This design comes from an exercise in tuning for small area and a short achievable clock period on the open sky130 flow, not from production work. Where RTL was checked, it was by simulation tests only, not by an equivalence proof against the original. Some runs may be left out. An edit can pass the tests and still lose a function that they never use. The RTL of runs 2 to 4 and 8 to 10 was laid out without a check of its function. Power and IR-drop figures of this design are not reliable: the tool's default activity estimate is inflated in some of its runs.

`flow/constraint.sdc`:
```
create_clock -name core_clock -period 28.0 [get_ports {clk}]
set_input_delay 5.6000 -clock core_clock [delete_from_list [all_inputs] [get_ports {clk}]]
set_output_delay 5.6000 -clock core_clock [all_outputs]
set_load 0.01 [all_outputs]
```
`flow/run.sh`:
```
#!/bin/bash
# synth_recipe.tcl (not shown) runs the flow's synth.tcl, then flattens the netlist and writes it again
# the make line also repeats each setting of config.mk as NAME=value (left out here)
make -C /OpenROAD-flow-scripts/flow DESIGN_CONFIG=/design/flow/config.mk WORK_HOME=/design/flow/orfs CLKGATE_MAP_FILE= SYNTH_SCRIPT=/design/flow/synth_recipe.tcl finish
```
`flow/config.mk`:
```
export PLATFORM = sky130hd
export DESIGN_NAME = mod_reg
export DESIGN_NICKNAME = mod_reg
export VERILOG_FILES = /design/flow/design.v
export SDC_FILE = /design/flow/constraint.sdc
export NUM_CORES = 4
export LEC_CHECK = 0
export CAP_MARGIN = 20
export CORE_MARGIN = 2
export CORE_UTILIZATION = 40
export SLEW_MARGIN = 20
```
`flow/design.v`:
```
`timescale 1ns / 1ps
module divbyconstant(
    input [31:0] a,
    output [31:0] b
    );
assign b = a / 1234101;
endmodule
module integer_division_modulus(
    input [31:0] a,
    output [31:0] r
    );
wire [31:0] b;
divbyconstant D0 (.a(a), .b(b));
assign r = a - 1234101 * b;
endmodule
`timescale 1ns / 1ps
module mod_reg(
    input clk,
    input [31:0] a,
    output reg [31:0] r
    );
wire [31:0] r_comb;
integer_division_modulus M0 (.a(a), .r(r_comb));
always @(posedge clk)
    r <= r_comb;
endmodule
```
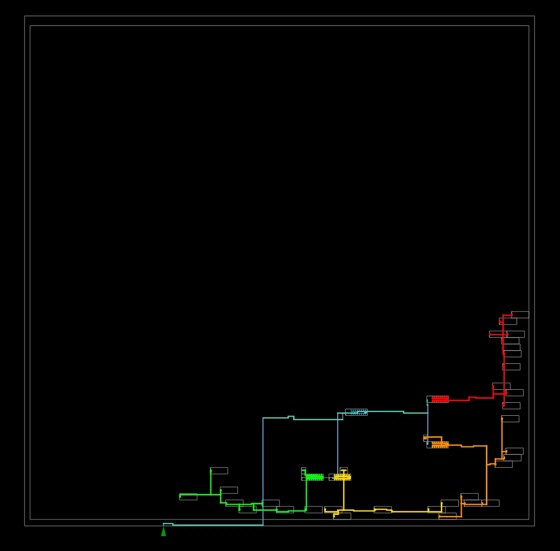
*Clock tree after CTS, run 1*
library cell used as clock root buffer: sky130_fd_sc_hd__clkbuf_16
FFs & Latches: 32
number of sinks driven by the clock tree: 32

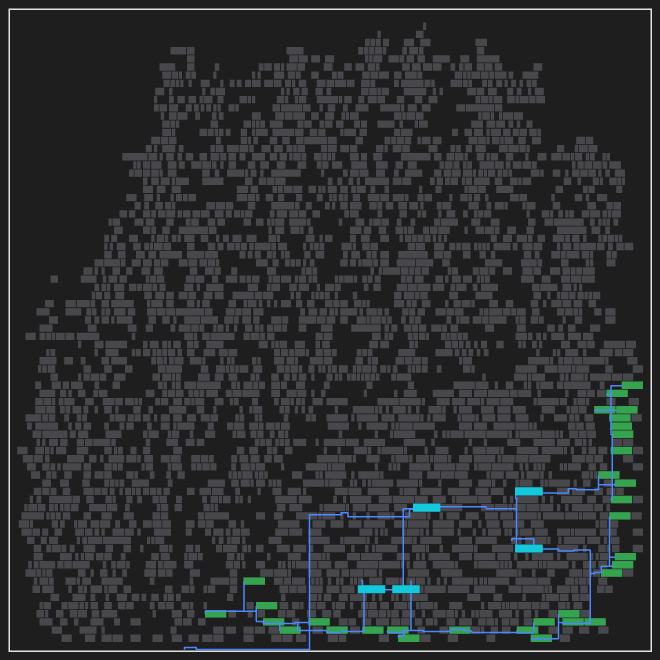
*Clock distribution, run 1*
(3 px per um)
legend:
  green:
    item: flip-flops
    count: 32
  blue:
    item: clock wires
    length: 606 um
  cyan:
    item: clock drivers
    count: 5
routed clock nets: 6

==> flow_results.org, run 1 <==
** Status
- The flow ran to the end and the layout has no timing, DRC or antenna violations.

** GRT
- Number of global-route vias before repair :: between 15000 and 20000
- M3 GR Usage :: 0.0161
- Entering global routing, the biggest net connects 29 pins.
- GRT overflow :: 0
- The number of antenna violations at the first check in global routing was 0.
- Busiest grt layer :: met2

** Critical path
- Data on the critical path is required at its endpoint by approximately 28 ns.
- The critical path is of the primary input to register type.
- By instance count, the cell type seen most on the critical path is sky130_fd_sc_hd__a21oi_2.
- STA puts the critical path data arrival time at 27.38 ns.
- Nature of the critical path startpoint :: primary input
- The slowest stage of the critical path belongs to the cell sky130_fd_sc_hd__or4_4.

** Layout
- Share of post-route cells with drive strength above 1 :: 0.213
- For this run, the share of the core covered by cells in the final layout is 0.510.
- From synthesis to final layout, the design area changed by 25.4%.
- The largest registers in the layout are r (32).
- Largest Register :: r
- Final cell count without fillers :: 3259

** Routing
- Count of vias placed by the detailed router :: roughly 19000
- Wires add up to 56800 um.
- Detail-routed net length per standard cell :: 17.4 um
- Using the TritonRoute via totals, the vias-per-cell ratio works out to 5.70.
- The count of nets left with antenna violations once routing finished came out at 0.
- First-iteration detailed-routing DRC count :: around 1300
- In the routed design, unresolved DRC markers number 0.

** Logic synthesis
- Unique masters post-synth :: about 120
- Post-synth EDFFs :: 0
- Register bit total from synthesis :: 32
- For this run, the number of Yosys warnings is 1.
- The biggest area contributor in the post-synthesis netlist is sky130_fd_sc_hd__ha_1.
- Dominant synthesized flop cell :: sky130_fd_sc_hd__dfxtp_1
- In this run the cell area of the synthesized design comes to 17600 sq um.
- Synthesis produced roughly 2400 cells.
- sky130_fd_sc_hd__inv_1 is the most common cell in the netlist.
- For this run, the register share of the synthesized area comes to 0.0365.
- Sorting the synthesized cells by area gives the leading types as sky130_fd_sc_hd__ha_1 (12%), sky130_fd_sc_hd__fa_1 (12%), sky130_fd_sc_hd__xnor2_1 (10%), sky130_fd_sc_hd__inv_1 (6.0%), sky130_fd_sc_hd__a21oi_1 (4.3%).

** Clock tree
- After clock tree synthesis, the clock-pin slew on the worst setup and hold paths is 0.06 ns.
- No sink is reached through more buffers than the 2 on the longest clock path.
- Post-cts hold buffer count :: 0
- TritonCTS created 5 clock buffers.
- The H-tree generated during clock tree synthesis spans 2 levels.

** Place
- Final GP Congestion :: 0.977
- Once placement completed, the tool counted placed cells totaling 3195.
- During placement, the flow inserted port buffers numbering 64.
- Prior to clock tree synthesis, the placed netlist has a worst setup slack of -0.389 ns.
- Total half-perimeter wirelength after legalization and detailed placement :: 46700 um

** STA
- Time the final worst path needs with I/O delays and setup :: between 20 and 30 ns
- Max frequency :: 36.8 MHz
- Final cycle utilization of the critical path :: 0.970
- The total count of hold-check failures in the final report was 0.
- The worst path meets setup with between 0.8 and 0.9 ns of slack.
- Max-slew violation count :: 0
- Final count of negative-setup-slack endpoints :: 0
- At the pin with the least slew margin, the transition time is 0.938 ns.
- Headroom to the max-slew limit came out at 0.370.
- The tightest hold path in the finished design has a slack of 6.21 ns.

** Die
- Top-Level Pins :: 65
- In this run the vertical extent of the chip is 213 um.
- The total area inside the core boundary comes to approximately 43000 sq um.
- Area of the die :: ~46000 sq um
- The initial utilization of the core area, before any placement, comes to 0.407.

** Run
- Number of maximum-capacitance constraint violations :: 0

** Pwr
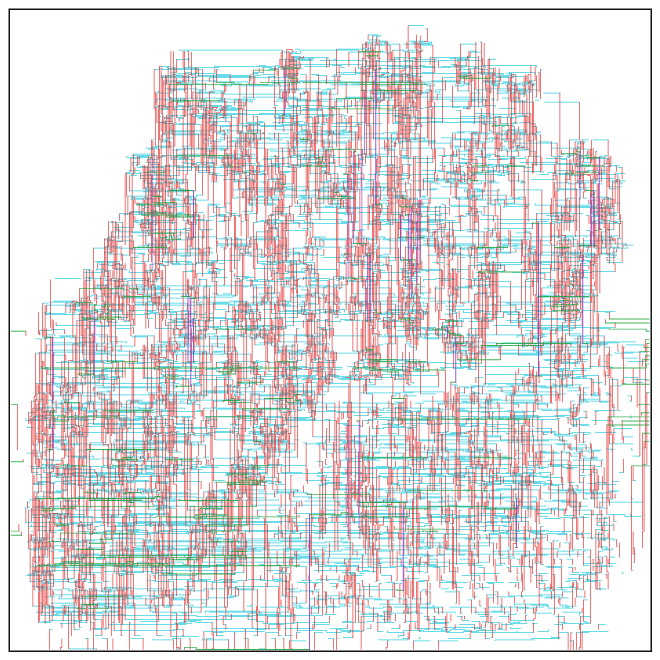
*Wiring by layer, run 1*
(3 px per um)
legend:
  red:
    layer: metal 2
    wire_length: 27.7 mm
  cyan:
    layer: metal 1
    wire_length: 26.0 mm
  purple:
    layer: metal 4
    wire_length: 840 um
  green:
    layer: metal 3
    wire_length: 2230 um

[run 1: layout make-up]
class                      instances  area [sq um]  share of cell area
multi-input combinational       1964         16300               0.742
clock inverter                     3          18.8            0.000853
tap                              585           732              0.0332
inverter                         301          1140              0.0519
clock buffer                       5           125             0.00568
sequential                        32           641              0.0291
timing repair buffer             369          3010               0.137
[run 1: cells by family after synthesis]
family                   Yosys count  synth area share
AND/OR/NAND/NOR                  702             0.197
AO/OA/AOI/OAI                    687             0.281
buffers and inverters            391            0.0879
adder cells (fa/ha/maj)          275             0.239
XOR/XNOR                         256             0.132
multiplexers                      44            0.0268
flip-flops                        32            0.0365
[run 1: what timing repair did]
item / in CTS / in global routing
pin swaps: 0 / 79
buffers inserted: 0 / 54
gates resized for setup: 15 / 200
cloned: 0 / 2
setup endpoints to repair: 3 / 14
[run 1: worst paths after layout]
kind                  startpoint     to  slack [ns]  depth (start not counted)
worst max-delay path       a[20]  r[31]        0.83                        104
worst min-delay path        a[2]   r[0]        6.21                          3
[run 1: per-layer routing]
layer  wire length, um  vias up  part of all wire
met5                 0        -                 0
met4               839        0             0.015
met3              2230       72             0.039
met2             27700      482              0.49
met1             26000     8949              0.46
li1                  -     9086                 -
[run 1: layout by cell type, fill, tap and decap left out, drive strengths merged, types with 63 or more instances in the layout]
cell           Yosys  layout
buf               36     303
inv              294     292
ha               168     168
clkdlybuf4s50      0      63
xnor2            207     207
a21oi            154     154
fa               103     103
o21ai            122     122
nand3             84      84
nor2             193     193
nand2            164     164
[run 1: per-stage QoR]
step           TNS (ns)  area [sq um]
5_1_grt          -0.969         22000
4_1_cts               0         20600
2_1_floorplan         0         17600
6_report              0         22000
3_3_place_gp          0         20400
3_5_place_dp      -1.00         20400
==> inputs of run 2 (changes only) <==
==> flow/design.v (replaced) <==
module integer_division_modulus(input [31:0] a, output [22:0] s);
reg [19:0] t0;
always @* begin
  case (a[31:28])
    4'd0: t0 = 20'd0;
    4'd1: t0 = 20'd635539;
    4'd2: t0 = 20'd36977;
    4'd3: t0 = 20'd672516;
    4'd4: t0 = 20'd73954;
    4'd5: t0 = 20'd709493;
    4'd6: t0 = 20'd110931;
    4'd7: t0 = 20'd746470;
    4'd8: t0 = 20'd147908;
    4'd9: t0 = 20'd783447;
    4'd10: t0 = 20'd184885;
    4'd11: t0 = 20'd820424;
    4'd12: t0 = 20'd221862;
    4'd13: t0 = 20'd857401;
    4'd14: t0 = 20'd258839;
    4'd15: t0 = 20'd894378;
    default: t0 = 20'd0;
  endcase
end
reg [20:0] t1;
always @* begin
  case (a[27:24])
    4'd0: t1 = 21'd0;
    4'd1: t1 = 21'd733903;
    4'd2: t1 = 21'd233705;
    4'd3: t1 = 21'd967608;
    4'd4: t1 = 21'd467410;
    4'd5: t1 = 21'd1201313;
    4'd6: t1 = 21'd701115;
    4'd7: t1 = 21'd200917;
    4'd8: t1 = 21'd934820;
    4'd9: t1 = 21'd434622;
    4'd10: t1 = 21'd1168525;
    4'd11: t1 = 21'd668327;
    4'd12: t1 = 21'd168129;
    4'd13: t1 = 21'd902032;
    4'd14: t1 = 21'd401834;
    4'd15: t1 = 21'd1135737;
    default: t1 = 21'd0;
  endcase
end
reg [20:0] t2;
always @* begin
  case (a[23:20])
    4'd0: t2 = 21'd0;
    4'd1: t2 = 21'd1048576;
    4'd2: t2 = 21'd863051;
    4'd3: t2 = 21'd677526;
    4'd4: t2 = 21'd492001;
    4'd5: t2 = 21'd306476;
    4'd6: t2 = 21'd120951;
    4'd7: t2 = 21'd1169527;
    4'd8: t2 = 21'd984002;
    4'd9: t2 = 21'd798477;
    4'd10: t2 = 21'd612952;
    4'd11: t2 = 21'd427427;
    4'd12: t2 = 21'd241902;
    4'd13: t2 = 21'd56377;
    4'd14: t2 = 21'd1104953;
    4'd15: t2 = 21'd919428;
    default: t2 = 21'd0;
  endcase
end
assign s = a[19:0] + t0 + t1 + t2;
endmodule
module mod_final(input [22:0] s, output reg [20:0] r);
wire [23:0] d1 = {1'b0, s} - 24'd1234101;
wire [23:0] d2 = {1'b0, s} - 24'd2468202;
wire [23:0] d3 = {1'b0, s} - 24'd3702303;
always @* begin
  r = s[20:0];
  if (!d1[23]) r = d1[20:0];
  if (!d2[23]) r = d2[20:0];
  if (!d3[23]) r = d3[20:0];
end
endmodule
module mod_reg(
    input clk,
    input [31:0] a,
    output reg [31:0] r
    );
wire [22:0] s;
wire [20:0] rf;
integer_division_modulus M0 (.a(a), .s(s));
mod_final F0 (.s(s), .r(rf));
always @(posedge clk) r <= {11'd0, rf};
endmodule
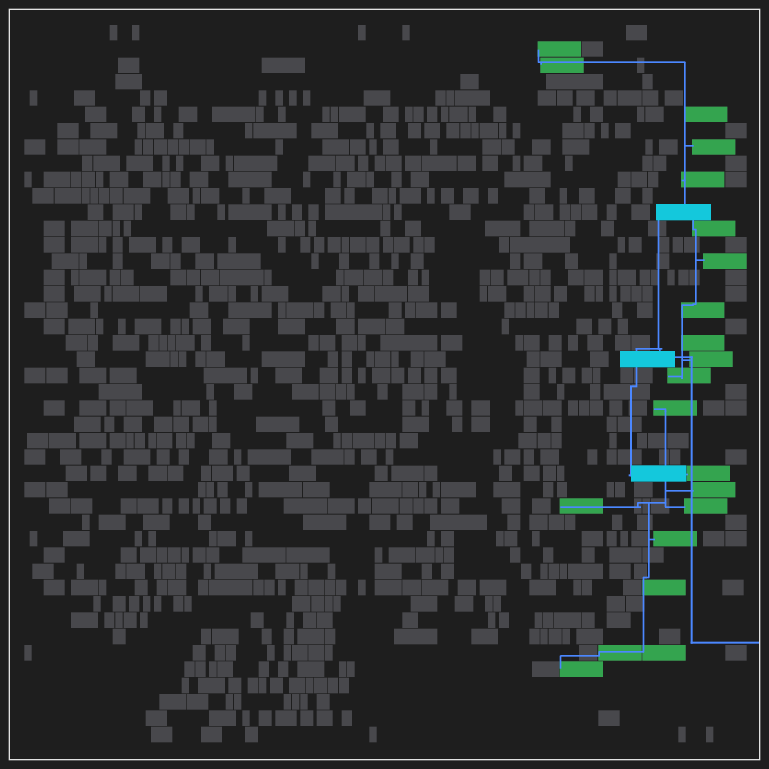
*Clock distribution, run 2*
(6 px per um)
legend:
  blue:
    item: clock wires
    length: 302 um
  green:
    item: flip-flops
    count: 21
  cyan:
    item: clock drivers
    count: 3
routed clock nets: 4

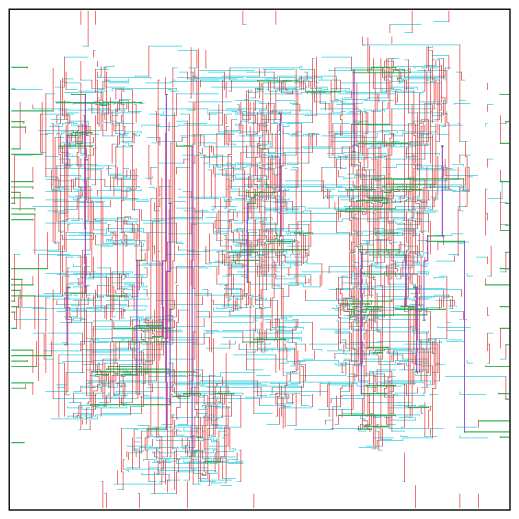
*Wiring by layer, run 2*
(4 px per um)
legend:
  green:
    layer: metal 3
    wire_length: 792 um
  red:
    layer: metal 2
    wire_length: 8000 um
  purple:
    layer: metal 4
    wire_length: 552 um
  cyan:
    layer: metal 1
    wire_length: 7330 um

==> run 2 against run 1 <==
Critical path depth decreased by 73. Wire length decreased by 71%. Design area decreased by 71%. Die area decreased by 66%. Fmax increased by 100%. Non-clock buffer count decreased by 315. Sequential cell count decreased by 11. Worst hold slack improved by 0.39 ns. Still clean. Synthesized cell count decreased by 68%.
==> flow_results.org, run 2 <==
** Clock tree
- The largest buffer count on any clock path came to 2 (unchanged).
- The total clock buffers created by CTS came to 3 (was 5).
- Clock Pin Slew Worst Setup and Hold Paths :: 0.05 ns (was 0.06 ns)
- Library cell used as clock root buffer :: sky130_fd_sc_hd__clkbuf_16 (unchanged)
- Number of sinks driven by the clock tree :: 21 (was 32)
- The number of resized instances in the post-cts repair step was 0 (was 15).
- Post-cts hold buffer count :: 0 (unchanged)
- H-Tree Depth :: 1 (was 2)
- Setup repair bufs after CTS :: 0 (unchanged)

** Critical path
- The slowest library cell on the worst path is sky130_fd_sc_hd__o311a_1 (was sky130_fd_sc_hd__or4_4).
- Nature of the critical path startpoint :: primary input (unchanged)
- The kind of critical path is primary input to register (unchanged).
- The critical path required time came to 28.19 ns (was 28.21 ns).

** Layout
- Most frequent standard cell in the layout excluding fill and tap cells :: sky130_fd_sc_hd__nor2_1 (was sky130_fd_sc_hd__buf_4)
- Area grow syn2layout :: 11.2% (was 25.4%)
- Biggest registers after layout :: r (21) (was r (32))
- The footprint of the flip-flops and latches is 420 sq um (was 641 sq um).
- Top library cells by usage in the layout, fill and taps aside :: sky130_fd_sc_hd__nor2_1 (73), sky130_fd_sc_hd__a21oi_1 (67), sky130_fd_sc_hd__ha_1 (65) (was sky130_fd_sc_hd__buf_4 (287), sky130_fd_sc_hd__inv_1 (280), sky130_fd_sc_hd__xnor2_1 (187))
- Final cell count without fillers :: 983 (was 3259)
- Post-route cell area :: 6490 sq um (was 22000 sq um)
- Share of post-route cells with drive strength above 1 :: 0.0651 (was 0.213)
- The area taken by multi-input logic gates was 5000 sq um (was 16300 sq um).

** STA
- Final count of negative-setup-slack endpoints :: 0 (unchanged)
- Hold Violations, Final :: 0 (unchanged)
- Final cycle utilization of the critical path :: 0.482 (was 0.970)
- Pin slew with the least headroom to its limit :: 1.03 ns (was 0.938 ns)
- The final-report max-slew violation count was 0 (unchanged).
- Total Negative Setup Slacks :: 0 ns (unchanged)
- The worst slack on hold paths came to 6.60 ns (was 6.21 ns).
- Worst slew margin relative to its limit :: 0.314 (was 0.370)

** Logic synthesis
- Sequential cell area fraction in the yosys report :: 0.0720 (was 0.0365)
- Synth top area cells: sky130_fd_sc_hd__ha_1 (14%), sky130_fd_sc_hd__fa_1 (7.5%), sky130_fd_sc_hd__dfxtp_1 (7.2%), sky130_fd_sc_hd__a21oi_1 (5.7%), sky130_fd_sc_hd__xnor2_1 (4.8%) (was sky130_fd_sc_hd__ha_1 (12%), sky130_fd_sc_hd__fa_1 (12%), sky130_fd_sc_hd__xnor2_1 (10%), sky130_fd_sc_hd__inv_1 (6.0%), sky130_fd_sc_hd__a21oi_1 (4.3%)).
- Register bit total from synthesis :: 21 (was 32)
- Cells after synthesis :: 774 (was 2387)
- Post-synthesis mux area share :: 0.0105 (was 0.0268)
- The combinational family with the most area after synthesis is compound AO/OA/AOI/OAI gates (unchanged).
- Unique masters post-synth :: 95 (was 122)
- Xor/xnor cell area share of the yosys netlist :: 0.0761 (was 0.132)
- The most instantiated flip-flop cell in the synthesis netlist is sky130_fd_sc_hd__dfxtp_1 (unchanged).
- The adder-cell share of the synthesized area is 0.215 (was 0.239).
- The warning count from the yosys run is 3 (was 1).
- Most instantiated library cell after synthesis :: sky130_fd_sc_hd__nor2_1 (was sky130_fd_sc_hd__inv_1)
- The compound-gate portion of the synthesized area is 0.351 (was 0.281).
- Synthesized area :: 5840 sq um (was 17600 sq um)
- Post-synthesis simple-gate area fraction :: 0.196 (was 0.197)

** Place
- I/O Buffers :: 53 (was 64)
- Total half-perimeter wirelength after legalization and detailed placement :: 13900 um (was 46700 um)
- Cell area after placement :: 6400 sq um (was 20400 sq um)
- The placed cell count was 978 (was 3195).
- The global placer's final weighted congestion came to 0.918 (was 0.977).

** GRT
- The number of global-route vias before repair came to 5303 (was 17900).
- GRT overflow :: 0 (unchanged)
- The number of antenna violations at the first check in global routing came to 0 (unchanged).

** Hold path
- Hold Path Stages :: 1 (was 3)
- The hold path endpoint was r[17] (was r[0]).
- The launch instance of the worst min-delay path is r[17] (was a[2]).

** Routing
- Routed length on met3 :: 792 um (was 2230 um)
- Via density per instance :: 5.93 (was 5.70)
- Routed length on met2 :: 8000 um (was 27700 um)
- The met1 wire length was 7330 um (was 26000 um).
- The violation count after the first detailed-route iteration was 527 (was 1316).
- The detailed-route DRC error count was 0 (unchanged).
- The final routed wirelength across all metal layers came to 16700 um (was 56800 um).
- Top layer reached by signal wires :: met4 (unchanged)
- Detail-routed net length per standard cell :: 17.0 um (was 17.4 um)
- Count of vias placed by the detailed router :: 5831 (was 18600)

** Die
- Top-Level Pins :: 65 (unchanged)
- Area of the die :: 15600 sq um (was 45600 sq um)
- The die outline height was 125 um (was 213 um).
- Initial Utilization :: 0.405 (was 0.407)

** Run
- Number of maximum-capacitance constraint violations :: 0 (unchanged)

** Status
- Outcome :: finished clean (unchanged)
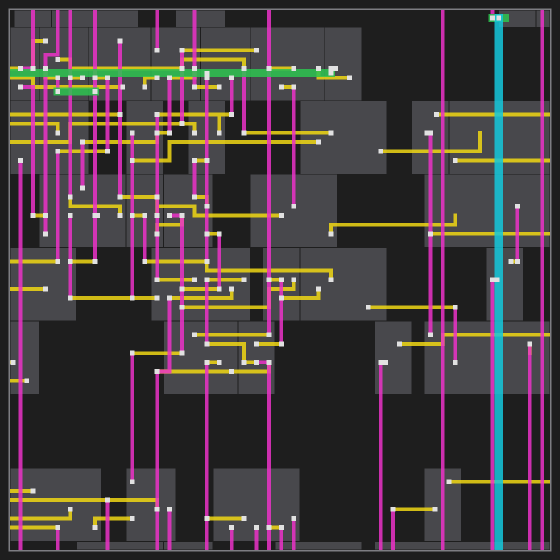
*Layout detail, run 2*
Window x 21 to 41, y 84 to 104 um. Cells in grey, sequential cells in the stronger grey; small squares are vias.
legend:
  green:
    layer: metal 3
  yellow:
    layer: metal 1
  cyan:
    layer: metal 4
  magenta:
    layer: metal 2
sequential cells in the window: 0
cells with their middle in the window: 32
most frequent: inv_1 (6), nand2_1 (4)

==> run 2: critical path, delay by kind of cell <==
| family | cells | cell delay (ns) |
|---|---|---|
| compound gates | 18 | 4.24 |
| xor+xnor | 1 | 0.11 |
| fa+ha+maj | 4 | 1.54 |
| buf+inv | 3 | 0.84 |
| mux | 1 | 0.18 |
| simple gates | 4 | 1.18 |
==> run 2: how the worst max path moves through the flow <==
stage	startpoint	to	cells past startpoint
2_1_floorplan	a[30]	r[3]	29
3_3_place_gp	a[28]	r[20]	29
3_5_place_dp	a[28]	r[18]	31
4_1_cts	a[28]	r[18]	31
5_1_grt	a[28]	r[9]	31
6_report	a[28]	r[9]	31
==> run 2: per-layer routing <==
layer / track usage / up-vias
met3: 0.0133 / 35
met1: 0.268 / 2699
met4: 0.0791 / 0
met5: 0 / -
li1: - / 2861
met2: 0.356 / 236
==> run 2: kinds of logic (layout without fill, tap and decap cells) <==
family,after synthesis,in the layout
AO/OA/AOI/OAI,275,275
AND/OR/NAND/NOR,233,233
buffers and inverters,102,117
adder cells (fa/ha/maj),87,87
XOR/XNOR,49,49
flip-flops,21,21
multiplexers,6,6
other,1,11
==> run 2: layout make-up <==
class / count / area share
multi-input combinational: 661 / 0.771
timing repair buffer: 54 / 0.0829
sequential: 21 / 0.0648
tap: 184 / 0.0355
inverter: 59 / 0.0341
clock buffer: 4 / 0.0121
==> run 2: through the flow <==
| stage | setup slack [ns] | utilization |
|---|---|---|
| after global placement | 14.30 | 0.444 |
| after global routing | 13.83 | 0.450 |
| final | 14.50 | 0.450 |
| after floorplan | 16.04 | - |
| after CTS | 14.55 | 0.450 |
| after detailed placement | 14.33 | 0.444 |
==> inputs of run 3 (changes only) <==
--- a/flow/design.v
+++ b/flow/design.v
@@ -86,6 +86,8 @@
 wire [22:0] s;
 wire [20:0] rf;
 integer_division_modulus M0 (.a(a), .s(s));
-mod_final F0 (.s(s), .r(rf));
-always @(posedge clk) r <= {11'd0, rf};
+reg [22:0] sr;
+always @(posedge clk) sr <= s;
+mod_final F0 (.s(sr), .r(rf));
+always @* r = {11'd0, rf};
 endmodule
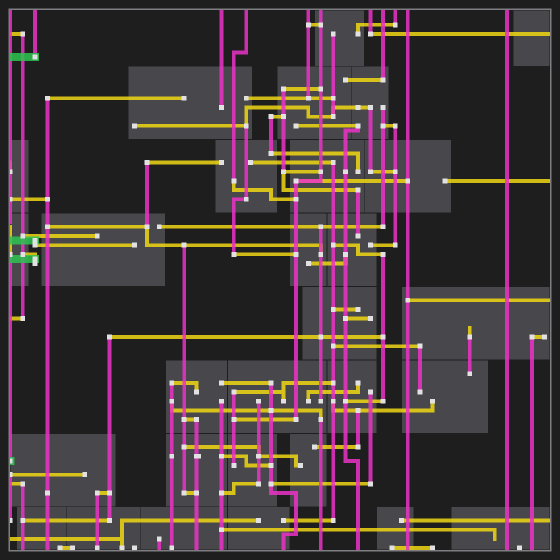
*Layout detail, run 3*
Window x 20 to 40, y 80 to 100 um. Cells in grey, sequential cells in the stronger grey; small squares are vias.

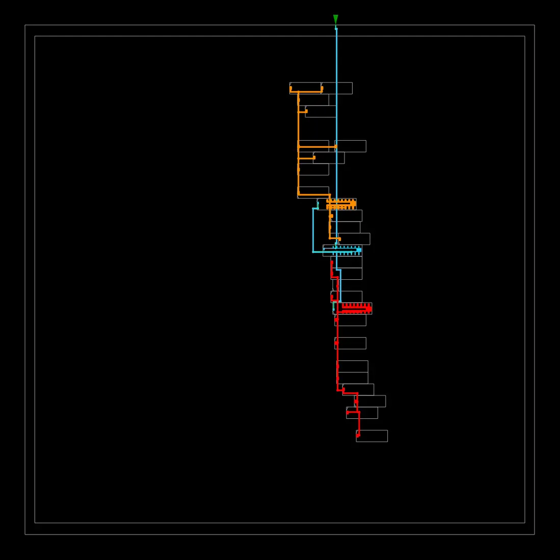
*Clock tree after CTS, run 3*
CTS Buf Count: 3
number of sinks driven by the clock tree: 23
H-Tree Depth: 1
FFs & Latches: 23

==> run 3 against run 2 <==
Sequential cell count rose by 2. Highest routed layer unchanged. Non-clock buffer count fell by 1. Design area fell by 7.9%. Wire length fell by 17%. Still clean.
==> flow_results.org, run 3 <==
** Layout
- Top library cells by usage in the layout, fill and taps aside :: sky130_fd_sc_hd__inv_1 (65), sky130_fd_sc_hd__ha_1 (64), sky130_fd_sc_hd__nor2_1 (62) (was sky130_fd_sc_hd__nor2_1 (73), sky130_fd_sc_hd__a21oi_1 (67), sky130_fd_sc_hd__ha_1 (65))
- Number of diodes added for antenna fixing :: 0 (unchanged)
- Largest register FFs :: 23 (was 21)
- The most frequent standard cell in the layout excluding fill and tap cells is sky130_fd_sc_hd__inv_1 (was sky130_fd_sc_hd__nor2_1).
- Area grow syn2layout :: 11.9% (was 11.2%)
- Count of nets after finishing :: 865 (was 920)
- Post-route cell area :: 5980 sq um (was 6490 sq um)
- Biggest registers after layout :: sr (23) (was r (21))
- Share of post-route cells with drive strength above 1 :: 0.0336 (was 0.0651)
- The register ranked first by flip-flop count is sr (was r).

** Logic synthesis
- Synthesized area :: 5340 sq um (was 5840 sq um)
- Xor/xnor cell area share of the yosys netlist :: 0.0885 (was 0.0761)
- Register bit total from synthesis :: 23 (was 21)
- Post-synthesis compound-gate area fraction :: 0.288 (was 0.351)
- The library cell with the largest summed area after synthesis is sky130_fd_sc_hd__ha_1 (unchanged).
- Top cells by count, synth :: sky130_fd_sc_hd__inv_1 (65), sky130_fd_sc_hd__ha_1 (64), sky130_fd_sc_hd__nor2_1 (62) (was sky130_fd_sc_hd__nor2_1 (73), sky130_fd_sc_hd__a21oi_1 (67), sky130_fd_sc_hd__ha_1 (65))
- The number of library cell types mapped by synthesis is 74 (was 95).
- The mean instance size in the synthesized netlist came to 7.39 sq um (was 7.54 sq um).
- The warning count from the yosys run was 3 (unchanged).
- The basic-gate share of the synthesized area counting and, or, nand and nor cells came to 0.203 (was 0.196).
- Most instantiated library cell after synthesis :: sky130_fd_sc_hd__inv_1 (was sky130_fd_sc_hd__nor2_1)
- The most instantiated flip-flop cell in the synthesis netlist was sky130_fd_sc_hd__dfxtp_1 (unchanged).
- The adder-cell share of the synthesized area came to 0.232 (was 0.215).
- Area share of the largest cell type after synthesis :: 0.150 (was 0.139)
- Post-synth EDFFs :: 0 (unchanged)
- Cells after synthesis :: 723 (was 774)
- The combinational family with the most area after synthesis is compound AO/OA/AOI/OAI gates (unchanged).
- The portion of the post-synthesis area used by sequential elements was 0.0862 (was 0.0720).
- The post-synthesis mux area share is 0.0133 (was 0.0105).
- Synth top area cells: sky130_fd_sc_hd__ha_1 (15%), sky130_fd_sc_hd__dfxtp_1 (8.6%), sky130_fd_sc_hd__fa_1 (8.2%), sky130_fd_sc_hd__xnor2_1 (5.7%), sky130_fd_sc_hd__a21oi_1 (4.9%) (was sky130_fd_sc_hd__ha_1 (14%), sky130_fd_sc_hd__fa_1 (7.5%), sky130_fd_sc_hd__dfxtp_1 (7.2%), sky130_fd_sc_hd__a21oi_1 (5.7%), sky130_fd_sc_hd__xnor2_1 (4.8%)).
- The fraction of registers with async set/reset came to 0 (unchanged).

** STA
- The sum of negative setup slack came to 0 ns (unchanged).
- The total count of hold-check failures in the final report came to 0 (unchanged).
- Pin slew with the least headroom to its limit :: 1.05 ns (was 1.03 ns)
- Time the final worst path needs with I/O delays and setup :: 11.50 ns (was 13.50 ns)
- The normalized max-slew margin was 0.299 (was 0.314).
- The final-report max-slew violation count is 0 (unchanged).
- RSZ-0062 raised after global routing: no (unchanged).
- The final setup slack of the worst path is 16.50 ns (was 14.50 ns).
- The final worst-path cycle share came to 0.411 (was 0.482).
- The final-report setup violation count came to 0 (unchanged).
- Max frequency :: 87.0 MHz (was 74.1 MHz)

** Status
- Outcome: finished clean (unchanged).

** Routing
- Via density per instance :: 5.55 (was 5.93)
- Remaining antenna violation count :: 0 (unchanged)
- The violation count after the first detailed-route iteration came to 446 (was 527).
- Total wire length after detailed routing :: 13900 um (was 16700 um)
- The detailed-route DRC error count came to 0 (unchanged).
- Iteration count of the initial detailed-routing pass :: 5 (unchanged)

** Clock tree
- Setup repair bufs after CTS :: 0 (unchanged)
- CTS tree :: built (unchanged)
- The clock transition at the register clock pins on the worst setup and hold paths after CTS was 0.05 ns (about the same).
- Library cell used as clock root buffer :: sky130_fd_sc_hd__clkbuf_16 (unchanged)
- The largest buffer count on any clock path was 2 (unchanged).
- The hold buffer count at CTS is 0 (unchanged).
- The number of resized instances in the post-cts repair step came to 0 (unchanged).

** GRT
- The wire length of the first global-routing pass is 22900 um (was 26900 um).
- The largest net degree at the start of global routing was 31 (was 29).
- The overall overflow remaining after global route came to 0 (unchanged).
- Number of global-route vias before repair :: 4870 (was 5303)
- Antenna violations before repair :: 0 (unchanged)

** Critical path
- Slowest library cell on the worst path :: sky130_fd_sc_hd__o311ai_1 (was sky130_fd_sc_hd__o311a_1)
- The type of origin of the critical path is a primary input (unchanged).
- Largest stage delay on the critical path :: 0.55 ns (was 0.78 ns)
- The top fanout value on the critical path came to 7 (was 18).
- The critical path required time is 28.18 ns (was 28.19 ns).
- The kind of critical path is primary input to register (unchanged).
- Series of cell instances along the critical path :: clkdlybuf4s50_1 > inv_1 > ha_1 > nand2b_1 > nor3_1 > a311oi_1 > ha_1 > nor2b_1 > o21a_1 > o21ai_0 > a211oi_1 > o21a_1 > o21a_1 > or2_2 > fa_1 > inv_1 > ha_1 > a21oi_1 > nand2_1 > a211o_1 > o311ai_1 > o211ai_1 > a31oi_1 > xnor2_1
- The number of buffers and inverters on the critical path was 3 (unchanged).
- The arrival time of data at the critical path endpoint is 11.68 ns (was 13.68 ns).
- The category of the worst setup path capture point was a register (unchanged).
- The family with the most delay on the worst path is compound AO/OA/AOI/OAI gates (unchanged).

** Run
- The number of max-cap violations is 0 (unchanged).

** Place
- Total half-perimeter wirelength after legalization and detailed placement :: 11600 um (was 13900 um)
- I/O Buffers :: 53 (unchanged)
- Worst Setup Slack post-DPL :: 16.19 ns (was 14.33 ns)
- Cell area after placement :: 5900 sq um (was 6400 sq um)
- The global placer's final weighted congestion came to 0.903 (was 0.918).

** Die
- The die width is 120 um (was 125 um).
- Top-Level Pins :: 65 (unchanged)
- Row count :: 42 (was 44)
- Height of the die :: 120 um (was 125 um)
- Area of the die :: 14300 sq um (was 15600 sq um)
- The area of the core region came to 13100 sq um (was 14400 sq um).
- The initial cell density of the core was 0.407 (was 0.405).

** Hold path
- The worst min-delay path class is primary input to register (was register to primary output).
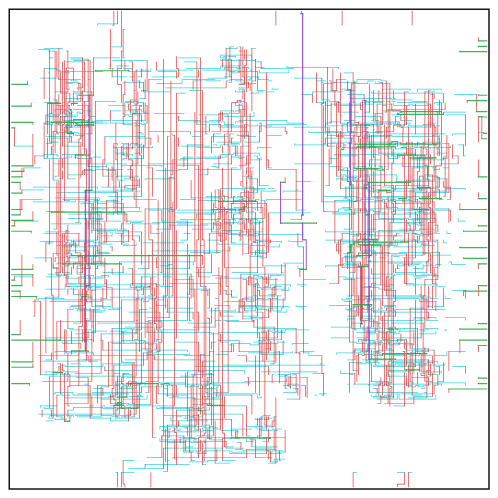
*Wiring by layer, run 3*
(4 px per um)
detail-routed net length per standard cell: 15.1 um
GRT Util Overall: 0.192
count of vias placed by the detailed router: 5116

[run 3: cell count changes after synthesis, sizes merged, moves of 6 or more]
cell    change
o21a       +10
inv         +6
and3        -7
nor2       -12
nand2b     +13
a21oi      -17
o211ai      -8
[run 3: per-layer routing]
layer / track usage / wire (um)
met1: 0.245 / 6340
met2: 0.352 / 6730
met3: 0.00523 / 547
met4: 0.0581 / 281
met5: 0 / 0
[run 3: logic make-up (layout without fill, tap and decap cells)]
group / Yosys count / after routing
mux: 7 / 7
simple gates: 215 / 215
flops: 23 / 23
buf+inv: 110 / 122
fa+ha+maj: 86 / 86
compound gates: 227 / 227
other cells: 1 / 11
xor+xnor: 54 / 54
[run 3: final timing paths]
path | start | end | slack (ns) | cells after the start
hold / removal | a[0] | sr[0] | 6.24 | 3
setup / recovery | a[28] | sr[20] | 16.50 | 24
[run 3: final cells by class]
class	count	area (sq um)
clock buffers	4	78.8
multi-input cells	600	4450
repair buffers	53	531
flip-flops and latches	23	460
inverters	65	244
fillers	1387	7160
well taps	176	220
[run 3: tightest hold or removal path: cells and delay by family]
| family | cells | cell delay [ns] |
|---|---|---|
| adders and majority gates | 2 | 0.38 |
| buffers and inverters | 1 | 0.46 |
[run 3: stage by stage]
stage / utilization / cells / hold slack, ns
2_1_floorplan: - / 733 / 5.91
6_report: 0.455 / 921 / 6.24
3_3_place_gp: 0.449 / 917 / 6.50
5_1_grt: 0.455 / 921 / 6.25
3_5_place_dp: 0.449 / 917 / 6.49
4_1_cts: 0.455 / 921 / 6.24
==> inputs of run 4 (changes only) <==
==> flow/flow/run.sh (new file) <==
#!/bin/bash
# Standard layout; keeps the full tool output in standard.log.
bash standard.sh > standard.log 2>&1
==> flow/standard.sh (new file) <==
#!/bin/bash
# synth_recipe.tcl (not shown) runs the flow's synth.tcl, then flattens the netlist and writes it again
# the make line also repeats each setting of config.mk as NAME=value (left out here)
make -C /OpenROAD-flow-scripts/flow DESIGN_CONFIG=/design/flow/config.mk WORK_HOME=/design/flow/orfs CLKGATE_MAP_FILE= SYNTH_SCRIPT=/design/flow/synth_recipe.tcl "${@:-finish}"
removed: flow/run.sh
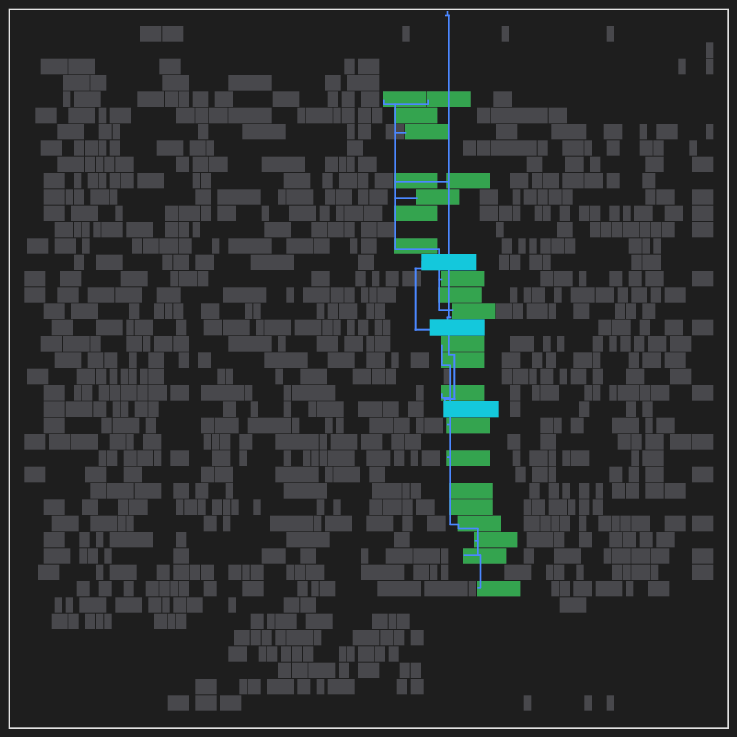
*Clock distribution, run 4*
(6 px per um)
legend:
  blue:
    item: clock wires
    length: 223 um
  cyan:
    item: clock drivers
    count: 3
  green:
    item: flip-flops
    count: 23
routed clock nets: 4

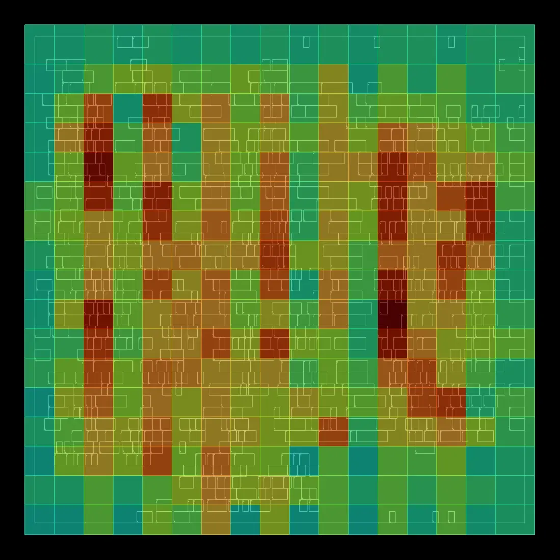
*Routing congestion, run 4*
met1 capacity usage during global routing: 0.245
final core utilization: 0.455

==> run 4 against run 3 <==
Still clean on timing, DRC and antenna. Worst hold slack unchanged. First-iteration DRC count unchanged. Critical path type unchanged. Critical endpoint unchanged. Via count unchanged.
==> flow_results.org, run 4 <==
** Layout
- Area grow syn2layout :: 11.9% (unchanged)
- Largest register FFs :: 23 (unchanged)
- The share of cells above drive strength 1 is 0.0336 (unchanged).
- Top library cells by usage in the layout, fill and taps aside: sky130_fd_sc_hd__inv_1 (65), sky130_fd_sc_hd__ha_1 (64), sky130_fd_sc_hd__nor2_1 (62) (unchanged).
- Final cell count without fillers :: 921 (unchanged)

** Clock tree
- CTS Buf Count :: 3 (unchanged)
- Number of sinks driven by the clock tree :: 23 (unchanged)
- The number of resized instances in the post-cts repair step was 0 (unchanged).
- The clock tree from TritonCTS is built (unchanged).
- The count of buffers added by post-CTS timing repair for setup is 0 (unchanged).
- Library cell used as clock root buffer :: sky130_fd_sc_hd__clkbuf_16 (unchanged)

** STA
- Pin slew with the least headroom to its limit :: 1.05 ns (unchanged)
- Hold Violations, Final :: 0 (unchanged)
- Tightest hold margin :: 6.24 ns (unchanged)
- Max-slew violation count :: 0 (unchanged)
- The sum of negative setup slack is 0 ns (unchanged).

** Logic synthesis
- Register bit total from synthesis :: 23 (unchanged)
- Unique masters post-synth :: 74 (unchanged)
- The most instantiated flip-flop cell in the synthesis netlist is sky130_fd_sc_hd__dfxtp_1 (unchanged).
- The fraction of registers with async set/reset came to 0 (unchanged).
- Number of warnings printed during yosys synthesis :: 3 (unchanged)
- Area share of the largest cell type after synthesis :: 0.150 (unchanged)
- Post-synth EDFFs :: 0 (unchanged)
- Synthesized area :: 5340 sq um (unchanged)
- Top cells by count, synth :: sky130_fd_sc_hd__inv_1 (65), sky130_fd_sc_hd__ha_1 (64), sky130_fd_sc_hd__nor2_1 (62) (unchanged)

** Routing
- The number of routed nets with antenna violations was 0 (unchanged).
- Total wire length after detailed routing :: 13900 um (unchanged)
- Via density per instance :: 5.55 (unchanged)
- Detail-routed net length per standard cell :: 15.1 um (unchanged)

** Die
- Initial Utilization :: 0.407 (unchanged)
- The die area came to 14300 sq um (unchanged).
- The number of ports placed on the die boundary came to 65 (unchanged).
- Horizontal die dimension :: 120 um (unchanged)
- The die outline height is 120 um (unchanged).

** Hold path
- Hold Path Stages :: 3 (unchanged)
- The worst min-delay path class is primary input to register (unchanged).

** GRT
- Number of global-route vias before repair :: 4870 (unchanged)
- GRT overflow :: 0 (unchanged)
- Maximum number of pins on one net before global-route repair :: 31 (unchanged)
- Antenna violations before repair :: 0 (unchanged)
- The total track usage is 0.192 (unchanged).

** Critical path
- The top fanout value on the critical path came to 7 (unchanged).
- Worst path bufs/invs :: 3 (unchanged)
- The critical path required time came to 28.18 ns (about the same).

** Run
- Number of maximum-capacitance constraint violations :: 0 (unchanged)

** Place
- The post-place setup slack was 16.19 ns (unchanged).

** Status
- Outcome :: finished clean (unchanged)
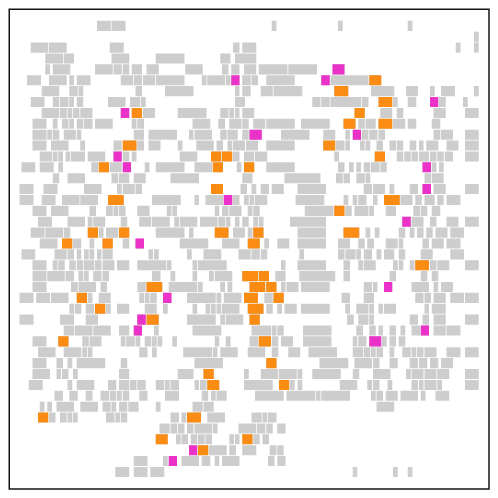
*Gate-type map, run 4*
(4 px per um)
legend:
  orange:
    family: AND-OR and OR-AND gates
    cells: 51
  magenta:
    family: AND and OR gates
    cells: 22

run 4: cell counts after synthesis:
No cell type changed its count.
run 4: kinds of logic after synthesis:
family          Yosys count  share of synthesized area
compound gates          227                      0.288
flops                    23                     0.0862
buf+inv                 110                     0.0885
simple gates            215                      0.203
other cells               1                   0.000702
fa+ha+maj                86                      0.232
xor+xnor                 54                     0.0885
mux                       7                     0.0133
run 4: per-layer routing:
metal  global-route usage  up-vias  routed length [um]  share of wire
met4               0.0581        0                 281          0.020
met1                0.245     2320                6340           0.46
met3              0.00523       22                 547          0.039
met2                0.352      176                6730           0.48
met5                    0        -                   0              0
li1                     -     2598                   -              -
run 4: cell type report:
type,instances,area (sq um)
repair buffers,53,531
flip-flops and latches,23,460
well taps,176,220
fillers,1387,7160
clock buffers,4,78.8
multi-input cells,600,4450
inverters,65,244
run 4: worst min-delay path: cells and delay by family:
| family | cells | cell delay, ns |
|---|---|---|
| buf+inv | 1 | 0.46 |
| fa+ha+maj | 2 | 0.38 |
run 4: how the worst max path moves through the flow:
stage | to | slack [ns] | cells after the start | startpoint
floorplan | sr[20] | 17.54 | 23 | a[31]
global placement | sr[20] | 16.43 | 24 | a[28]
detailed placement | sr[20] | 16.19 | 24 | a[28]
CTS | sr[20] | 16.45 | 24 | a[28]
global route | sr[20] | 16.05 | 24 | a[28]
finish | sr[20] | 16.50 | 24 | a[28]
run 4: through the flow:
stage	utilization	instance area, sq um
global route	0.455	5980
floorplan	-	5380
finish	0.455	5980
CTS	0.455	5980
global placement	0.449	5900
detailed placement	0.449	5900
==> inputs of run 5 (changes only) <==
==> flow/design.v (replaced) <==
module mod_fold(input [31:0] a, output [22:0] s);
wire [3:0] t0_sel = a[31:28];
wire [19:0] t0 =
    ({20{t0_sel == 4'd1}} & 20'd635539) |
    ({20{t0_sel == 4'd2}} & 20'd36977) |
    ({20{t0_sel == 4'd3}} & 20'd672516) |
    ({20{t0_sel == 4'd4}} & 20'd73954) |
    ({20{t0_sel == 4'd5}} & 20'd709493) |
    ({20{t0_sel == 4'd6}} & 20'd110931) |
    ({20{t0_sel == 4'd7}} & 20'd746470) |
    ({20{t0_sel == 4'd8}} & 20'd147908) |
    ({20{t0_sel == 4'd9}} & 20'd783447) |
    ({20{t0_sel == 4'd10}} & 20'd184885) |
    ({20{t0_sel == 4'd11}} & 20'd820424) |
    ({20{t0_sel == 4'd12}} & 20'd221862) |
    ({20{t0_sel == 4'd13}} & 20'd857401) |
    ({20{t0_sel == 4'd14}} & 20'd258839) |
    ({20{t0_sel == 4'd15}} & 20'd894378);
wire [3:0] t1_sel = a[27:24];
wire [20:0] t1 =
    ({21{t1_sel == 4'd1}} & 21'd733903) |
    ({21{t1_sel == 4'd2}} & 21'd233705) |
    ({21{t1_sel == 4'd3}} & 21'd967608) |
    ({21{t1_sel == 4'd4}} & 21'd467410) |
    ({21{t1_sel == 4'd5}} & 21'd1201313) |
    ({21{t1_sel == 4'd6}} & 21'd701115) |
    ({21{t1_sel == 4'd7}} & 21'd200917) |
    ({21{t1_sel == 4'd8}} & 21'd934820) |
    ({21{t1_sel == 4'd9}} & 21'd434622) |
    ({21{t1_sel == 4'd10}} & 21'd1168525) |
    ({21{t1_sel == 4'd11}} & 21'd668327) |
    ({21{t1_sel == 4'd12}} & 21'd168129) |
    ({21{t1_sel == 4'd13}} & 21'd902032) |
    ({21{t1_sel == 4'd14}} & 21'd401834) |
    ({21{t1_sel == 4'd15}} & 21'd1135737);
wire [3:0] t2_sel = a[23:20];
wire [20:0] t2 =
    ({21{t2_sel == 4'd1}} & 21'd1048576) |
    ({21{t2_sel == 4'd2}} & 21'd863051) |
    ({21{t2_sel == 4'd3}} & 21'd677526) |
    ({21{t2_sel == 4'd4}} & 21'd492001) |
    ({21{t2_sel == 4'd5}} & 21'd306476) |
    ({21{t2_sel == 4'd6}} & 21'd120951) |
    ({21{t2_sel == 4'd7}} & 21'd1169527) |
    ({21{t2_sel == 4'd8}} & 21'd984002) |
    ({21{t2_sel == 4'd9}} & 21'd798477) |
    ({21{t2_sel == 4'd10}} & 21'd612952) |
    ({21{t2_sel == 4'd11}} & 21'd427427) |
    ({21{t2_sel == 4'd12}} & 21'd241902) |
    ({21{t2_sel == 4'd13}} & 21'd56377) |
    ({21{t2_sel == 4'd14}} & 21'd1104953) |
    ({21{t2_sel == 4'd15}} & 21'd919428);
assign s = a[19:0] + t0 + t1 + t2;
endmodule
module mod_top(input [22:0] s, output [21:0] x);
wire [2:0] k_sel = s[22:20];
wire [20:0] k =
    ({21{k_sel == 3'd1}} & 21'd1048576) |
    ({21{k_sel == 3'd2}} & 21'd863051) |
    ({21{k_sel == 3'd3}} & 21'd677526) |
    ({21{k_sel == 3'd4}} & 21'd492001) |
    ({21{k_sel == 3'd5}} & 21'd306476) |
    ({21{k_sel == 3'd6}} & 21'd120951) |
    ({21{k_sel == 3'd7}} & 21'd1169527);
assign x = s[19:0] + k;
endmodule
module mod_final(input [21:0] x, output [20:0] r);
wire [22:0] d = {1'b0, x} - 23'd1234101;
assign r = d[22] ? x[20:0] : d[20:0];
endmodule
module integer_division_modulus(input [31:0] a, output [20:0] r);
wire [22:0] s;
wire [21:0] x;
mod_fold A0 (.a(a), .s(s));
mod_top B0 (.s(s), .x(x));
mod_final C0 (.x(x), .r(r));
endmodule
module mod_reg(
    input clk,
    input [31:0] a,
    output reg [31:0] r
    );
wire [22:0] s;
wire [21:0] x;
wire [20:0] rc;
mod_fold A0 (.a(a), .s(s));
reg [22:0] q;
always @(posedge clk) q <= s;
mod_top B0 (.s(q), .x(x));
mod_final C0 (.x(x), .r(rc));
always @* r = {11'd0, rc};
endmodule
==> flow/run.sh (new file) <==
#!/bin/bash
# synth_recipe.tcl (not shown) runs the flow's synth.tcl, then flattens the netlist and writes it again
# the make line also repeats each setting of config.mk as NAME=value (left out here)
make -C /OpenROAD-flow-scripts/flow DESIGN_CONFIG=/design/flow/config.mk WORK_HOME=/design/flow/orfs CLKGATE_MAP_FILE= SYNTH_SCRIPT=/design/flow/synth_recipe.tcl finish
removed: flow/flow/run.sh
removed: flow/standard.sh
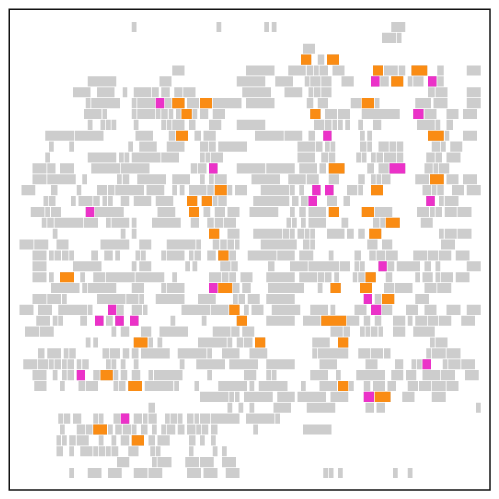
*Gate-type map, run 5*
(4 px per um)
final cell count without fillers: 900
most frequent standard cell in the layout excluding fill and tap cells: sky130_fd_sc_hd__inv_1
share of the final layout cell area in multi-input gates: 0.729

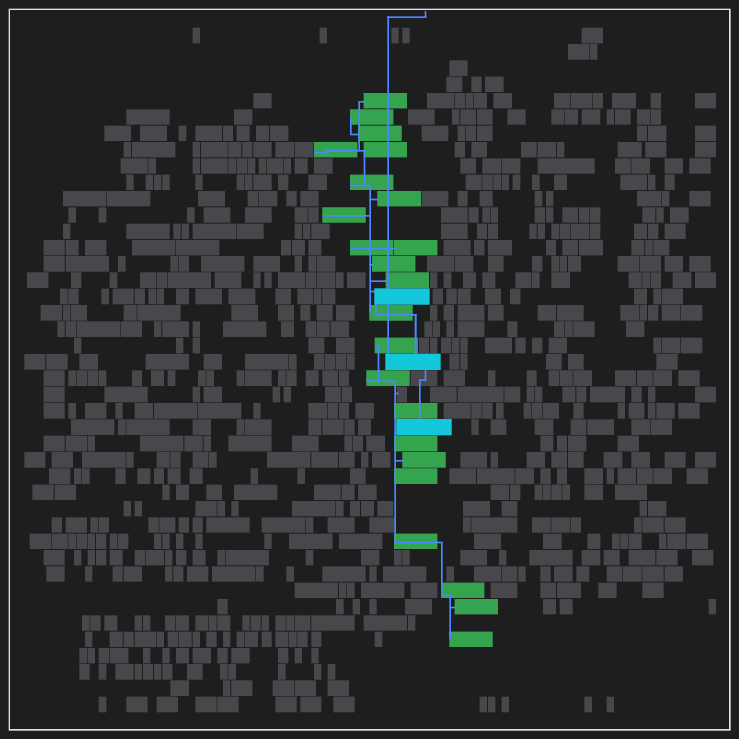
*Clock distribution, run 5*
(6 px per um)
legend:
  cyan:
    item: clock drivers
    count: 3
  green:
    item: flip-flops
    count: 23
  blue:
    item: clock wires
    length: 252 um
routed clock nets: 4

==> run 5 against run 4 <==
Design area up 0.25%. Highest routed layer unchanged. Count of clock-buffer cells in the layout is 1 lower. Cell count is 2.3% lower. Wire length is 9.5% lower. Critical path depth decreased by 10.
==> flow_results.org, run 5 <==
** Hold path
- Class of the tightest hold or removal check :: primary input to register (unchanged)
- The hold path depth came to 5 (was 3).
- The launch instance of the worst min-delay path is a[0] (unchanged).
- Endpoint of the worst hold path :: q[0] (was sr[0])

** Critical path
- The type of origin of the critical path is a register (was primary input).
- Slowest library cell on the worst path :: sky130_fd_sc_hd__o2111a_1 (was sky130_fd_sc_hd__o311ai_1)
- The category of the worst setup path capture point is a primary output (was register).
- The top fanout value on the critical path was 18 (was 7).
- The number of buffers and inverters on the critical path came to 1 (was 3).
- Arrival time of data at the critical path endpoint :: 5.35 ns (was 11.68 ns)
- The stage delay of the slowest cell on the critical path came to 0.81 ns (was 0.55 ns).
- The family with the most delay on the worst path is compound AO/OA/AOI/OAI gates (unchanged).
- Start-to-end type of the worst setup path :: register to primary output (was primary input to register)
- Series of cell instances along the critical path :: nand2_1 > o21ai_0 > ha_1 > nand2_1 > o21ai_0 > or3_1 > o31ai_1 > o211ai_1 > a21oi_1 > xor2_1 > o2111a_1 > nor2_1 > mux2i_1 > clkdlybuf4s50_1 (was clkdlybuf4s50_1 > inv_1 > ha_1 > nand2b_1 > nor3_1 > a311oi_1 > ha_1 > nor2b_1 > o21a_1 > o21ai_0 > a211oi_1 > o21a_1 > o21a_1 > or2_2 > fa_1 > inv_1 > ha_1 > a21oi_1 > nand2_1 > a211o_1 > o311ai_1 > o211ai_1 > a31oi_1 > xnor2_1)
- The critical path required time came to 22.40 ns (was 28.18 ns).

** Clock tree
- Library cell used as clock root buffer :: sky130_fd_sc_hd__clkbuf_16 (unchanged)
- The clock tree from TritonCTS was built (unchanged).
- The hold buffer count at CTS came to 0 (unchanged).
- Setup repair bufs after CTS :: 0 (unchanged)
- The number of clock sinks seen by CTS is 23 (unchanged).
- CTS-repair resized insts :: 0 (unchanged)
- Clock Pin Slew Worst Setup and Hold Paths :: 0.05 ns (about the same)
- The maximum level of the CTS H-tree is 1 (unchanged).
- Clock tree buffer depth :: 2 (unchanged)
- The total clock buffers created by CTS was 3 (unchanged).

** Routing
- The final routed wirelength across all metal layers was 12600 um (was 13900 um).
- Iteration count of the initial detailed-routing pass :: 5 (unchanged)
- The detailed-route DRC error count was 0 (unchanged).
- The via count normalized by instance count was 5.26 (was 5.55).
- First-iteration detailed-routing DRC count :: 200 (was 446)
- The via count was 4734 (was 5116).
- Remaining antenna violation count :: 0 (unchanged)

** Place
- The number of input and output port buffers inserted was 53 (unchanged).
- Total half-perimeter wirelength after legalization and detailed placement :: 11000 um (was 11600 um)
- Final GP Congestion :: 0.838 (was 0.903)
- The placed cell count came to 896 (was 917).

** Logic synthesis
- The most instantiated flip-flop cell in the synthesis netlist is sky130_fd_sc_hd__dfxtp_1 (unchanged).
- The fraction of registers with async set/reset was 0 (unchanged).
- The library cell with the largest summed area after synthesis was sky130_fd_sc_hd__fa_1 (was sky130_fd_sc_hd__ha_1).
- Register bit total from synthesis :: 23 (unchanged)
- The mean instance size in the synthesized netlist is 7.68 sq um (was 7.39 sq um).
- Number of warnings printed during yosys synthesis :: 1 (was 3)
- The number of library cell types mapped by synthesis was 79 (was 74).
- The number of flops mapped to enable cells by yosys came to 0 (unchanged).
- Synthesized area :: 5370 sq um (was 5340 sq um)
- Top cells by count, synth :: sky130_fd_sc_hd__inv_1 (89), sky130_fd_sc_hd__nor2_1 (61), sky130_fd_sc_hd__ha_1 (47), sky130_fd_sc_hd__nand2_1 (47), sky130_fd_sc_hd__a21oi_1 (44) (was sky130_fd_sc_hd__inv_1 (65), sky130_fd_sc_hd__ha_1 (64), sky130_fd_sc_hd__nor2_1 (62))
- The most common cell in the netlist is sky130_fd_sc_hd__inv_1 (unchanged).
- Synth top area cells: sky130_fd_sc_hd__fa_1 (15%), sky130_fd_sc_hd__ha_1 (11%), sky130_fd_sc_hd__dfxtp_1 (8.6%), sky130_fd_sc_hd__inv_1 (6.2%), sky130_fd_sc_hd__xnor2_1 (6.2%) (was sky130_fd_sc_hd__ha_1 (15%), sky130_fd_sc_hd__dfxtp_1 (8.6%), sky130_fd_sc_hd__fa_1 (8.2%), sky130_fd_sc_hd__xnor2_1 (5.7%), sky130_fd_sc_hd__a21oi_1 (4.9%)).
- Area share of the largest cell type after synthesis :: 0.149 (was 0.150)
- The portion of the post-synthesis area used by sequential elements was 0.0858 (was 0.0862).
- Cells after synthesis :: 699 (was 723)

** Run
- The number of max-cap violations was 0 (unchanged).

** GRT
- The wire length of the first global-routing pass was 21100 um (was 22900 um).
- Number of global-route vias before repair :: 4492 (was 4870)
- Maximum number of pins on one net before global-route repair :: 27 (was 31)
- GRT overflow :: 0 (unchanged)
- The number of antenna violations at the first check in global routing is 0 (unchanged).

** Layout
- Largest register FFs :: 23 (unchanged)
- The register ranked first by flip-flop count is q (was sr).
- The number of diodes added for antenna fixing was 0 (unchanged).
- Top library cells by usage in the layout, fill and taps aside: sky130_fd_sc_hd__inv_1 (89), sky130_fd_sc_hd__nor2_1 (61), sky130_fd_sc_hd__clkdlybuf4s50_1 (53) (was sky130_fd_sc_hd__inv_1 (65), sky130_fd_sc_hd__ha_1 (64), sky130_fd_sc_hd__nor2_1 (62)).
- The number of filler cells placed in the layout came to 1331 (was 1387).
- The post-layout net count is 845 (was 865).
- The relative area change from synthesis to final layout came to 11.7% (was 11.9%).
- The share of cells above drive strength 1 came to 0.0566 (was 0.0336).
- Biggest registers after layout :: q (23) (was sr (23))

** STA
- The minimum period implied by the final worst setup slack came to 10.95 ns (was 11.50 ns).
- Max-slew violation count :: 0 (unchanged)
- The timing-limited maximum frequency is 91.3 MHz (was 87.0 MHz).
- The final worst-path cycle share came to 0.391 (was 0.411).
- The slew at the pin closest to its max-slew limit came to 0.898 ns (was 1.05 ns).
- The final-report setup violation count came to 0 (unchanged).
- Hold Violations, Final :: 0 (unchanged)
- The sum of negative setup slack is 0 ns (unchanged).
- RSZ-0062 raised after global routing :: no (unchanged)
- The normalized max-slew margin came to 0.401 (was 0.299).

** Status
- Outcome: finished clean (unchanged).

** Die
- Initial Utilization :: 0.407 (about the same)
- The die outline height was 120 um (about the same).
- Area of the die :: 14400 sq um (was 14300 sq um)
- Horizontal die dimension :: 120 um (about the same)
- Core Box Area :: 13200 sq um (was 13100 sq um)
- The number of ports placed on the die boundary was 65 (unchanged).
- Row count :: 42 (unchanged)

** Pwr
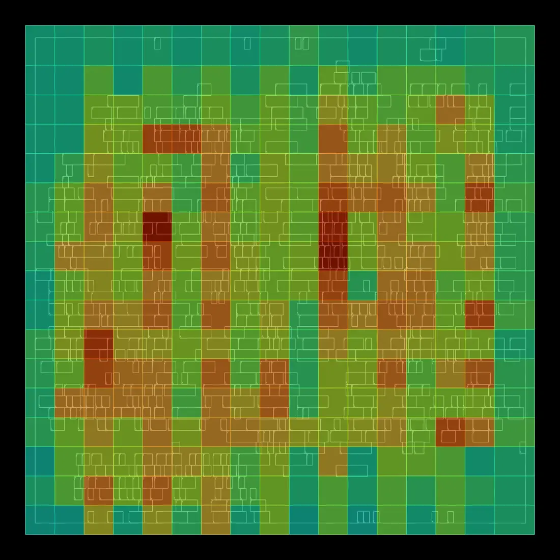
*Routing congestion, run 5*
detail-routed net length per standard cell: 14.0 um
met2 routing resource usage after global routing: 0.330
GRT Util Overall: 0.178
final core utilization: 0.455
M3 GR Usage: 0.0119

-- run 5: cell count changes after synthesis, sizes merged, moves of 7 or more --
| cell | previous run | this run |
|---|---|---|
| inv | 65 | 89 |
| o211ai | 5 | 14 |
| and2 | 3 | 10 |
| nor3 | 19 | 28 |
| o21a | 16 | 7 |
| ha | 64 | 47 |
| a31oi | 18 | 8 |
| nor4 | 8 | 1 |
| o21ai | 52 | 39 |
| fa | 22 | 40 |
| nand2b | 22 | 11 |
-- run 5: kinds of logic (layout without fill, tap and decap cells) --
kind of cell / count (synthesis) / after routing / share of synthesized area
AOI/OAI and AO/OA: 182 / 182 / 0.239
buffers and inverters: 131 / 146 / 0.107
DFF: 23 / 23 / 0.0858
other: 1 / 11 / 0.000699
xor gates and xnor gates: 61 / 61 / 0.101
muxes: 4 / 4 / 0.00746
and+or+nand+nor: 210 / 210 / 0.200
adders and majority gates: 87 / 87 / 0.259
-- run 5: worst max path at each step --
stage / cells past startpoint / endpoint / start
CTS: 14 / r[1] / q[21]
finish: 14 / r[1] / q[21]
detailed placement: 20 / q[21] / a[26]
global route: 14 / r[1] / q[21]
global placement: 20 / q[21] / a[26]
floorplan: 20 / q[21] / a[22]
-- run 5: through the flow --
step	utilization	setup WS [ns]	hold WS (ns)	area [sq um]
6_report	0.455	17.05	6.32	6000
5_1_grt	0.455	16.66	6.36	6000
4_1_cts	0.455	17.00	6.33	6000
3_5_place_dp	0.448	17.26	6.58	5920
3_3_place_gp	0.448	17.33	6.57	5920
2_1_floorplan	-	18.34	6.13	5410
-- run 5: routing by layer --
layer | global-route usage | part of all wire | wire [um] | vias up
li1 | - | - | - | 2410
met1 | 0.226 | 0.45 | 5610 | 2196
met2 | 0.330 | 0.50 | 6290 | 114
met3 | 0.0119 | 0.037 | 468 | 14
met4 | 0.0397 | 0.016 | 207 | 0
met5 | 0 | 0 | 0 | -
-- run 5: final cells by class --
cell class              instances  area (sq um)  share of cell area
repair buffers                 53           531              0.0885
well taps                     176           220              0.0367
clock inverters                 1          5.00            0.000835
flip-flops and latches         23           460              0.0768
clock buffers                   3          75.1              0.0125
multi-input cells             555          4370               0.729
inverters                      89           334              0.0557
-- run 5: worst min-delay path: stages --
cell and delay [ns]:
sky130_fd_sc_hd__clkdlybuf4s50_1 0.40, sky130_fd_sc_hd__inv_1 0.08, sky130_fd_sc_hd__fa_1 0.16, sky130_fd_sc_hd__inv_1 0.04, sky130_fd_sc_hd__ha_1 0.26
==> inputs of run 6 (changes only) <==
==> flow/flow/run.sh (new file) <==
#!/bin/bash
# The standard layout (standard.sh) with three changes:
#  - synthesis maps with flow/abc.script (flow/synth.tcl wraps synth_recipe.tcl's steps);
#  - ports are buffered with buf_1 instead of the flow's default pick;
#  - smaller clock buffers for the small clock tree.
set -euo pipefail
W=$PWD
sed -e "s#SYNTH_SCRIPT=[^ ]*#SYNTH_SCRIPT=$W/flow/synth.tcl#" standard.sh > my_standard.sh
export MY_ABC_SCRIPT=$W/flow/abc.script
bash my_standard.sh \
  "BUFFER_PORTS_ARGS=-buffer_cell sky130_fd_sc_hd__buf_1" \
  SETUP_SLACK_MARGIN=17.5 finish > flow.log 2>&1
==> flow/flow/abc.script (new file) <==
strash
&get -n
&fraig -x
&put
scorr
dc2
dretime
strash
&get -n
&dch -f
&nf {D}
&put
buffer
upsize {D}
dnsize {D}
stime -p
==> flow/flow/synth.tcl (new file) <==
# synth_recipe.tcl with one change: abc maps with flow/abc.script (area-recovering
# mapping) instead of ORFS's speed script. Everything else is the standard synthesis.
proc synth {args} { yosys synth -nofsm -noshare {*}$args }
proc abc {args} {
  set i [lsearch -exact $args -script]
  if {$i >= 0} { lset args [expr {$i + 1}] $::env(MY_ABC_SCRIPT) }
  set i [lsearch -exact $args -D]
  if {$i >= 0} { set args [lreplace $args $i [expr {$i + 1}]] }
  if {[info exists ::env(MY_ABC_D)]} { lappend args -D $::env(MY_ABC_D) }
  yosys abc {*}$args
}
source $::env(SCRIPTS_DIR)/synth.tcl
# left out here: clear keep_hierarchy, flatten, clean up, hide names made inside functions, write 1_2_yosys.v
==> flow/standard.sh (new file) <==
#!/bin/bash
# synth_recipe.tcl (not shown) runs the flow's synth.tcl, then flattens the netlist and writes it again
# the make line also repeats each setting of config.mk as NAME=value (left out here)
make -C /OpenROAD-flow-scripts/flow DESIGN_CONFIG=/design/flow/config.mk WORK_HOME=/design/flow/orfs CLKGATE_MAP_FILE= SYNTH_SCRIPT=/design/flow/synth_recipe.tcl "${@:-finish}"
removed: flow/run.sh
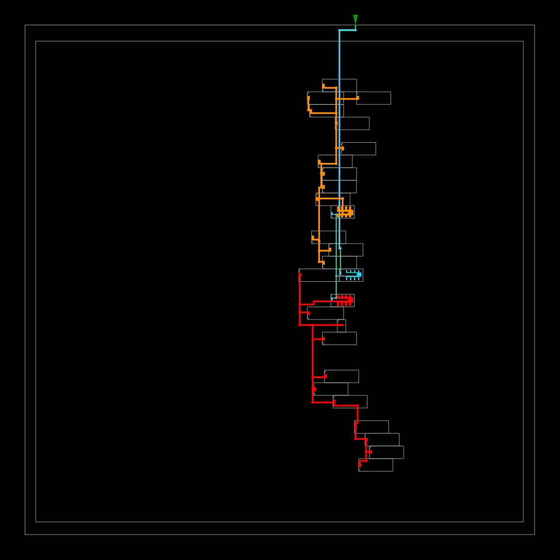
*Clock tree after CTS, run 6*
library cell used as clock root buffer: sky130_fd_sc_hd__clkbuf_8

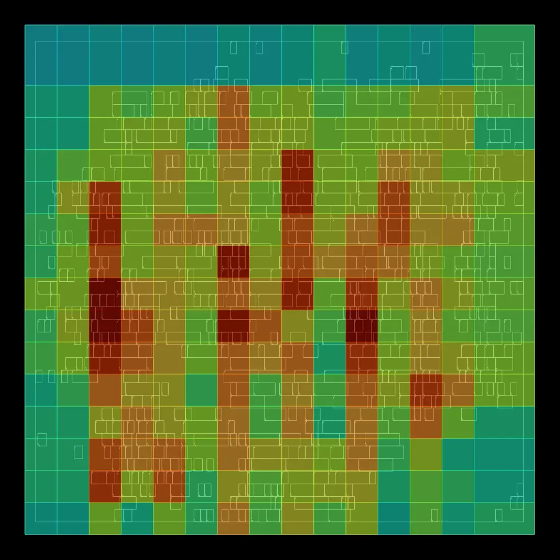
*Routing congestion, run 6*
met2 routing resource usage after global routing: 0.363
M3 GR Usage: 0.00593

==> run 6 against run 5 <==
Sequential share of layout area increased by 1.3 points. Area after synthesis decreased by 17%. Worst setup slack improved by 0.66 ns. Critical path type is now primary input to register.
==> flow_results.org, run 6 <==
** Logic synthesis
- The portion of the post-synthesis area used by sequential elements is 0.103 (was 0.0858).
- The post-synth design cell area came to 4460 sq um (was 5370 sq um).
- Synth top area cells: sky130_fd_sc_hd__fa_1 (18%), sky130_fd_sc_hd__ha_1 (13%), sky130_fd_sc_hd__dfxtp_1 (10%), sky130_fd_sc_hd__inv_1 (7.7%), sky130_fd_sc_hd__a21oi_1 (5.5%) (was sky130_fd_sc_hd__fa_1 (15%), sky130_fd_sc_hd__ha_1 (11%), sky130_fd_sc_hd__dfxtp_1 (8.6%), sky130_fd_sc_hd__inv_1 (6.2%), sky130_fd_sc_hd__xnor2_1 (6.2%)).
- Post-synthesis mux area share :: 0.00225 (was 0.00746)
- The number of library cell types mapped by synthesis was 46 (was 79).
- The number of flops mapped to enable cells by yosys came to 0 (unchanged).
- Dominant synthesized flop cell :: sky130_fd_sc_hd__dfxtp_1 (unchanged)
- Number of warnings printed during yosys synthesis :: 1 (unchanged)
- Synth Area in Adders :: 0.312 (was 0.259)
- The synthesized instance count was 584 (was 699).
- Area share of the largest cell type after synthesis :: 0.180 (was 0.149)
- Proportion of synthesized flip-flops having asynchronous set or reset :: 0 (unchanged)
- Top cells by count, synth: sky130_fd_sc_hd__inv_1 (91), sky130_fd_sc_hd__nand2_1 (51), sky130_fd_sc_hd__a21oi_1 (49) (was sky130_fd_sc_hd__inv_1 (89), sky130_fd_sc_hd__nor2_1 (61), sky130_fd_sc_hd__ha_1 (47), sky130_fd_sc_hd__nand2_1 (47), sky130_fd_sc_hd__a21oi_1 (44)).
- Post-synthesis compound-gate area fraction :: 0.215 (was 0.239)
- The basic-gate share of the synthesized area counting and, or, nand and nor cells is 0.151 (was 0.200).
- Combinational family with the most area after synthesis :: adder cells (unchanged)

** Critical path
- The kind of critical path is primary input to register (was register to primary output).
- The critical path required time came to 28.14 ns (was 22.40 ns).
- Maximum fanout encountered on the critical timing path :: 11 (was 18)
- The category of the worst setup path capture point is a register (was primary output).
- The arrival time of data at the critical path endpoint is 10.43 ns (was 5.35 ns).
- Worst path bufs/invs :: 2 (was 1)
- Beginning of the critical path :: a[23] (was q[21])
- The type of origin of the critical path was a primary input (was register).

** GRT
- Antenna violations before repair :: 0 (unchanged)
- The total track usage came to 0.189 (was 0.178).
- The overall overflow remaining after global route came to 0 (unchanged).
- Global-route wire length before repair :: 18000 um (was 21100 um)
- The largest net degree at the start of global routing was 21 (was 27).

** Die
- Area of the die :: 12000 sq um (was 14400 sq um)
- Height of the die :: 110 um (was 120 um)
- Row count :: 38 (was 42)
- Initial Utilization :: 0.411 (was 0.407)
- Horizontal die dimension :: 110 um (was 120 um)

** Routing
- Count of vias placed by the detailed router :: 4009 (was 4734)
- First-iteration detailed-routing DRC count :: 239 (was 200)
- Iteration count of the initial detailed-routing pass :: 4 (was 5)
- Total wire length after detailed routing :: 11400 um (was 12600 um)
- The via count normalized by instance count was 5.11 (was 5.26).

** STA
- The total count of hold-check failures in the final report came to 0 (unchanged).
- RSZ-0062 raised after global routing: yes (was no).
- Final cycle utilization of the critical path :: 0.368 (was 0.391)
- Pin slew with the least headroom to its limit :: 0.605 ns (was 0.898 ns)
- Worst slew margin relative to its limit :: 0.592 (was 0.401)
- The final-report max-slew violation count was 0 (unchanged).
- The minimum period implied by the final worst setup slack is 10.29 ns (was 10.95 ns).
- Max frequency :: 97.2 MHz (was 91.3 MHz)
- The final-report setup violation count is 0 (unchanged).
- Final worst-path setup slack :: 17.71 ns (was 17.05 ns)

** Hold path
- Endpoint of the worst hold path :: q[0] (unchanged)
- The launch instance of the worst min-delay path was a[0] (unchanged).
- The worst min-delay path class was primary input to register (unchanged).

** Layout
- The register ranked first by flip-flop count was q (unchanged).
- Top library cells by usage in the layout, fill and taps aside: sky130_fd_sc_hd__inv_1 (88), sky130_fd_sc_hd__nand2_1 (50), sky130_fd_sc_hd__ha_1 (46) (was sky130_fd_sc_hd__inv_1 (89), sky130_fd_sc_hd__nor2_1 (61), sky130_fd_sc_hd__clkdlybuf4s50_1 (53)).
- Largest register FFs :: 23 (unchanged)
- Final core utilization :: 0.479 (was 0.455)
- The relative area change from synthesis to final layout came to 16.4% (was 11.7%).
- The most frequent standard cell in the layout excluding fill and tap cells is sky130_fd_sc_hd__inv_1 (unchanged).
- Number of diodes added for antenna fixing :: 0 (unchanged)

** Clock tree
- The number of clock sinks seen by CTS was 23 (unchanged).
- The clock transition at the register clock pins on the worst setup and hold paths after CTS came to 0.08 ns (was 0.05 ns).
- CTS Buf Count :: 3 (unchanged)
- CTS tree :: built (unchanged)
- Post-cts hold buffer count :: 0 (unchanged)
- The largest buffer count on any clock path was 2 (unchanged).

** Place
- The global placer's final weighted congestion was 0.885 (was 0.838).
- The post-place setup slack came to 16.70 ns (was 17.26 ns).
- Cell area after placement :: 4740 sq um (was 5920 sq um)

** Status
- Outcome :: finished clean (unchanged)

** Pwr
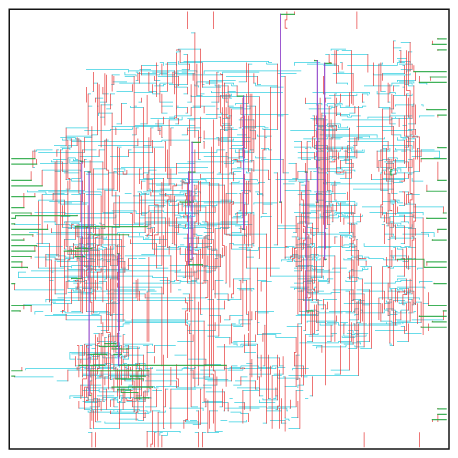
*Wiring by layer, run 6*
(4 px per um)
legend:
  purple:
    layer: metal 4
    wire_length: 365 um
  red:
    layer: metal 2
    wire_length: 5700 um
  cyan:
    layer: metal 1
    wire_length: 4900 um
  green:
    layer: metal 3
    wire_length: 382 um

-- run 6: cell types whose count changed after synthesis, sizes merged, moves of 10 or more --
| cell | change |
|---|---|
| nor2 | -20 |
| xnor2 | -11 |
| o211ai | -14 |
| buf | -10 |
| nor3 | -19 |
-- run 6: layout make-up --
class / count / area (sq um)
Tap cell: 140 / 175
Sequential cell: 23 / 467
Clock buffer: 3 / 41.3
Fill cell: 1081 / 5650
Clock inverter: 1 / 5.00
Timing Repair Buffer: 70 / 352
Multi-Input combinational cell: 456 / 3800
Inverter: 92 / 345
-- run 6: how the worst max path moves through the flow --
stage / slack, ns / depth (start not counted) / endpoint
2_1_floorplan: 17.67 / 25 / q[21]
3_3_place_gp: 16.70 / 25 / q[21]
3_5_place_dp: 16.70 / 25 / q[21]
4_1_cts: 17.50 / 25 / q[21]
5_1_grt: 17.34 / 27 / r[10]
6_report: 17.71 / 25 / q[21]
-- run 6: repair_timing --
item	in CTS	in global routing
setup buffers	4	11
resized for setup	27	57
endpoints found under the setup margin	27	25
pin swaps	6	20
hold endpoints to repair	0	0
cloned	0	1
-- run 6: logic make-up (layout without fill, tap and decap cells) --
family | count (synthesis) | in the layout
flip-flops | 23 | 23
adder cells (fa/ha/maj) | 87 | 87
other | 1 | 11
XOR/XNOR | 55 | 55
buffers and inverters | 115 | 166
multiplexers | 1 | 1
AND/OR/NAND/NOR | 148 | 148
AO/OA/AOI/OAI | 154 | 154
-- run 6: metrics by stage --
stage	cells	hold WS [ns]
floorplan	594	5.95
global placement	765	6.25
detailed placement	765	6.26
CTS	773	5.99
global route	785	6.01
finish	785	5.98
-- run 6: routing by layer --
layer / share of wire / wire length (um) / up-vias / track usage
met3: 0.034 / 381 / 20 / 0.00593
li1: - / - / 2026 / -
met1: 0.43 / 4900 / 1851 / 0.223
met4: 0.032 / 364 / 0 / 0.0678
met5: 0 / 0 / - / 0
met2: 0.50 / 5700 / 112 / 0.363
==> inputs of run 7 (changes only) <==
--- a/flow/flow/run.sh
+++ b/flow/flow/run.sh
@@ -9,4 +9,4 @@
 export MY_ABC_SCRIPT=$W/flow/abc.script
 bash my_standard.sh \
   "BUFFER_PORTS_ARGS=-buffer_cell sky130_fd_sc_hd__buf_1" \
-  SETUP_SLACK_MARGIN=17.5 finish > flow.log 2>&1
+  finish > flow.log 2>&1
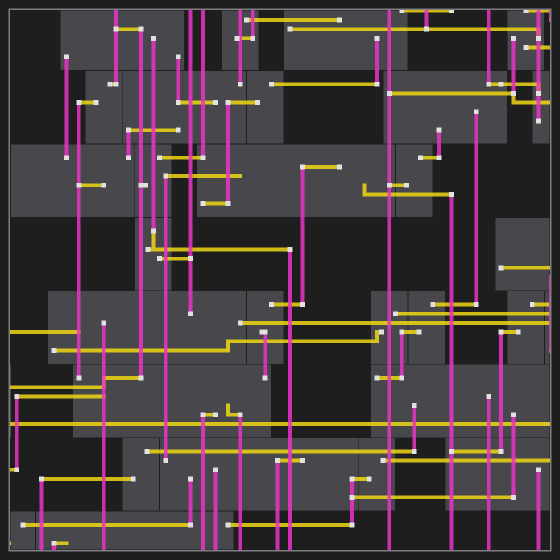
*Layout detail, run 7*
Window x 17 to 37, y 72 to 92 um. Cells in grey, sequential cells in the stronger grey; small squares are vias.
legend:
  yellow:
    layer: metal 1
  magenta:
    layer: metal 2
most frequent: inv_1 (13), fa_1 (7), ha_1 (5)
cells with their middle in the window: 26
sequential cells in the window: 0

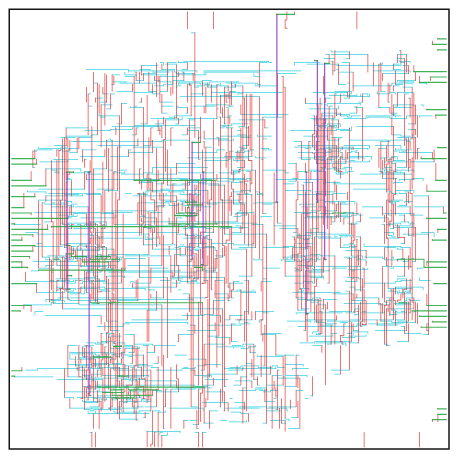
*Wiring by layer, run 7*
(4 px per um)
legend:
  green:
    layer: metal 3
    wire_length: 484 um
  purple:
    layer: metal 4
    wire_length: 304 um
  cyan:
    layer: metal 1
    wire_length: 4620 um
  red:
    layer: metal 2
    wire_length: 5310 um

==> run 7 against run 6 <==
Fmax fell by 7.3%. Global-route usage fell by 0.40 points. Sequential cell count did not move. Non-clock buffer count fell by 16. Via count fell by 2.6%. Largest cell class unchanged. Design area fell by 7.7%. Still clean.
==> flow_results.org, run 7 <==
** STA
- Time the final worst path needs with I/O delays and setup :: 11.10 ns (was 10.29 ns)
- RSZ-0062 raised after global routing :: no (was yes)
- The total count of hold-check failures in the final report was 0 (unchanged).
- The sum of negative setup slack was 0 ns (unchanged).
- The normalized max-slew margin came to 0.508 (was 0.592).
- Max-slew violation count :: 0 (unchanged)
- Tightest hold margin :: 5.98 ns (about the same)
- Final count of negative-setup-slack endpoints :: 0 (unchanged)

** Layout
- The relative area change from synthesis to final layout was 7.38% (was 16.4%).
- Number of diodes added for antenna fixing :: 0 (unchanged)
- The most frequent standard cell in the layout excluding fill and tap cells is sky130_fd_sc_hd__inv_1 (unchanged).
- The share of cells above drive strength 1 came to 0.0254 (was 0.141).
- Final cell count without fillers :: 769 (was 785)
- Biggest registers after layout :: q (23) (unchanged)
- Largest register FFs :: 23 (unchanged)
- Top library cells by usage in the layout, fill and taps aside :: sky130_fd_sc_hd__inv_1 (91), sky130_fd_sc_hd__buf_1 (53), sky130_fd_sc_hd__nand2_1 (51) (was sky130_fd_sc_hd__inv_1 (88), sky130_fd_sc_hd__nand2_1 (50), sky130_fd_sc_hd__ha_1 (46))

** Critical path
- Arrival time of data at the critical path endpoint :: 5.50 ns (was 10.43 ns)
- The cell that appears most often on the critical path is sky130_fd_sc_hd__o21ai_1.
- Category of the worst setup path capture point :: primary output (was register)
- The type of origin of the critical path was a register (was primary input).
- The kind of critical path was register to primary output (was primary input to register).
- Required time at the endpoint of the critical path :: 22.40 ns (was 28.14 ns)

** Die
- Core Box Area :: 10800 sq um (unchanged)
- Top-Level Pins :: 65 (unchanged)
- The initial cell density of the core came to 0.411 (unchanged).
- The die width came to 110 um (unchanged).
- The die area came to 12000 sq um (unchanged).
- The site row count came to 38 (unchanged).

** Logic synthesis
- Unique masters post-synth :: 46 (unchanged)
- The most common cell in the netlist is sky130_fd_sc_hd__inv_1 (unchanged).
- Synthesized area :: 4460 sq um (unchanged)
- Synth top area cells :: sky130_fd_sc_hd__fa_1 (18%), sky130_fd_sc_hd__ha_1 (13%), sky130_fd_sc_hd__dfxtp_1 (10%), sky130_fd_sc_hd__inv_1 (7.7%), sky130_fd_sc_hd__a21oi_1 (5.5%) (unchanged)
- The post-synthesis register bit count came to 23 (unchanged).
- The area share of the largest cell type after synthesis was 0.180 (unchanged).
- Top cells by count, synth: sky130_fd_sc_hd__inv_1 (91), sky130_fd_sc_hd__nand2_1 (51), sky130_fd_sc_hd__a21oi_1 (49) (unchanged).
- The mean instance size in the synthesized netlist is 7.63 sq um (unchanged).
- Cells after synthesis :: 584 (unchanged)

** Routing
- The detailed-route DRC error count came to 0 (unchanged).
- Via density per instance :: 5.08 (was 5.11)
- The detail-routed net length per standard cell came to 13.9 um (was 14.5 um).
- The number of routed nets with antenna violations was 0 (unchanged).
- The number of iterations in the first detailed-routing pass came to 4 (unchanged).
- The via count is 3905 (was 4009).

** Status
- Outcome: finished clean (unchanged).

** Clock tree
- CTS Buf Count :: 3 (unchanged)
- Post-cts hold buffer count :: 0 (unchanged)
- The number of resized instances in the post-cts repair step came to 0 (was 27).
- Number of sinks driven by the clock tree :: 23 (unchanged)
- Clock Pin Slew Worst Setup and Hold Paths :: 0.07 ns (was 0.08 ns)
- CTS tree :: built (unchanged)
- Clock tree buffer depth :: 2 (unchanged)

** Place
- Number of placed instances, taps included :: 765 (unchanged)
- The half-perimeter wire length after placement was 9610 um (unchanged).
- Worst Setup Slack post-DPL :: 16.70 ns (unchanged)

** GRT
- Maximum number of pins on one net before global-route repair :: 21 (unchanged)
- The total track usage was 0.185 (was 0.189).
- GRT overflow :: 0 (unchanged)
- The number of global-route vias before repair is 3899 (was 3970).

** Run
- Number of maximum-capacitance constraint violations :: 0 (unchanged)

** Hold path
- Class of the tightest hold or removal check :: primary input to register (unchanged)
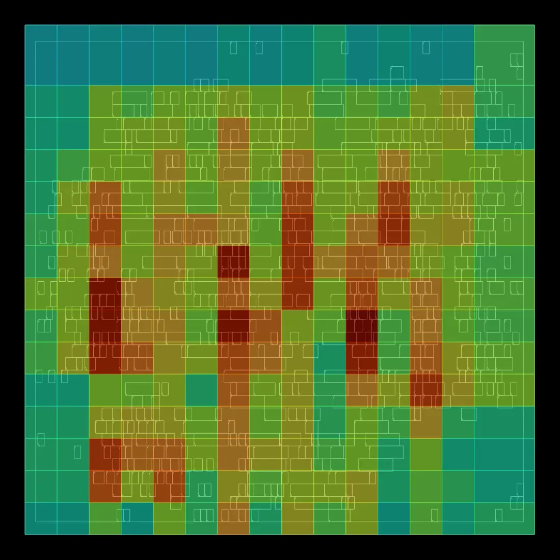
*Routing congestion, run 7*
final core utilization: 0.442
met1 capacity usage during global routing: 0.223

## run 7: cell counts after synthesis
No cell type changed its count.
## run 7: metrics by stage
stage / area (sq um) / util
after CTS: 4790 / 0.442
final: 4790 / 0.442
after global placement: 4740 / 0.437
after detailed placement: 4740 / 0.437
after global routing: 4790 / 0.442
after floorplan: 4500 / -
## run 7: kinds of logic after synthesis
kind of cell,after synthesis,share of synthesized area
simple gates,148,0.151
flops,23,0.103
xor+xnor,55,0.108
mux,1,0.00225
fa+ha+maj,87,0.312
other cells,1,0.000841
buf+inv,115,0.108
compound gates,154,0.215
## run 7: worst max-delay path: cells and delay by family (launching register included)
kind / cells / cell delay [ns]
buffers and inverters: 3 / 0.35
DFF: 1 / 0.57
adders and majority gates: 2 / 0.63
xor gates and xnor gates: 1 / 0.20
muxes: 1 / 0.20
and+or+nand+nor: 2 / 0.40
AOI/OAI and AO/OA: 14 / 2.91
## run 7: path summary, 6_finish.rpt
check  start  slack [ns]  cells after the start  endpoint
min     a[0]        5.98                      5      q[0]
max    q[22]       16.90                     23      r[1]
## run 7: area by class of cell
| type | count | area (sq um) | share of cell area |
|---|---|---|---|
| multi-input combinational | 456 | 3550 | 0.742 |
| sequential | 23 | 460 | 0.0962 |
| inverter | 92 | 345 | 0.0721 |
| timing repair buffer | 54 | 206 | 0.0431 |
| tap | 140 | 175 | 0.0366 |
| clock buffer | 3 | 41.3 | 0.00863 |
| clock inverter | 1 | 5.00 | 0.00105 |
## run 7: routing by layer
metal	global-route usage	wire (um)	vias up
li1	-	-	1995
met1	0.223	4620	1764
met2	0.351	5310	129
met3	0.00711	483	17
met4	0.0633	303	0
met5	0	0	-
==> inputs of run 8 (changes only) <==
--- a/flow/design.v
+++ b/flow/design.v
@@ -33,24 +33,16 @@
     ({21{t1_sel == 4'd13}} & 21'd902032) |
     ({21{t1_sel == 4'd14}} & 21'd401834) |
     ({21{t1_sel == 4'd15}} & 21'd1135737);
-wire [3:0] t2_sel = a[23:20];
+wire [2:0] t2_sel = a[23:21];
 wire [20:0] t2 =
-    ({21{t2_sel == 4'd1}} & 21'd1048576) |
-    ({21{t2_sel == 4'd2}} & 21'd863051) |
-    ({21{t2_sel == 4'd3}} & 21'd677526) |
-    ({21{t2_sel == 4'd4}} & 21'd492001) |
-    ({21{t2_sel == 4'd5}} & 21'd306476) |
-    ({21{t2_sel == 4'd6}} & 21'd120951) |
-    ({21{t2_sel == 4'd7}} & 21'd1169527) |
-    ({21{t2_sel == 4'd8}} & 21'd984002) |
-    ({21{t2_sel == 4'd9}} & 21'd798477) |
-    ({21{t2_sel == 4'd10}} & 21'd612952) |
-    ({21{t2_sel == 4'd11}} & 21'd427427) |
-    ({21{t2_sel == 4'd12}} & 21'd241902) |
-    ({21{t2_sel == 4'd13}} & 21'd56377) |
-    ({21{t2_sel == 4'd14}} & 21'd1104953) |
-    ({21{t2_sel == 4'd15}} & 21'd919428);
-assign s = a[19:0] + t0 + t1 + t2;
+    ({21{t2_sel == 3'd1}} & 21'd863051) |
+    ({21{t2_sel == 3'd2}} & 21'd492001) |
+    ({21{t2_sel == 3'd3}} & 21'd120951) |
+    ({21{t2_sel == 3'd4}} & 21'd984002) |
+    ({21{t2_sel == 3'd5}} & 21'd612952) |
+    ({21{t2_sel == 3'd6}} & 21'd241902) |
+    ({21{t2_sel == 3'd7}} & 21'd1104953);
+assign s = a[20:0] + t0 + t1 + t2;
 endmodule
 module mod_top(input [22:0] s, output [21:0] x);
 wire [2:0] k_sel = s[22:20];
==> flow/flow/run.sh (replaced) <==
#!/bin/bash
# The standard layout (standard.sh, the ORFS flow) with these changes:
#  - synthesis maps with flow/abc.script (flow/synth.tcl is synth_recipe.tcl with abc's script swapped);
#  - ports are buffered with buf_1 instead of the flow's default pick;
#  - any extra ORFS make variables listed in flow/knobs.txt (one per line).
# The make output goes to flow.log; each ORFS step keeps its own log under orfs/logs/.
set -euo pipefail
W=$PWD
sed -e "s#SYNTH_SCRIPT=[^ ]*#SYNTH_SCRIPT=$W/flow/synth.tcl#" standard.sh > my_standard.sh
export MY_ABC_SCRIPT=$W/flow/abc.script
EXTRA=()
if [[ -f flow/knobs.txt ]]; then
  while IFS= read -r line; do [[ -n "$line" ]] && EXTRA+=("$line"); done < flow/knobs.txt
fi
bash my_standard.sh "BUFFER_PORTS_ARGS=-buffer_cell sky130_fd_sc_hd__buf_1" "${EXTRA[@]}" finish > flow.log 2>&1
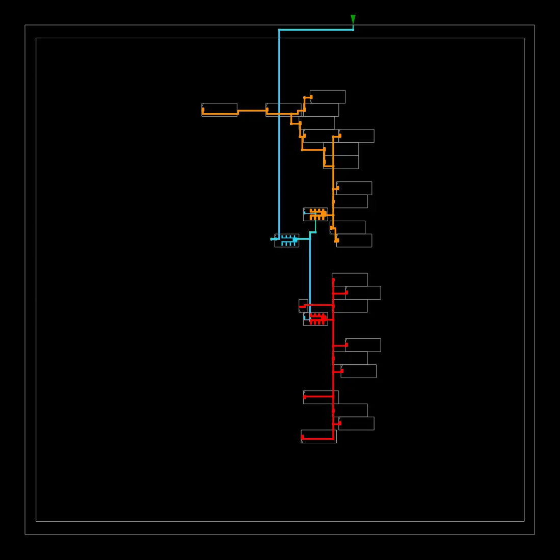
*Clock tree after CTS, run 8*

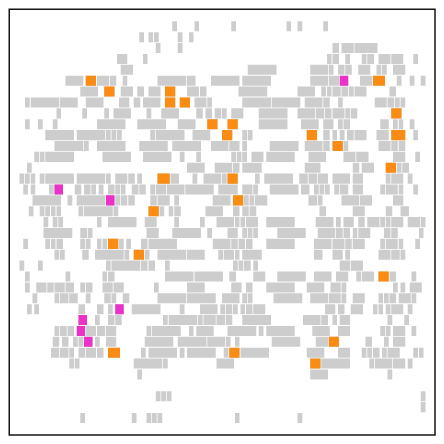
*Gate-type map, run 8*
(4 px per um)
final cell count without fillers: 710
share of the final layout cell area in multi-input gates: 0.739

==> run 8 against run 7 <==
Largest cell class unchanged. Critical endpoint is now q[21]. Worst setup slack got worse by 0.35 ns. First-iteration DRC count shrank 34%. Area after synthesis is 6.5% lower. Still clean. Synthesized cell count shrank 9.2%.
==> flow_results.org, run 8 <==
** Logic synthesis
- Synthesized area :: 4170 sq um (was 4460 sq um)
- The portion of the post-synthesis area used by sequential elements was 0.110 (was 0.103).
- Top cells by count, synth :: sky130_fd_sc_hd__inv_1 (79), sky130_fd_sc_hd__nor2_1 (52), sky130_fd_sc_hd__ha_1 (46) (was sky130_fd_sc_hd__inv_1 (91), sky130_fd_sc_hd__nand2_1 (51), sky130_fd_sc_hd__a21oi_1 (49))
- The combinational family with the most area after synthesis is adder cells (unchanged).
- The xor-xnor portion of the synthesized cell area is 0.116 (was 0.108).
- The most instantiated flip-flop cell in the synthesis netlist was sky130_fd_sc_hd__dfxtp_1 (unchanged).
- Biggest area consumer among synthesized cells :: sky130_fd_sc_hd__fa_1 (unchanged)
- The basic-gate share of the synthesized area counting and, or, nand and nor cells came to 0.146 (was 0.151).
- Syn_area_per_cell :: 7.86 sq um (was 7.63 sq um)
- The post-synthesis register bit count came to 23 (unchanged).
- Unique masters post-synth :: 37 (was 46)
- The most common cell in the netlist is sky130_fd_sc_hd__inv_1 (unchanged).
- Area share of the largest cell type after synthesis :: 0.192 (was 0.180)

** Clock tree
- The maximum level of the CTS H-tree was 1 (unchanged).
- The total clock buffers created by CTS was 3 (unchanged).
- The number of clock sinks seen by CTS came to 23 (unchanged).
- CTS-repair resized insts :: 0 (unchanged)
- The library cell used as clock root buffer is sky130_fd_sc_hd__clkbuf_8 (unchanged).
- Clock Pin Slew Worst Setup and Hold Paths :: 0.07 ns (about the same)

** Routing
- Iteration count of the initial detailed-routing pass :: 4 (unchanged)
- Via density per instance :: 4.83 (was 5.08)
- The detailed-route DRC error count was 0 (unchanged).
- Remaining antenna violation count :: 0 (unchanged)
- The via count was 3427 (was 3905).
- Detail-routed net length per standard cell :: 12.7 um (was 13.9 um)
- First-iteration detailed-routing DRC count :: 151 (was 229)

** Die
- Height of the die :: 106 um (was 110 um)
- Initial Utilization :: 0.407 (was 0.411)
- The site row count is 37 (was 38).
- Core Box Area :: 10200 sq um (was 10800 sq um)
- The die width is 106 um (was 110 um).

** GRT
- The number of antenna violations at the first check in global routing is 0 (unchanged).
- Number of global-route vias before repair :: 3357 (was 3899)
- The total track usage was 0.165 (was 0.185).

** Status
- Outcome: finished clean (unchanged).

** Run
- Number of maximum-capacitance constraint violations :: 0 (unchanged)

** Layout
- The number of flip-flops under the largest register name came to 23 (unchanged).
- Share of post-route cells with drive strength above 1 :: 0.0209 (was 0.0254)
- Final core utilization :: 0.438 (was 0.442)
- Count of nets after finishing :: 694 (was 750)
- The number of diodes added for antenna fixing is 0 (unchanged).
- Top library cells by usage in the layout, fill and taps aside: sky130_fd_sc_hd__inv_1 (79), sky130_fd_sc_hd__buf_1 (53), sky130_fd_sc_hd__nor2_1 (52) (was sky130_fd_sc_hd__inv_1 (91), sky130_fd_sc_hd__buf_1 (53), sky130_fd_sc_hd__nand2_1 (51)).
- Biggest registers after layout: q (23) (unchanged).
- The relative area change from synthesis to final layout was 7.63% (was 7.38%).

** Critical path
- Nature of the critical path startpoint :: primary input (was register)
- Maximum fanout encountered on the critical timing path :: 14 (was 19)
- Arrival time of data at the critical path endpoint :: 11.63 ns (was 5.50 ns)
- The critical path required time was 28.19 ns (was 22.40 ns).
- The timing startpoint of the critical path was a[25] (was q[22]).
- The stage delay of the slowest cell on the critical path was 0.49 ns (was 0.63 ns).

** Place
- I/O Buffers :: 53 (unchanged)
- Worst Setup Slack post-DPL :: 16.30 ns (was 16.70 ns)
- Final GP Congestion :: 0.922 (was 0.885)
- The half-perimeter wire length after placement is 8060 um (was 9610 um).

** STA
- The normalized max-slew margin came to 0.570 (was 0.508).
- Max frequency :: 87.3 MHz (was 90.1 MHz)
- The minimum period implied by the final worst setup slack is 11.45 ns (was 11.10 ns).

** Hold path
- Class of the tightest hold or removal check :: primary input to register (unchanged)
- Worst hold start :: a[20] (was a[0])
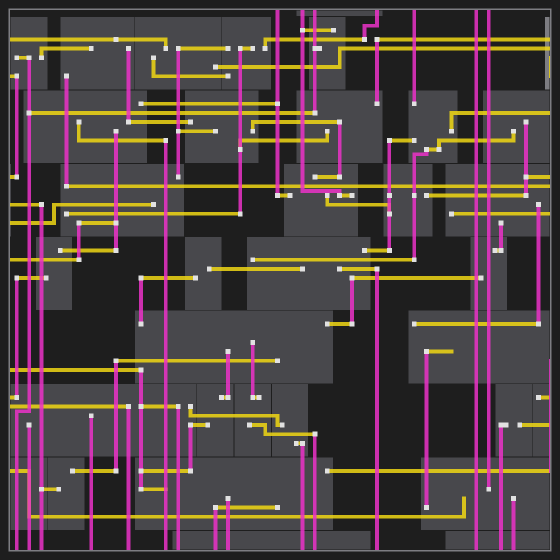
*Layout detail, run 8*
Window x 17 to 37, y 70 to 90 um. Cells in grey, sequential cells in the stronger grey; small squares are vias.
legend:
  yellow:
    layer: metal 1
  magenta:
    layer: metal 2
sequential cells in the window: 0
cells with their middle in the window: 27
most frequent: inv_1 (9), fa_1 (5), ha_1 (4)

-- run 8: changes by cell type after synthesis, moves of 4 or more --
cell                       before  now
sky130_fd_sc_hd__nand2b_1      10    6
sky130_fd_sc_hd__a21oi_1       49   31
sky130_fd_sc_hd__xor2_1        27   22
sky130_fd_sc_hd__o22ai_1        6    0
sky130_fd_sc_hd__o21ai_1        9    3
sky130_fd_sc_hd__xnor2_1       28   33
sky130_fd_sc_hd__nor2_1        41   52
sky130_fd_sc_hd__inv_1         91   79
sky130_fd_sc_hd__nand2_1       51   40
-- run 8: area by class of cell --
cell class,count,area (sq um)
Fill cell,1072,5750
Multi-Input combinational cell,415,3310
Sequential cell,23,460
Inverter,79,297
Timing Repair Buffer,53,199
Tap cell,136,170
Clock buffer,3,41.3
Clock inverter,1,5.00
-- run 8: cell families (layout without fill, tap and decap cells) --
family / count (synthesis) / after routing
compound gates: 124 / 124
xor+xnor: 55 / 55
fa+ha+maj: 86 / 86
buf+inv: 102 / 136
flops: 23 / 23
mux: 1 / 1
other cells: 1 / 11
simple gates: 138 / 138
-- run 8: per-layer routing --
metal / GRT usage / wire (um) / up-vias
met2: 0.304 / 4200 / 104
met5: 0 / 0 / -
met1: 0.212 / 4290 / 1524
li1: - / - / 1791
met3: 0.00858 / 343 / 8
met4: 0.0404 / 155 / 0
-- run 8: path summary, 6_finish.rpt --
check                   end  slack [ns]  cells after the start
worst max-delay path  q[21]       16.55                     29
worst min-delay path  q[21]        5.97                      4
-- run 8: metrics by stage --
| step | instance area, sq um | hold slack, ns | instances |
|---|---|---|---|
| after floorplan | 4210 | 5.96 | 540 |
| after global placement | 4440 | 6.22 | 706 |
| after detailed placement | 4440 | 6.23 | 706 |
| after CTS | 4490 | 5.97 | 710 |
| after global routing | 4490 | 6.02 | 710 |
| final | 4490 | 5.97 | 710 |
-- run 8: worst max-delay path: cells and delay by family --
family,cells,cell delay [ns]
adder cells (fa/ha/maj),3,1.27
AND/OR/NAND/NOR,5,0.98
XOR/XNOR,1,0.14
AO/OA/AOI/OAI,19,3.25
buffers and inverters,1,0.39
==> inputs of run 9 (changes only) <==
--- a/flow/design.v
+++ b/flow/design.v
@@ -16,33 +16,25 @@
     ({20{t0_sel == 4'd13}} & 20'd857401) |
     ({20{t0_sel == 4'd14}} & 20'd258839) |
     ({20{t0_sel == 4'd15}} & 20'd894378);
-wire [3:0] t1_sel = a[27:24];
+wire [2:0] t1_sel = a[27:25];
 wire [20:0] t1 =
-    ({21{t1_sel == 4'd1}} & 21'd733903) |
-    ({21{t1_sel == 4'd2}} & 21'd233705) |
-    ({21{t1_sel == 4'd3}} & 21'd967608) |
-    ({21{t1_sel == 4'd4}} & 21'd467410) |
-    ({21{t1_sel == 4'd5}} & 21'd1201313) |
-    ({21{t1_sel == 4'd6}} & 21'd701115) |
-    ({21{t1_sel == 4'd7}} & 21'd200917) |
-    ({21{t1_sel == 4'd8}} & 21'd934820) |
-    ({21{t1_sel == 4'd9}} & 21'd434622) |
-    ({21{t1_sel == 4'd10}} & 21'd1168525) |
-    ({21{t1_sel == 4'd11}} & 21'd668327) |
-    ({21{t1_sel == 4'd12}} & 21'd168129) |
-    ({21{t1_sel == 4'd13}} & 21'd902032) |
-    ({21{t1_sel == 4'd14}} & 21'd401834) |
-    ({21{t1_sel == 4'd15}} & 21'd1135737);
-wire [2:0] t2_sel = a[23:21];
+    ({21{t1_sel == 3'd1}} & 21'd233705) |
+    ({21{t1_sel == 3'd2}} & 21'd467410) |
+    ({21{t1_sel == 3'd3}} & 21'd701115) |
+    ({21{t1_sel == 3'd4}} & 21'd934820) |
+    ({21{t1_sel == 3'd5}} & 21'd1168525) |
+    ({21{t1_sel == 3'd6}} & 21'd168129) |
+    ({21{t1_sel == 3'd7}} & 21'd401834);
+wire [2:0] t2_sel = a[24:22];
 wire [20:0] t2 =
-    ({21{t2_sel == 3'd1}} & 21'd863051) |
-    ({21{t2_sel == 3'd2}} & 21'd492001) |
-    ({21{t2_sel == 3'd3}} & 21'd120951) |
-    ({21{t2_sel == 3'd4}} & 21'd984002) |
-    ({21{t2_sel == 3'd5}} & 21'd612952) |
-    ({21{t2_sel == 3'd6}} & 21'd241902) |
-    ({21{t2_sel == 3'd7}} & 21'd1104953);
-assign s = a[20:0] + t0 + t1 + t2;
+    ({21{t2_sel == 3'd1}} & 21'd492001) |
+    ({21{t2_sel == 3'd2}} & 21'd984002) |
+    ({21{t2_sel == 3'd3}} & 21'd241902) |
+    ({21{t2_sel == 3'd4}} & 21'd733903) |
+    ({21{t2_sel == 3'd5}} & 21'd1225904) |
+    ({21{t2_sel == 3'd6}} & 21'd483804) |
+    ({21{t2_sel == 3'd7}} & 21'd975805);
+assign s = a[21:0] + t0 + t1 + t2;
 endmodule
 module mod_top(input [22:0] s, output [21:0] x);
 wire [2:0] k_sel = s[22:20];
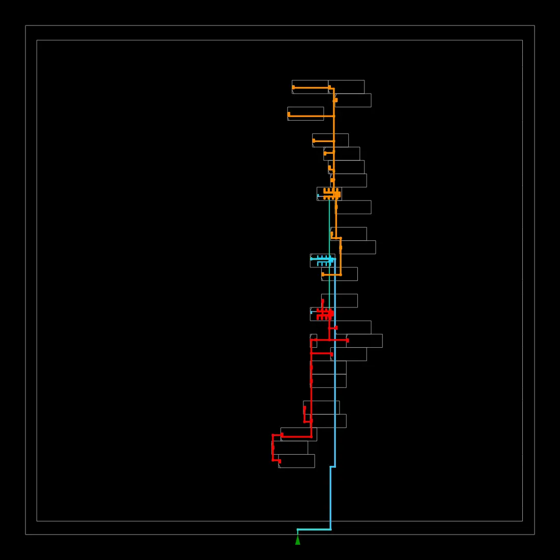
*Clock tree after CTS, run 9*

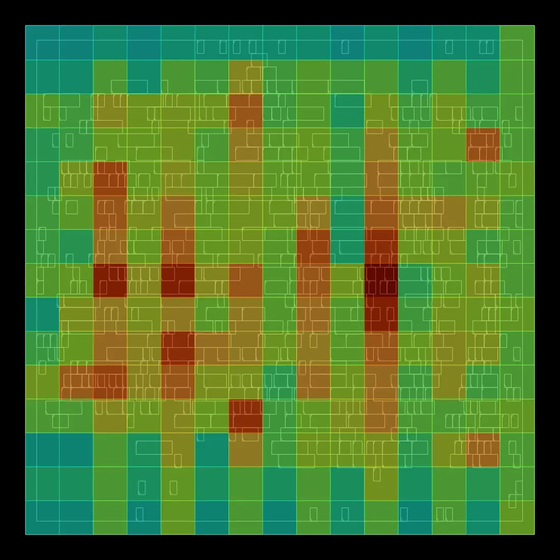
*Routing congestion, run 9*
GRT Util Overall: 0.160
met1 capacity usage during global routing: 0.213
met2 routing resource usage after global routing: 0.282
final core utilization: 0.443

==> run 9 against run 8 <==
Critical path depth down 4. Core utilization up 0.47 points. Still clean on timing, DRC and antenna. Die area down 4.5%. First-iteration DRC count down 48%. Area after synthesis down 4.7%. Non-clock buffer count unchanged. Worst setup slack better by 0.27 ns. Global-route usage down 0.49 points. Highest routed layer unchanged.
==> flow_results.org, run 9 <==
** GRT
- The number of global-route vias before repair was 3121 (was 3357).
- The overall overflow remaining after global route came to 0 (unchanged).
- Antenna violations before repair :: 0 (unchanged)
- Global-route wire length before repair :: 14300 um (was 15100 um)
- Maximum number of pins on one net before global-route repair :: 21 (was 23)

** STA
- The sum of negative setup slack was 0 ns (unchanged).
- Final cycle utilization of the critical path :: 0.399 (was 0.409)
- The timing-limited maximum frequency was 89.5 MHz (was 87.3 MHz).
- Pin slew with the least headroom to its limit :: 0.838 ns (was 0.641 ns)
- Final count of negative-setup-slack endpoints :: 0 (unchanged)
- RSZ-0062 raised after global routing: no (unchanged).
- Worst slew margin relative to its limit :: 0.442 (was 0.570)
- The final-report max-slew violation count is 0 (unchanged).
- The minimum period implied by the final worst setup slack came to 11.18 ns (was 11.45 ns).
- Hold Violations, Final :: 0 (unchanged)

** Routing
- Total wire length after detailed routing :: 8340 um (was 8990 um)
- Routed length on met3 :: 291 um (was 343 um)
- Remaining antenna violation count :: 0 (unchanged)
- Top layer reached by signal wires :: met4 (unchanged)
- The number of iterations in the first detailed-routing pass came to 6 (was 4).
- Count of vias placed by the detailed router :: 3092 (was 3427)
- Residual DRC :: 0 (unchanged)
- Via density per instance :: 4.60 (was 4.83)
- The met1 wire length is 3960 um (was 4290 um).
- The violation count after the first detailed-route iteration is 78 (was 151).
- The detail-routed net length per standard cell was 12.4 um (was 12.7 um).
- Routed length on met2 :: 3940 um (was 4200 um)

** Logic synthesis
- The post-synthesis register bit count was 23 (unchanged).
- The fraction of registers with async set/reset is 0 (unchanged).
- The most common cell in the netlist is sky130_fd_sc_hd__inv_1 (unchanged).
- The number of flops mapped to enable cells by yosys came to 0 (unchanged).
- Unique masters post-synth :: 35 (was 37)
- The portion of the post-synthesis area used by sequential elements was 0.116 (was 0.110).
- Biggest area consumer among synthesized cells :: sky130_fd_sc_hd__fa_1 (unchanged)
- Top cells by count, synth: sky130_fd_sc_hd__inv_1 (86), sky130_fd_sc_hd__ha_1 (47), sky130_fd_sc_hd__a21oi_1 (46) (was sky130_fd_sc_hd__inv_1 (79), sky130_fd_sc_hd__nor2_1 (52), sky130_fd_sc_hd__ha_1 (46)).
- Dominant synthesized flop cell :: sky130_fd_sc_hd__dfxtp_1 (unchanged)
- The area share of the largest cell type after synthesis came to 0.197 (was 0.192).
- The warning count from the yosys run was 1 (unchanged).
- Cells after synthesis :: 493 (was 530)
- Syn_area_per_cell :: 8.06 sq um (was 7.86 sq um)
- Synth top area cells: sky130_fd_sc_hd__fa_1 (20%), sky130_fd_sc_hd__ha_1 (15%), sky130_fd_sc_hd__dfxtp_1 (12%), sky130_fd_sc_hd__xnor2_1 (8.2%), sky130_fd_sc_hd__inv_1 (8.1%) (was sky130_fd_sc_hd__fa_1 (19%), sky130_fd_sc_hd__ha_1 (14%), sky130_fd_sc_hd__dfxtp_1 (11%), sky130_fd_sc_hd__inv_1 (7.1%), sky130_fd_sc_hd__xnor2_1 (6.9%)).
- The post-synth design cell area was 3970 sq um (was 4170 sq um).

** Critical path
- Library cell appearing most often on the critical path :: sky130_fd_sc_hd__o21ai_0 (unchanged)
- Largest stage delay on the critical path :: 0.68 ns (was 0.49 ns)
- The critical path required time came to 22.40 ns (was 28.19 ns).
- The critical path depth came to 25 (was 29).
- The arrival time of data at the critical path endpoint was 5.58 ns (was 11.63 ns).
- Maximum fanout encountered on the critical timing path :: 20 (was 14)
- Slowest library cell on the worst path :: sky130_fd_sc_hd__a21oi_2 (was sky130_fd_sc_hd__fa_1)
- The category of the worst setup path capture point is a primary output (was register).
- Start-to-end type of the worst setup path :: register to primary output (was primary input to register)
- Worst path bufs/invs :: 3 (was 1)
- The type of origin of the critical path was a register (was primary input).
- Crit-path leading delay family :: compound AO/OA/AOI/OAI gates (unchanged)

** Layout
- Top library cells by usage in the layout, fill and taps aside: sky130_fd_sc_hd__inv_1 (86), sky130_fd_sc_hd__buf_1 (53), sky130_fd_sc_hd__ha_1 (47) (was sky130_fd_sc_hd__inv_1 (79), sky130_fd_sc_hd__buf_1 (53), sky130_fd_sc_hd__nor2_1 (52)).
- The area taken by multi-input logic gates was 3100 sq um (was 3310 sq um).
- Area grow syn2layout :: 8.07% (was 7.63%)
- The post-layout net count came to 659 (was 694).
- The number of flip-flops under the largest register name came to 23 (unchanged).
- The footprint of the flip-flops and latches came to 460 sq um (unchanged).
- Biggest registers after layout :: q (23) (unchanged)
- The most frequent standard cell in the layout excluding fill and tap cells is sky130_fd_sc_hd__inv_1 (unchanged).
- Share of post-route cells with drive strength above 1 :: 0.0223 (was 0.0209)
- The final standard cell area without fillers came to 4290 sq um (was 4490 sq um).
- The number of diodes added for antenna fixing was 0 (unchanged).
- Final cell count without fillers :: 672 (was 710)
- Largest Register :: q (unchanged)
- The number of filler cells placed in the layout was 1020 (was 1072).

** Clock tree
- Post-cts hold buffer count :: 0 (unchanged)
- Clock Pin Slew Worst Setup and Hold Paths :: 0.07 ns (about the same)
- CTS tree :: built (unchanged)
- The number of clock sinks seen by CTS came to 23 (unchanged).
- The count of buffers added by post-CTS timing repair for setup was 0 (unchanged).
- The largest buffer count on any clock path is 2 (unchanged).
- The library cell used as clock root buffer is sky130_fd_sc_hd__clkbuf_8 (unchanged).
- The number of resized instances in the post-cts repair step came to 0 (unchanged).
- The maximum level of the CTS H-tree came to 1 (unchanged).
- The total clock buffers created by CTS came to 3 (unchanged).

** Place
- Total half-perimeter wirelength after legalization and detailed placement :: 7660 um (was 8060 um)
- Number of placed instances, taps included :: 668 (was 706)
- The number of input and output port buffers inserted came to 53 (unchanged).
- Final GP Congestion :: 0.897 (was 0.922)
- The cell area after placement was 4250 sq um (was 4440 sq um).

** Die
- Height of the die :: 104 um (was 106 um)
- The die width was 104 um (was 106 um).
- Initial Utilization :: 0.410 (was 0.407)
- The site row count came to 36 (was 37).
- The die area is 10700 sq um (was 11300 sq um).
- Core Box Area :: 9680 sq um (was 10200 sq um)
- The number of ports placed on the die boundary was 65 (unchanged).

** Run
- The number of max-cap violations was 0 (unchanged).

** Hold path
- Hold Path Stages :: 3 (was 4)
- The launch instance of the worst min-delay path was a[21] (was a[20]).
- Class of the tightest hold or removal check :: primary input to register (unchanged)
- The hold path endpoint was q[22] (was q[21]).

** Status
- Outcome: finished clean (unchanged).
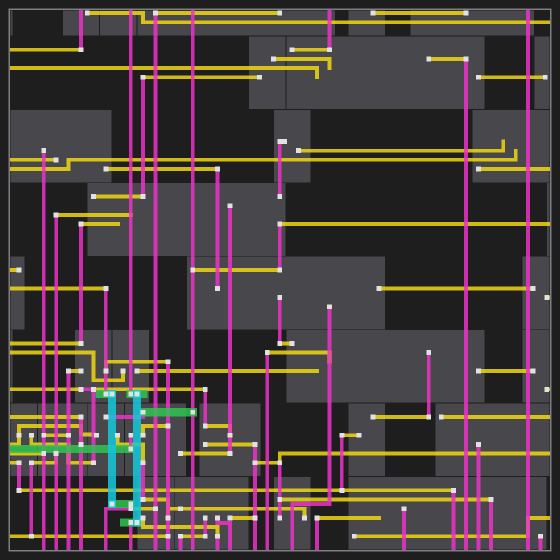
*Layout detail, run 9*
Window x 16 to 36, y 68 to 88 um. Cells in grey, sequential cells in the stronger grey; small squares are vias.
legend:
  green:
    layer: metal 3
  yellow:
    layer: metal 1
  magenta:
    layer: metal 2
  cyan:
    layer: metal 4
sequential cells in the window: 0
cells with their middle in the window: 21
most frequent: fa_1 (7), inv_1 (6), nor2_1 (4)

run 9: kinds of logic (layout without fill, tap and decap cells):
kind of cell | count (synthesis) | count (layout) | share of synthesized area
and+or+nand+nor | 102 | 102 | 0.115
adders and majority gates | 86 | 86 | 0.345
buffers and inverters | 107 | 143 | 0.113
xor gates and xnor gates | 60 | 60 | 0.132
other | 1 | 11 | 0.000944
AOI/OAI and AO/OA | 113 | 113 | 0.175
muxes | 1 | 1 | 0.00252
DFF | 23 | 23 | 0.116
run 9: final cells by class:
class	count	share of cell area
Clock buffer	4	0.0105
Timing Repair Buffer	53	0.0464
Tap cell	133	0.0388
Inverter	86	0.0752
Sequential cell	23	0.107
Multi-Input combinational cell	373	0.722
run 9: layer usage:
layer	vias up	track usage
met5	-	0
met4	0	0.0473
met3	12	0.00881
met2	78	0.282
met1	1358	0.213
li1	1644	-
run 9: how the worst max path moves through the flow:
stage | start | endpoint
6_report | q[21] | r[3]
5_1_grt | q[21] | r[19]
4_1_cts | q[21] | r[17]
3_5_place_dp | a[25] | q[22]
3_3_place_gp | a[27] | q[22]
2_1_floorplan | a[25] | q[22]
run 9: through the flow:
step | hold slack [ns] | utilization | setup WS, ns
6_report | 5.72 | 0.443 | 16.82
4_1_cts | 5.72 | 0.443 | 16.77
3_3_place_gp | 5.95 | 0.439 | 16.90
5_1_grt | 5.73 | 0.443 | 16.25
3_5_place_dp | 5.99 | 0.439 | 16.75
2_1_floorplan | 5.85 | - | 17.54
==> inputs of run 10 (changes only) <==
==> flow/flow/knobs.txt (new file) <==
CTS_BUF_LIST=sky130_fd_sc_hd__clkbuf_4
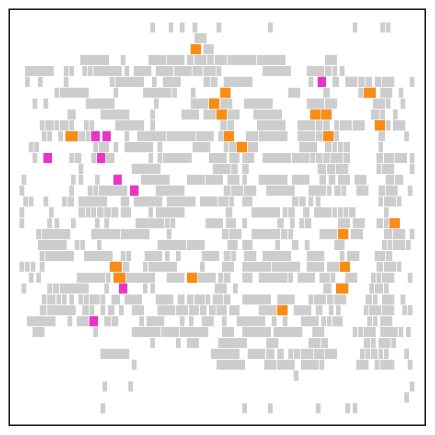
*Gate-type map, run 10*
(4 px per um)
share of the final layout cell area in multi-input gates: 0.724
final cell count without fillers: 673

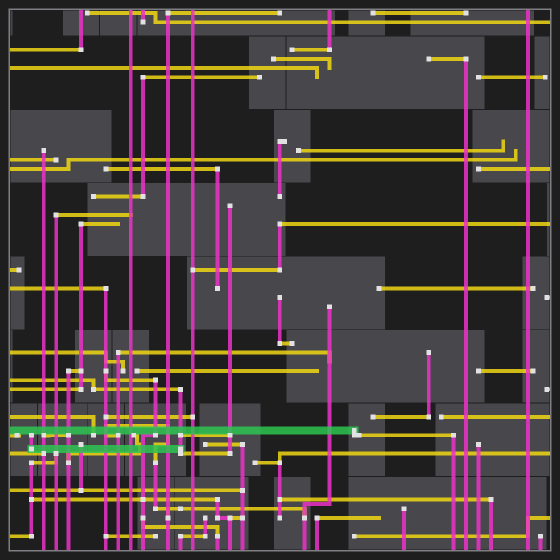
*Layout detail, run 10*
Window x 16 to 36, y 68 to 88 um. Cells in grey, sequential cells in the stronger grey; small squares are vias.
legend:
  magenta:
    layer: metal 2
  yellow:
    layer: metal 1
  green:
    layer: metal 3
cells with their middle in the window: 21
most frequent: fa_1 (7), inv_1 (6), nor2_1 (4)
sequential cells in the window: 0

==> run 10 against run 9 <==
Still clean. Synthesized cell count did not move. Area after synthesis did not move. Largest cell class unchanged.
==> flow_results.org, run 10 <==
** Logic synthesis
- The portion of the post-synthesis area used by sequential elements was 0.116 (unchanged).
- Biggest area consumer among synthesized cells :: sky130_fd_sc_hd__fa_1 (unchanged)
- Top cells by count, synth :: sky130_fd_sc_hd__inv_1 (86), sky130_fd_sc_hd__ha_1 (47), sky130_fd_sc_hd__a21oi_1 (46) (unchanged)
- Area share of the largest cell type after synthesis :: 0.197 (unchanged)
- The warning count from the yosys run was 1 (unchanged).
- Unique masters post-synth :: 35 (unchanged)
- The post-synth design cell area came to 3970 sq um (unchanged).
- Cells after synthesis :: 493 (unchanged)
- Synth top area cells :: sky130_fd_sc_hd__fa_1 (20%), sky130_fd_sc_hd__ha_1 (15%), sky130_fd_sc_hd__dfxtp_1 (12%), sky130_fd_sc_hd__xnor2_1 (8.2%), sky130_fd_sc_hd__inv_1 (8.1%) (unchanged)
- Most instantiated library cell after synthesis :: sky130_fd_sc_hd__inv_1 (unchanged)
- The fraction of registers with async set/reset came to 0 (unchanged).
- Post-synth EDFFs :: 0 (unchanged)

** Layout
- Largest register FFs :: 23 (unchanged)
- Biggest registers after layout :: q (23) (unchanged)
- Count of nets after finishing :: 659 (unchanged)
- Top library cells by usage in the layout, fill and taps aside: sky130_fd_sc_hd__inv_1 (86), sky130_fd_sc_hd__buf_1 (53), sky130_fd_sc_hd__ha_1 (47) (unchanged).
- The share of cells above drive strength 1 was 0.0241 (was 0.0223).
- The final standard cell area without fillers is 4280 sq um (was 4290 sq um).

** STA
- Max frequency :: 89.0 MHz (was 89.5 MHz)
- The final worst-path cycle share came to 0.401 (was 0.399).
- RSZ-0062 raised after global routing: no (unchanged).
- The final-report max-slew violation count was 0 (unchanged).
- Total Negative Setup Slacks :: 0 ns (unchanged)
- The normalized max-slew margin came to 0.443 (was 0.442).
- Time the final worst path needs with I/O delays and setup :: 11.23 ns (was 11.18 ns)
- Pin slew with the least headroom to its limit :: 0.836 ns (was 0.838 ns)

** Routing
- Remaining antenna violation count :: 0 (unchanged)
- Via density per instance :: 4.57 (was 4.60)
- The detailed-route DRC error count came to 0 (unchanged).
- Total wire length after detailed routing :: 8350 um (was 8340 um)

** Clock tree
- CTS-repair resized insts :: 0 (unchanged)
- H-Tree Depth :: 1 (unchanged)
- Clock Pin Slew Worst Setup and Hold Paths :: 0.10 ns (was 0.07 ns)
- Post-cts hold buffer count :: 0 (unchanged)
- The number of clock sinks seen by CTS came to 23 (unchanged).
- Setup repair bufs after CTS :: 0 (unchanged)
- Clock tree buffer depth :: 2 (unchanged)

** Critical path
- The kind of critical path was register to primary output (unchanged).
- Category of the worst setup path capture point :: primary output (unchanged)
- The top fanout value on the critical path came to 20 (unchanged).
- Arrival time of data at the critical path endpoint :: 5.63 ns (was 5.58 ns)

** Die
- The initial cell density of the core was 0.410 (unchanged).
- The number of ports placed on the die boundary was 65 (unchanged).
- Row count :: 36 (unchanged)
- The die area is 10700 sq um (unchanged).
- The area of the core region is 9680 sq um (unchanged).
- Horizontal die dimension :: 104 um (unchanged)
- The die outline height came to 104 um (unchanged).

** Hold path
- Worst hold start :: a[21] (unchanged)
- The hold path endpoint is q[22] (unchanged).
- The worst min-delay path class is primary input to register (unchanged).

** GRT
- Maximum number of pins on one net before global-route repair :: 21 (unchanged)
- The number of antenna violations at the first check in global routing came to 1 (was 0).
- Global-route wire length before repair :: 14300 um (about the same)
- The overall overflow remaining after global route is 0 (unchanged).
- The number of global-route vias before repair was 3126 (was 3121).

** Place
- Worst Setup Slack post-DPL :: 16.75 ns (unchanged)
- The number of input and output port buffers inserted is 53 (unchanged).
- Total half-perimeter wirelength after legalization and detailed placement :: 7660 um (unchanged)
- The cell area after placement is 4250 sq um (unchanged).

** Run
- The number of max-cap violations is 0 (unchanged).

** Status
- Outcome :: finished clean (unchanged)
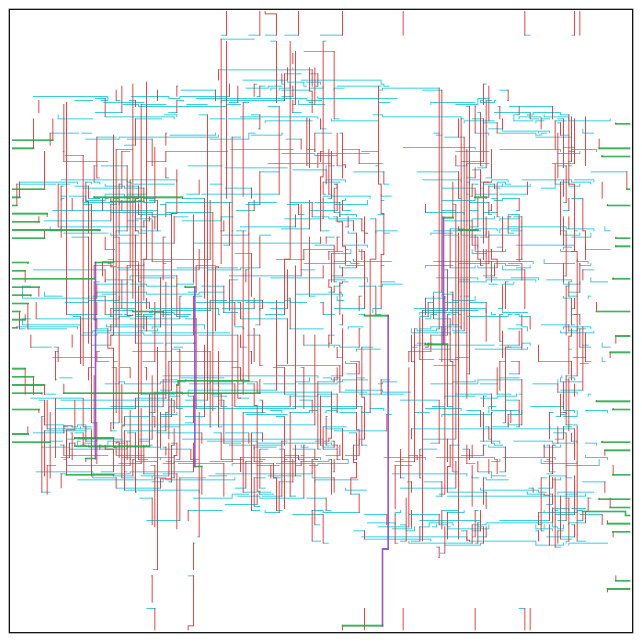
*Wiring by layer, run 10*
(6 px per um)
detail-routed net length per standard cell: 12.4 um
count of vias placed by the detailed router: 3078

[run 10: cell counts after synthesis]
Identical to the previous run, type by type.
[run 10: how the worst max path moves through the flow]
stage	start	endpoint	slack, ns	cells after the start
2_1_floorplan	a[25]	q[22]	17.54	28
3_3_place_gp	a[27]	q[22]	16.90	27
3_5_place_dp	a[25]	q[22]	16.75	29
4_1_cts	q[21]	r[17]	16.70	25
5_1_grt	q[21]	r[19]	16.18	24
6_report	q[21]	r[3]	16.77	25
[run 10: area by class of cell]
type	count	area [sq um]
Sequential cell	23	460
Clock buffer	4	30.0
Multi-Input combinational cell	373	3100
Antenna cell	1	2.50
Inverter	86	323
Fill cell	1018	5410
Timing Repair Buffer	53	199
Tap cell	133	166
[run 10: kinds of logic after synthesis]
logic type,Yosys count,share of synthesized area
mux,1,0.00252
other cells,1,0.000944
xor+xnor,60,0.132
compound gates,113,0.175
simple gates,102,0.115
fa+ha+maj,86,0.345
buf+inv,107,0.113
flops,23,0.116
[run 10: through the flow]
stage | util | hold WS (ns)
finish | 0.442 | 5.67
global route | 0.442 | 5.67
floorplan | - | 5.85
CTS | 0.442 | 5.66
detailed placement | 0.439 | 5.99
global placement | 0.439 | 5.95
[run 10: critical path, stage by stage (launching register included)]
cell and delay (ns):
sky130_fd_sc_hd__dfxtp_1 0.49, sky130_fd_sc_hd__inv_1 0.18, sky130_fd_sc_hd__a21oi_1 0.36, sky130_fd_sc_hd__ha_1 0.24, sky130_fd_sc_hd__inv_1 0.06, sky130_fd_sc_hd__fa_1 0.39
sky130_fd_sc_hd__nor2b_1 0.11, sky130_fd_sc_hd__o21ai_0 0.11, sky130_fd_sc_hd__a21boi_0 0.19, sky130_fd_sc_hd__o21ai_0 0.11, sky130_fd_sc_hd__a21boi_0 0.23, sky130_fd_sc_hd__o21ai_0 0.11
sky130_fd_sc_hd__nand2b_1 0.11, sky130_fd_sc_hd__a31o_2 0.19, sky130_fd_sc_hd__a21o_1 0.11, sky130_fd_sc_hd__nand2_1 0.06, sky130_fd_sc_hd__a21oi_1 0.18, sky130_fd_sc_hd__nand2b_1 0.14
sky130_fd_sc_hd__xnor2_1 0.20, sky130_fd_sc_hd__nor3_1 0.12, sky130_fd_sc_hd__o21a_1 0.20, sky130_fd_sc_hd__a211o_1 0.27, sky130_fd_sc_hd__a21oi_2 0.68, sky130_fd_sc_hd__nor2_1 0.13
sky130_fd_sc_hd__xor2_1 0.17, sky130_fd_sc_hd__buf_1 0.18
[run 10: per-layer routing]
layer  vias to the layer above  track usage  share of wire
met5                         -            0              0
met1                      1344        0.212           0.47
met2                        78        0.282           0.48
met3                         8      0.00881          0.038
li1                       1648            -              -
met4                         0       0.0502          0.016

==> screenshots <==
Layout detail.
picture 1
Window x 20 to 40, y 80 to 100 um. Cells in grey, sequential cells in the stronger grey; small squares are vias.
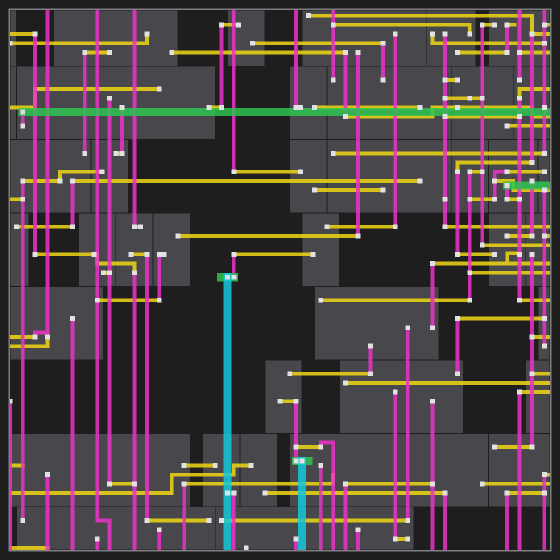
picture 2
Window x 17 to 37, y 72 to 92 um. Cells in grey, sequential cells in the stronger grey; small squares are vias.
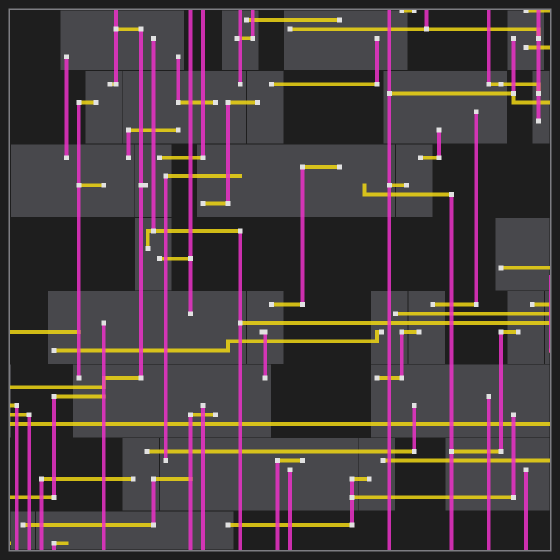
picture 3
Window x 43 to 63, y 150 to 170 um. Cells in grey, sequential cells in the stronger grey; small squares are vias.
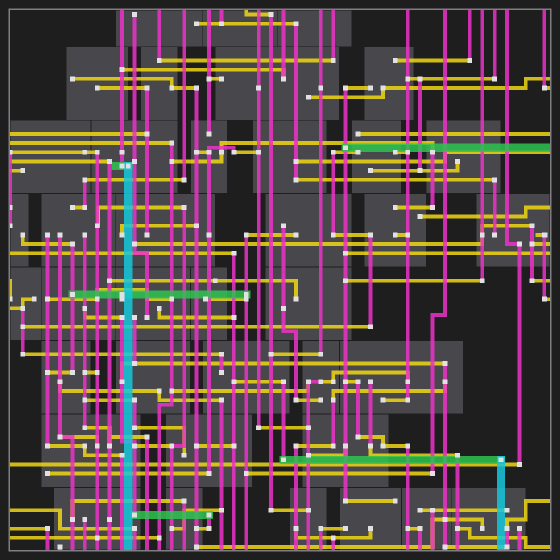
- picture 2 = run 6
- picture 3 = run 1
- picture 1 = run 5

Key to picture 1:
legend:
  yellow:
    layer: metal 1
  cyan:
    layer: metal 4
  green:
    layer: metal 3
  magenta:
    layer: metal 2
most frequent: inv_1 (12), ha_1 (7), fa_1 (5)
sequential cells in the window: 0
cells with their middle in the window: 32


==> screenshots <==
Gate-type map.
image #1
(4 px per um)
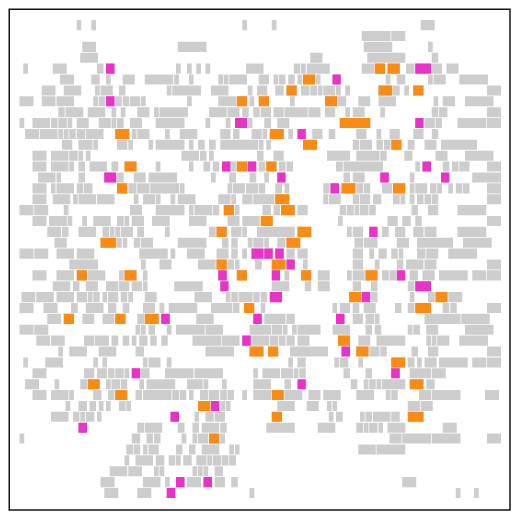
image #2
(4 px per um)
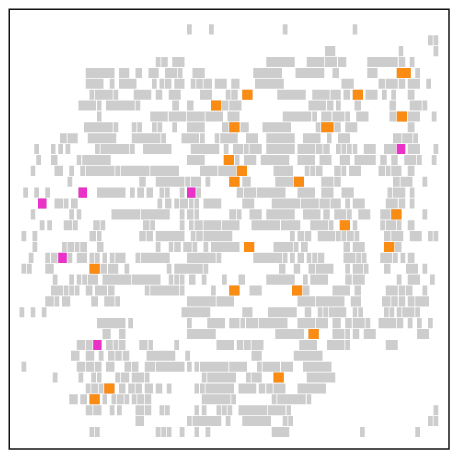
image #3
(4 px per um)
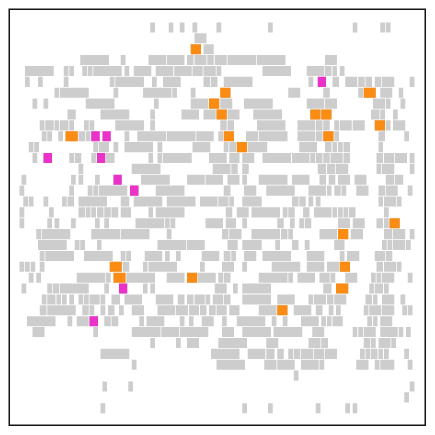
image #4
(2 px per um)
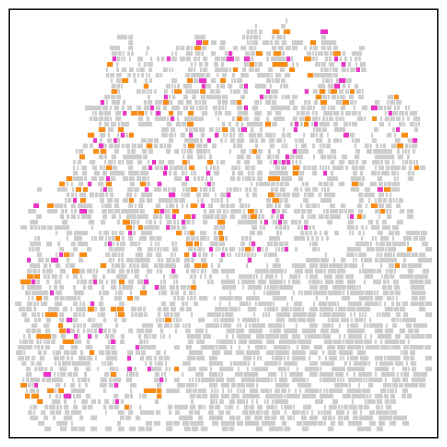
- most cells: image #4
run 9 -> image #3
run 1 -> image #4
run 2 -> image #1
run 7 -> image #2

Key to image #2:
legend:
  magenta:
    family: AND and OR gates
    cells: 6
  orange:
    family: AND-OR and OR-AND gates
    cells: 22
    where: widely spread

[static timing again, ports no longer ideal]
The flow's constraints put no driver on any port. The routed layouts listed below were extracted and timed again, unchanged, in two steps.
Step 1 (the two cells are an assumption about what drives the block):
set clk [get_ports {clk}]
set_driving_cell -lib_cell sky130_fd_sc_hd__clkbuf_16 $clk
set_driving_cell -lib_cell sky130_fd_sc_hd__buf_2 [delete_from_list [all_inputs] $clk]
Step 2 moves the port delays by t, midway between the first and last clock arrival at a register: inputs arrive t later, outputs are due t later. That takes back most of the time a late clock gives input paths.
a / b / c = no drivers / after step 1 / after step 2; a / b = the first two.
run	shift t [ns]	setup slack, ns	latest minus earliest clock arrival (ns)
run 1	0.324	0.833 / 0.854 / 0.530	0.005 / 0.005
run 2	0.283	14.503 / 14.511 / 14.228	0.002 / 0.002
run 3	0.276	16.503 / 16.512 / 16.236	0.002 / 0.002
run 4	0.276	16.503 / 16.512 / 16.236	0.002 / 0.002
run 5	0.279	17.046 / 17.016 / 17.203	0.001 / 0.001
run 6	0.278	17.709 / 17.714 / 17.436	0.003 / 0.003
run 7	0.277	16.898 / 16.872 / 16.734	0.002 / 0.002
run 8	0.280	16.551 / 16.553 / 16.272	0.005 / 0.005
run 9	0.276	16.821 / 16.794 / 16.725	0.002 / 0.001
run 10	0.316	16.768 / 16.742 / 16.719	0.002 / 0.002
After both steps every run listed still meets setup and hold. For run 1, which loses most, drivers alone change the setup slack by +0.021 ns; drivers and shift together by -0.303 ns.
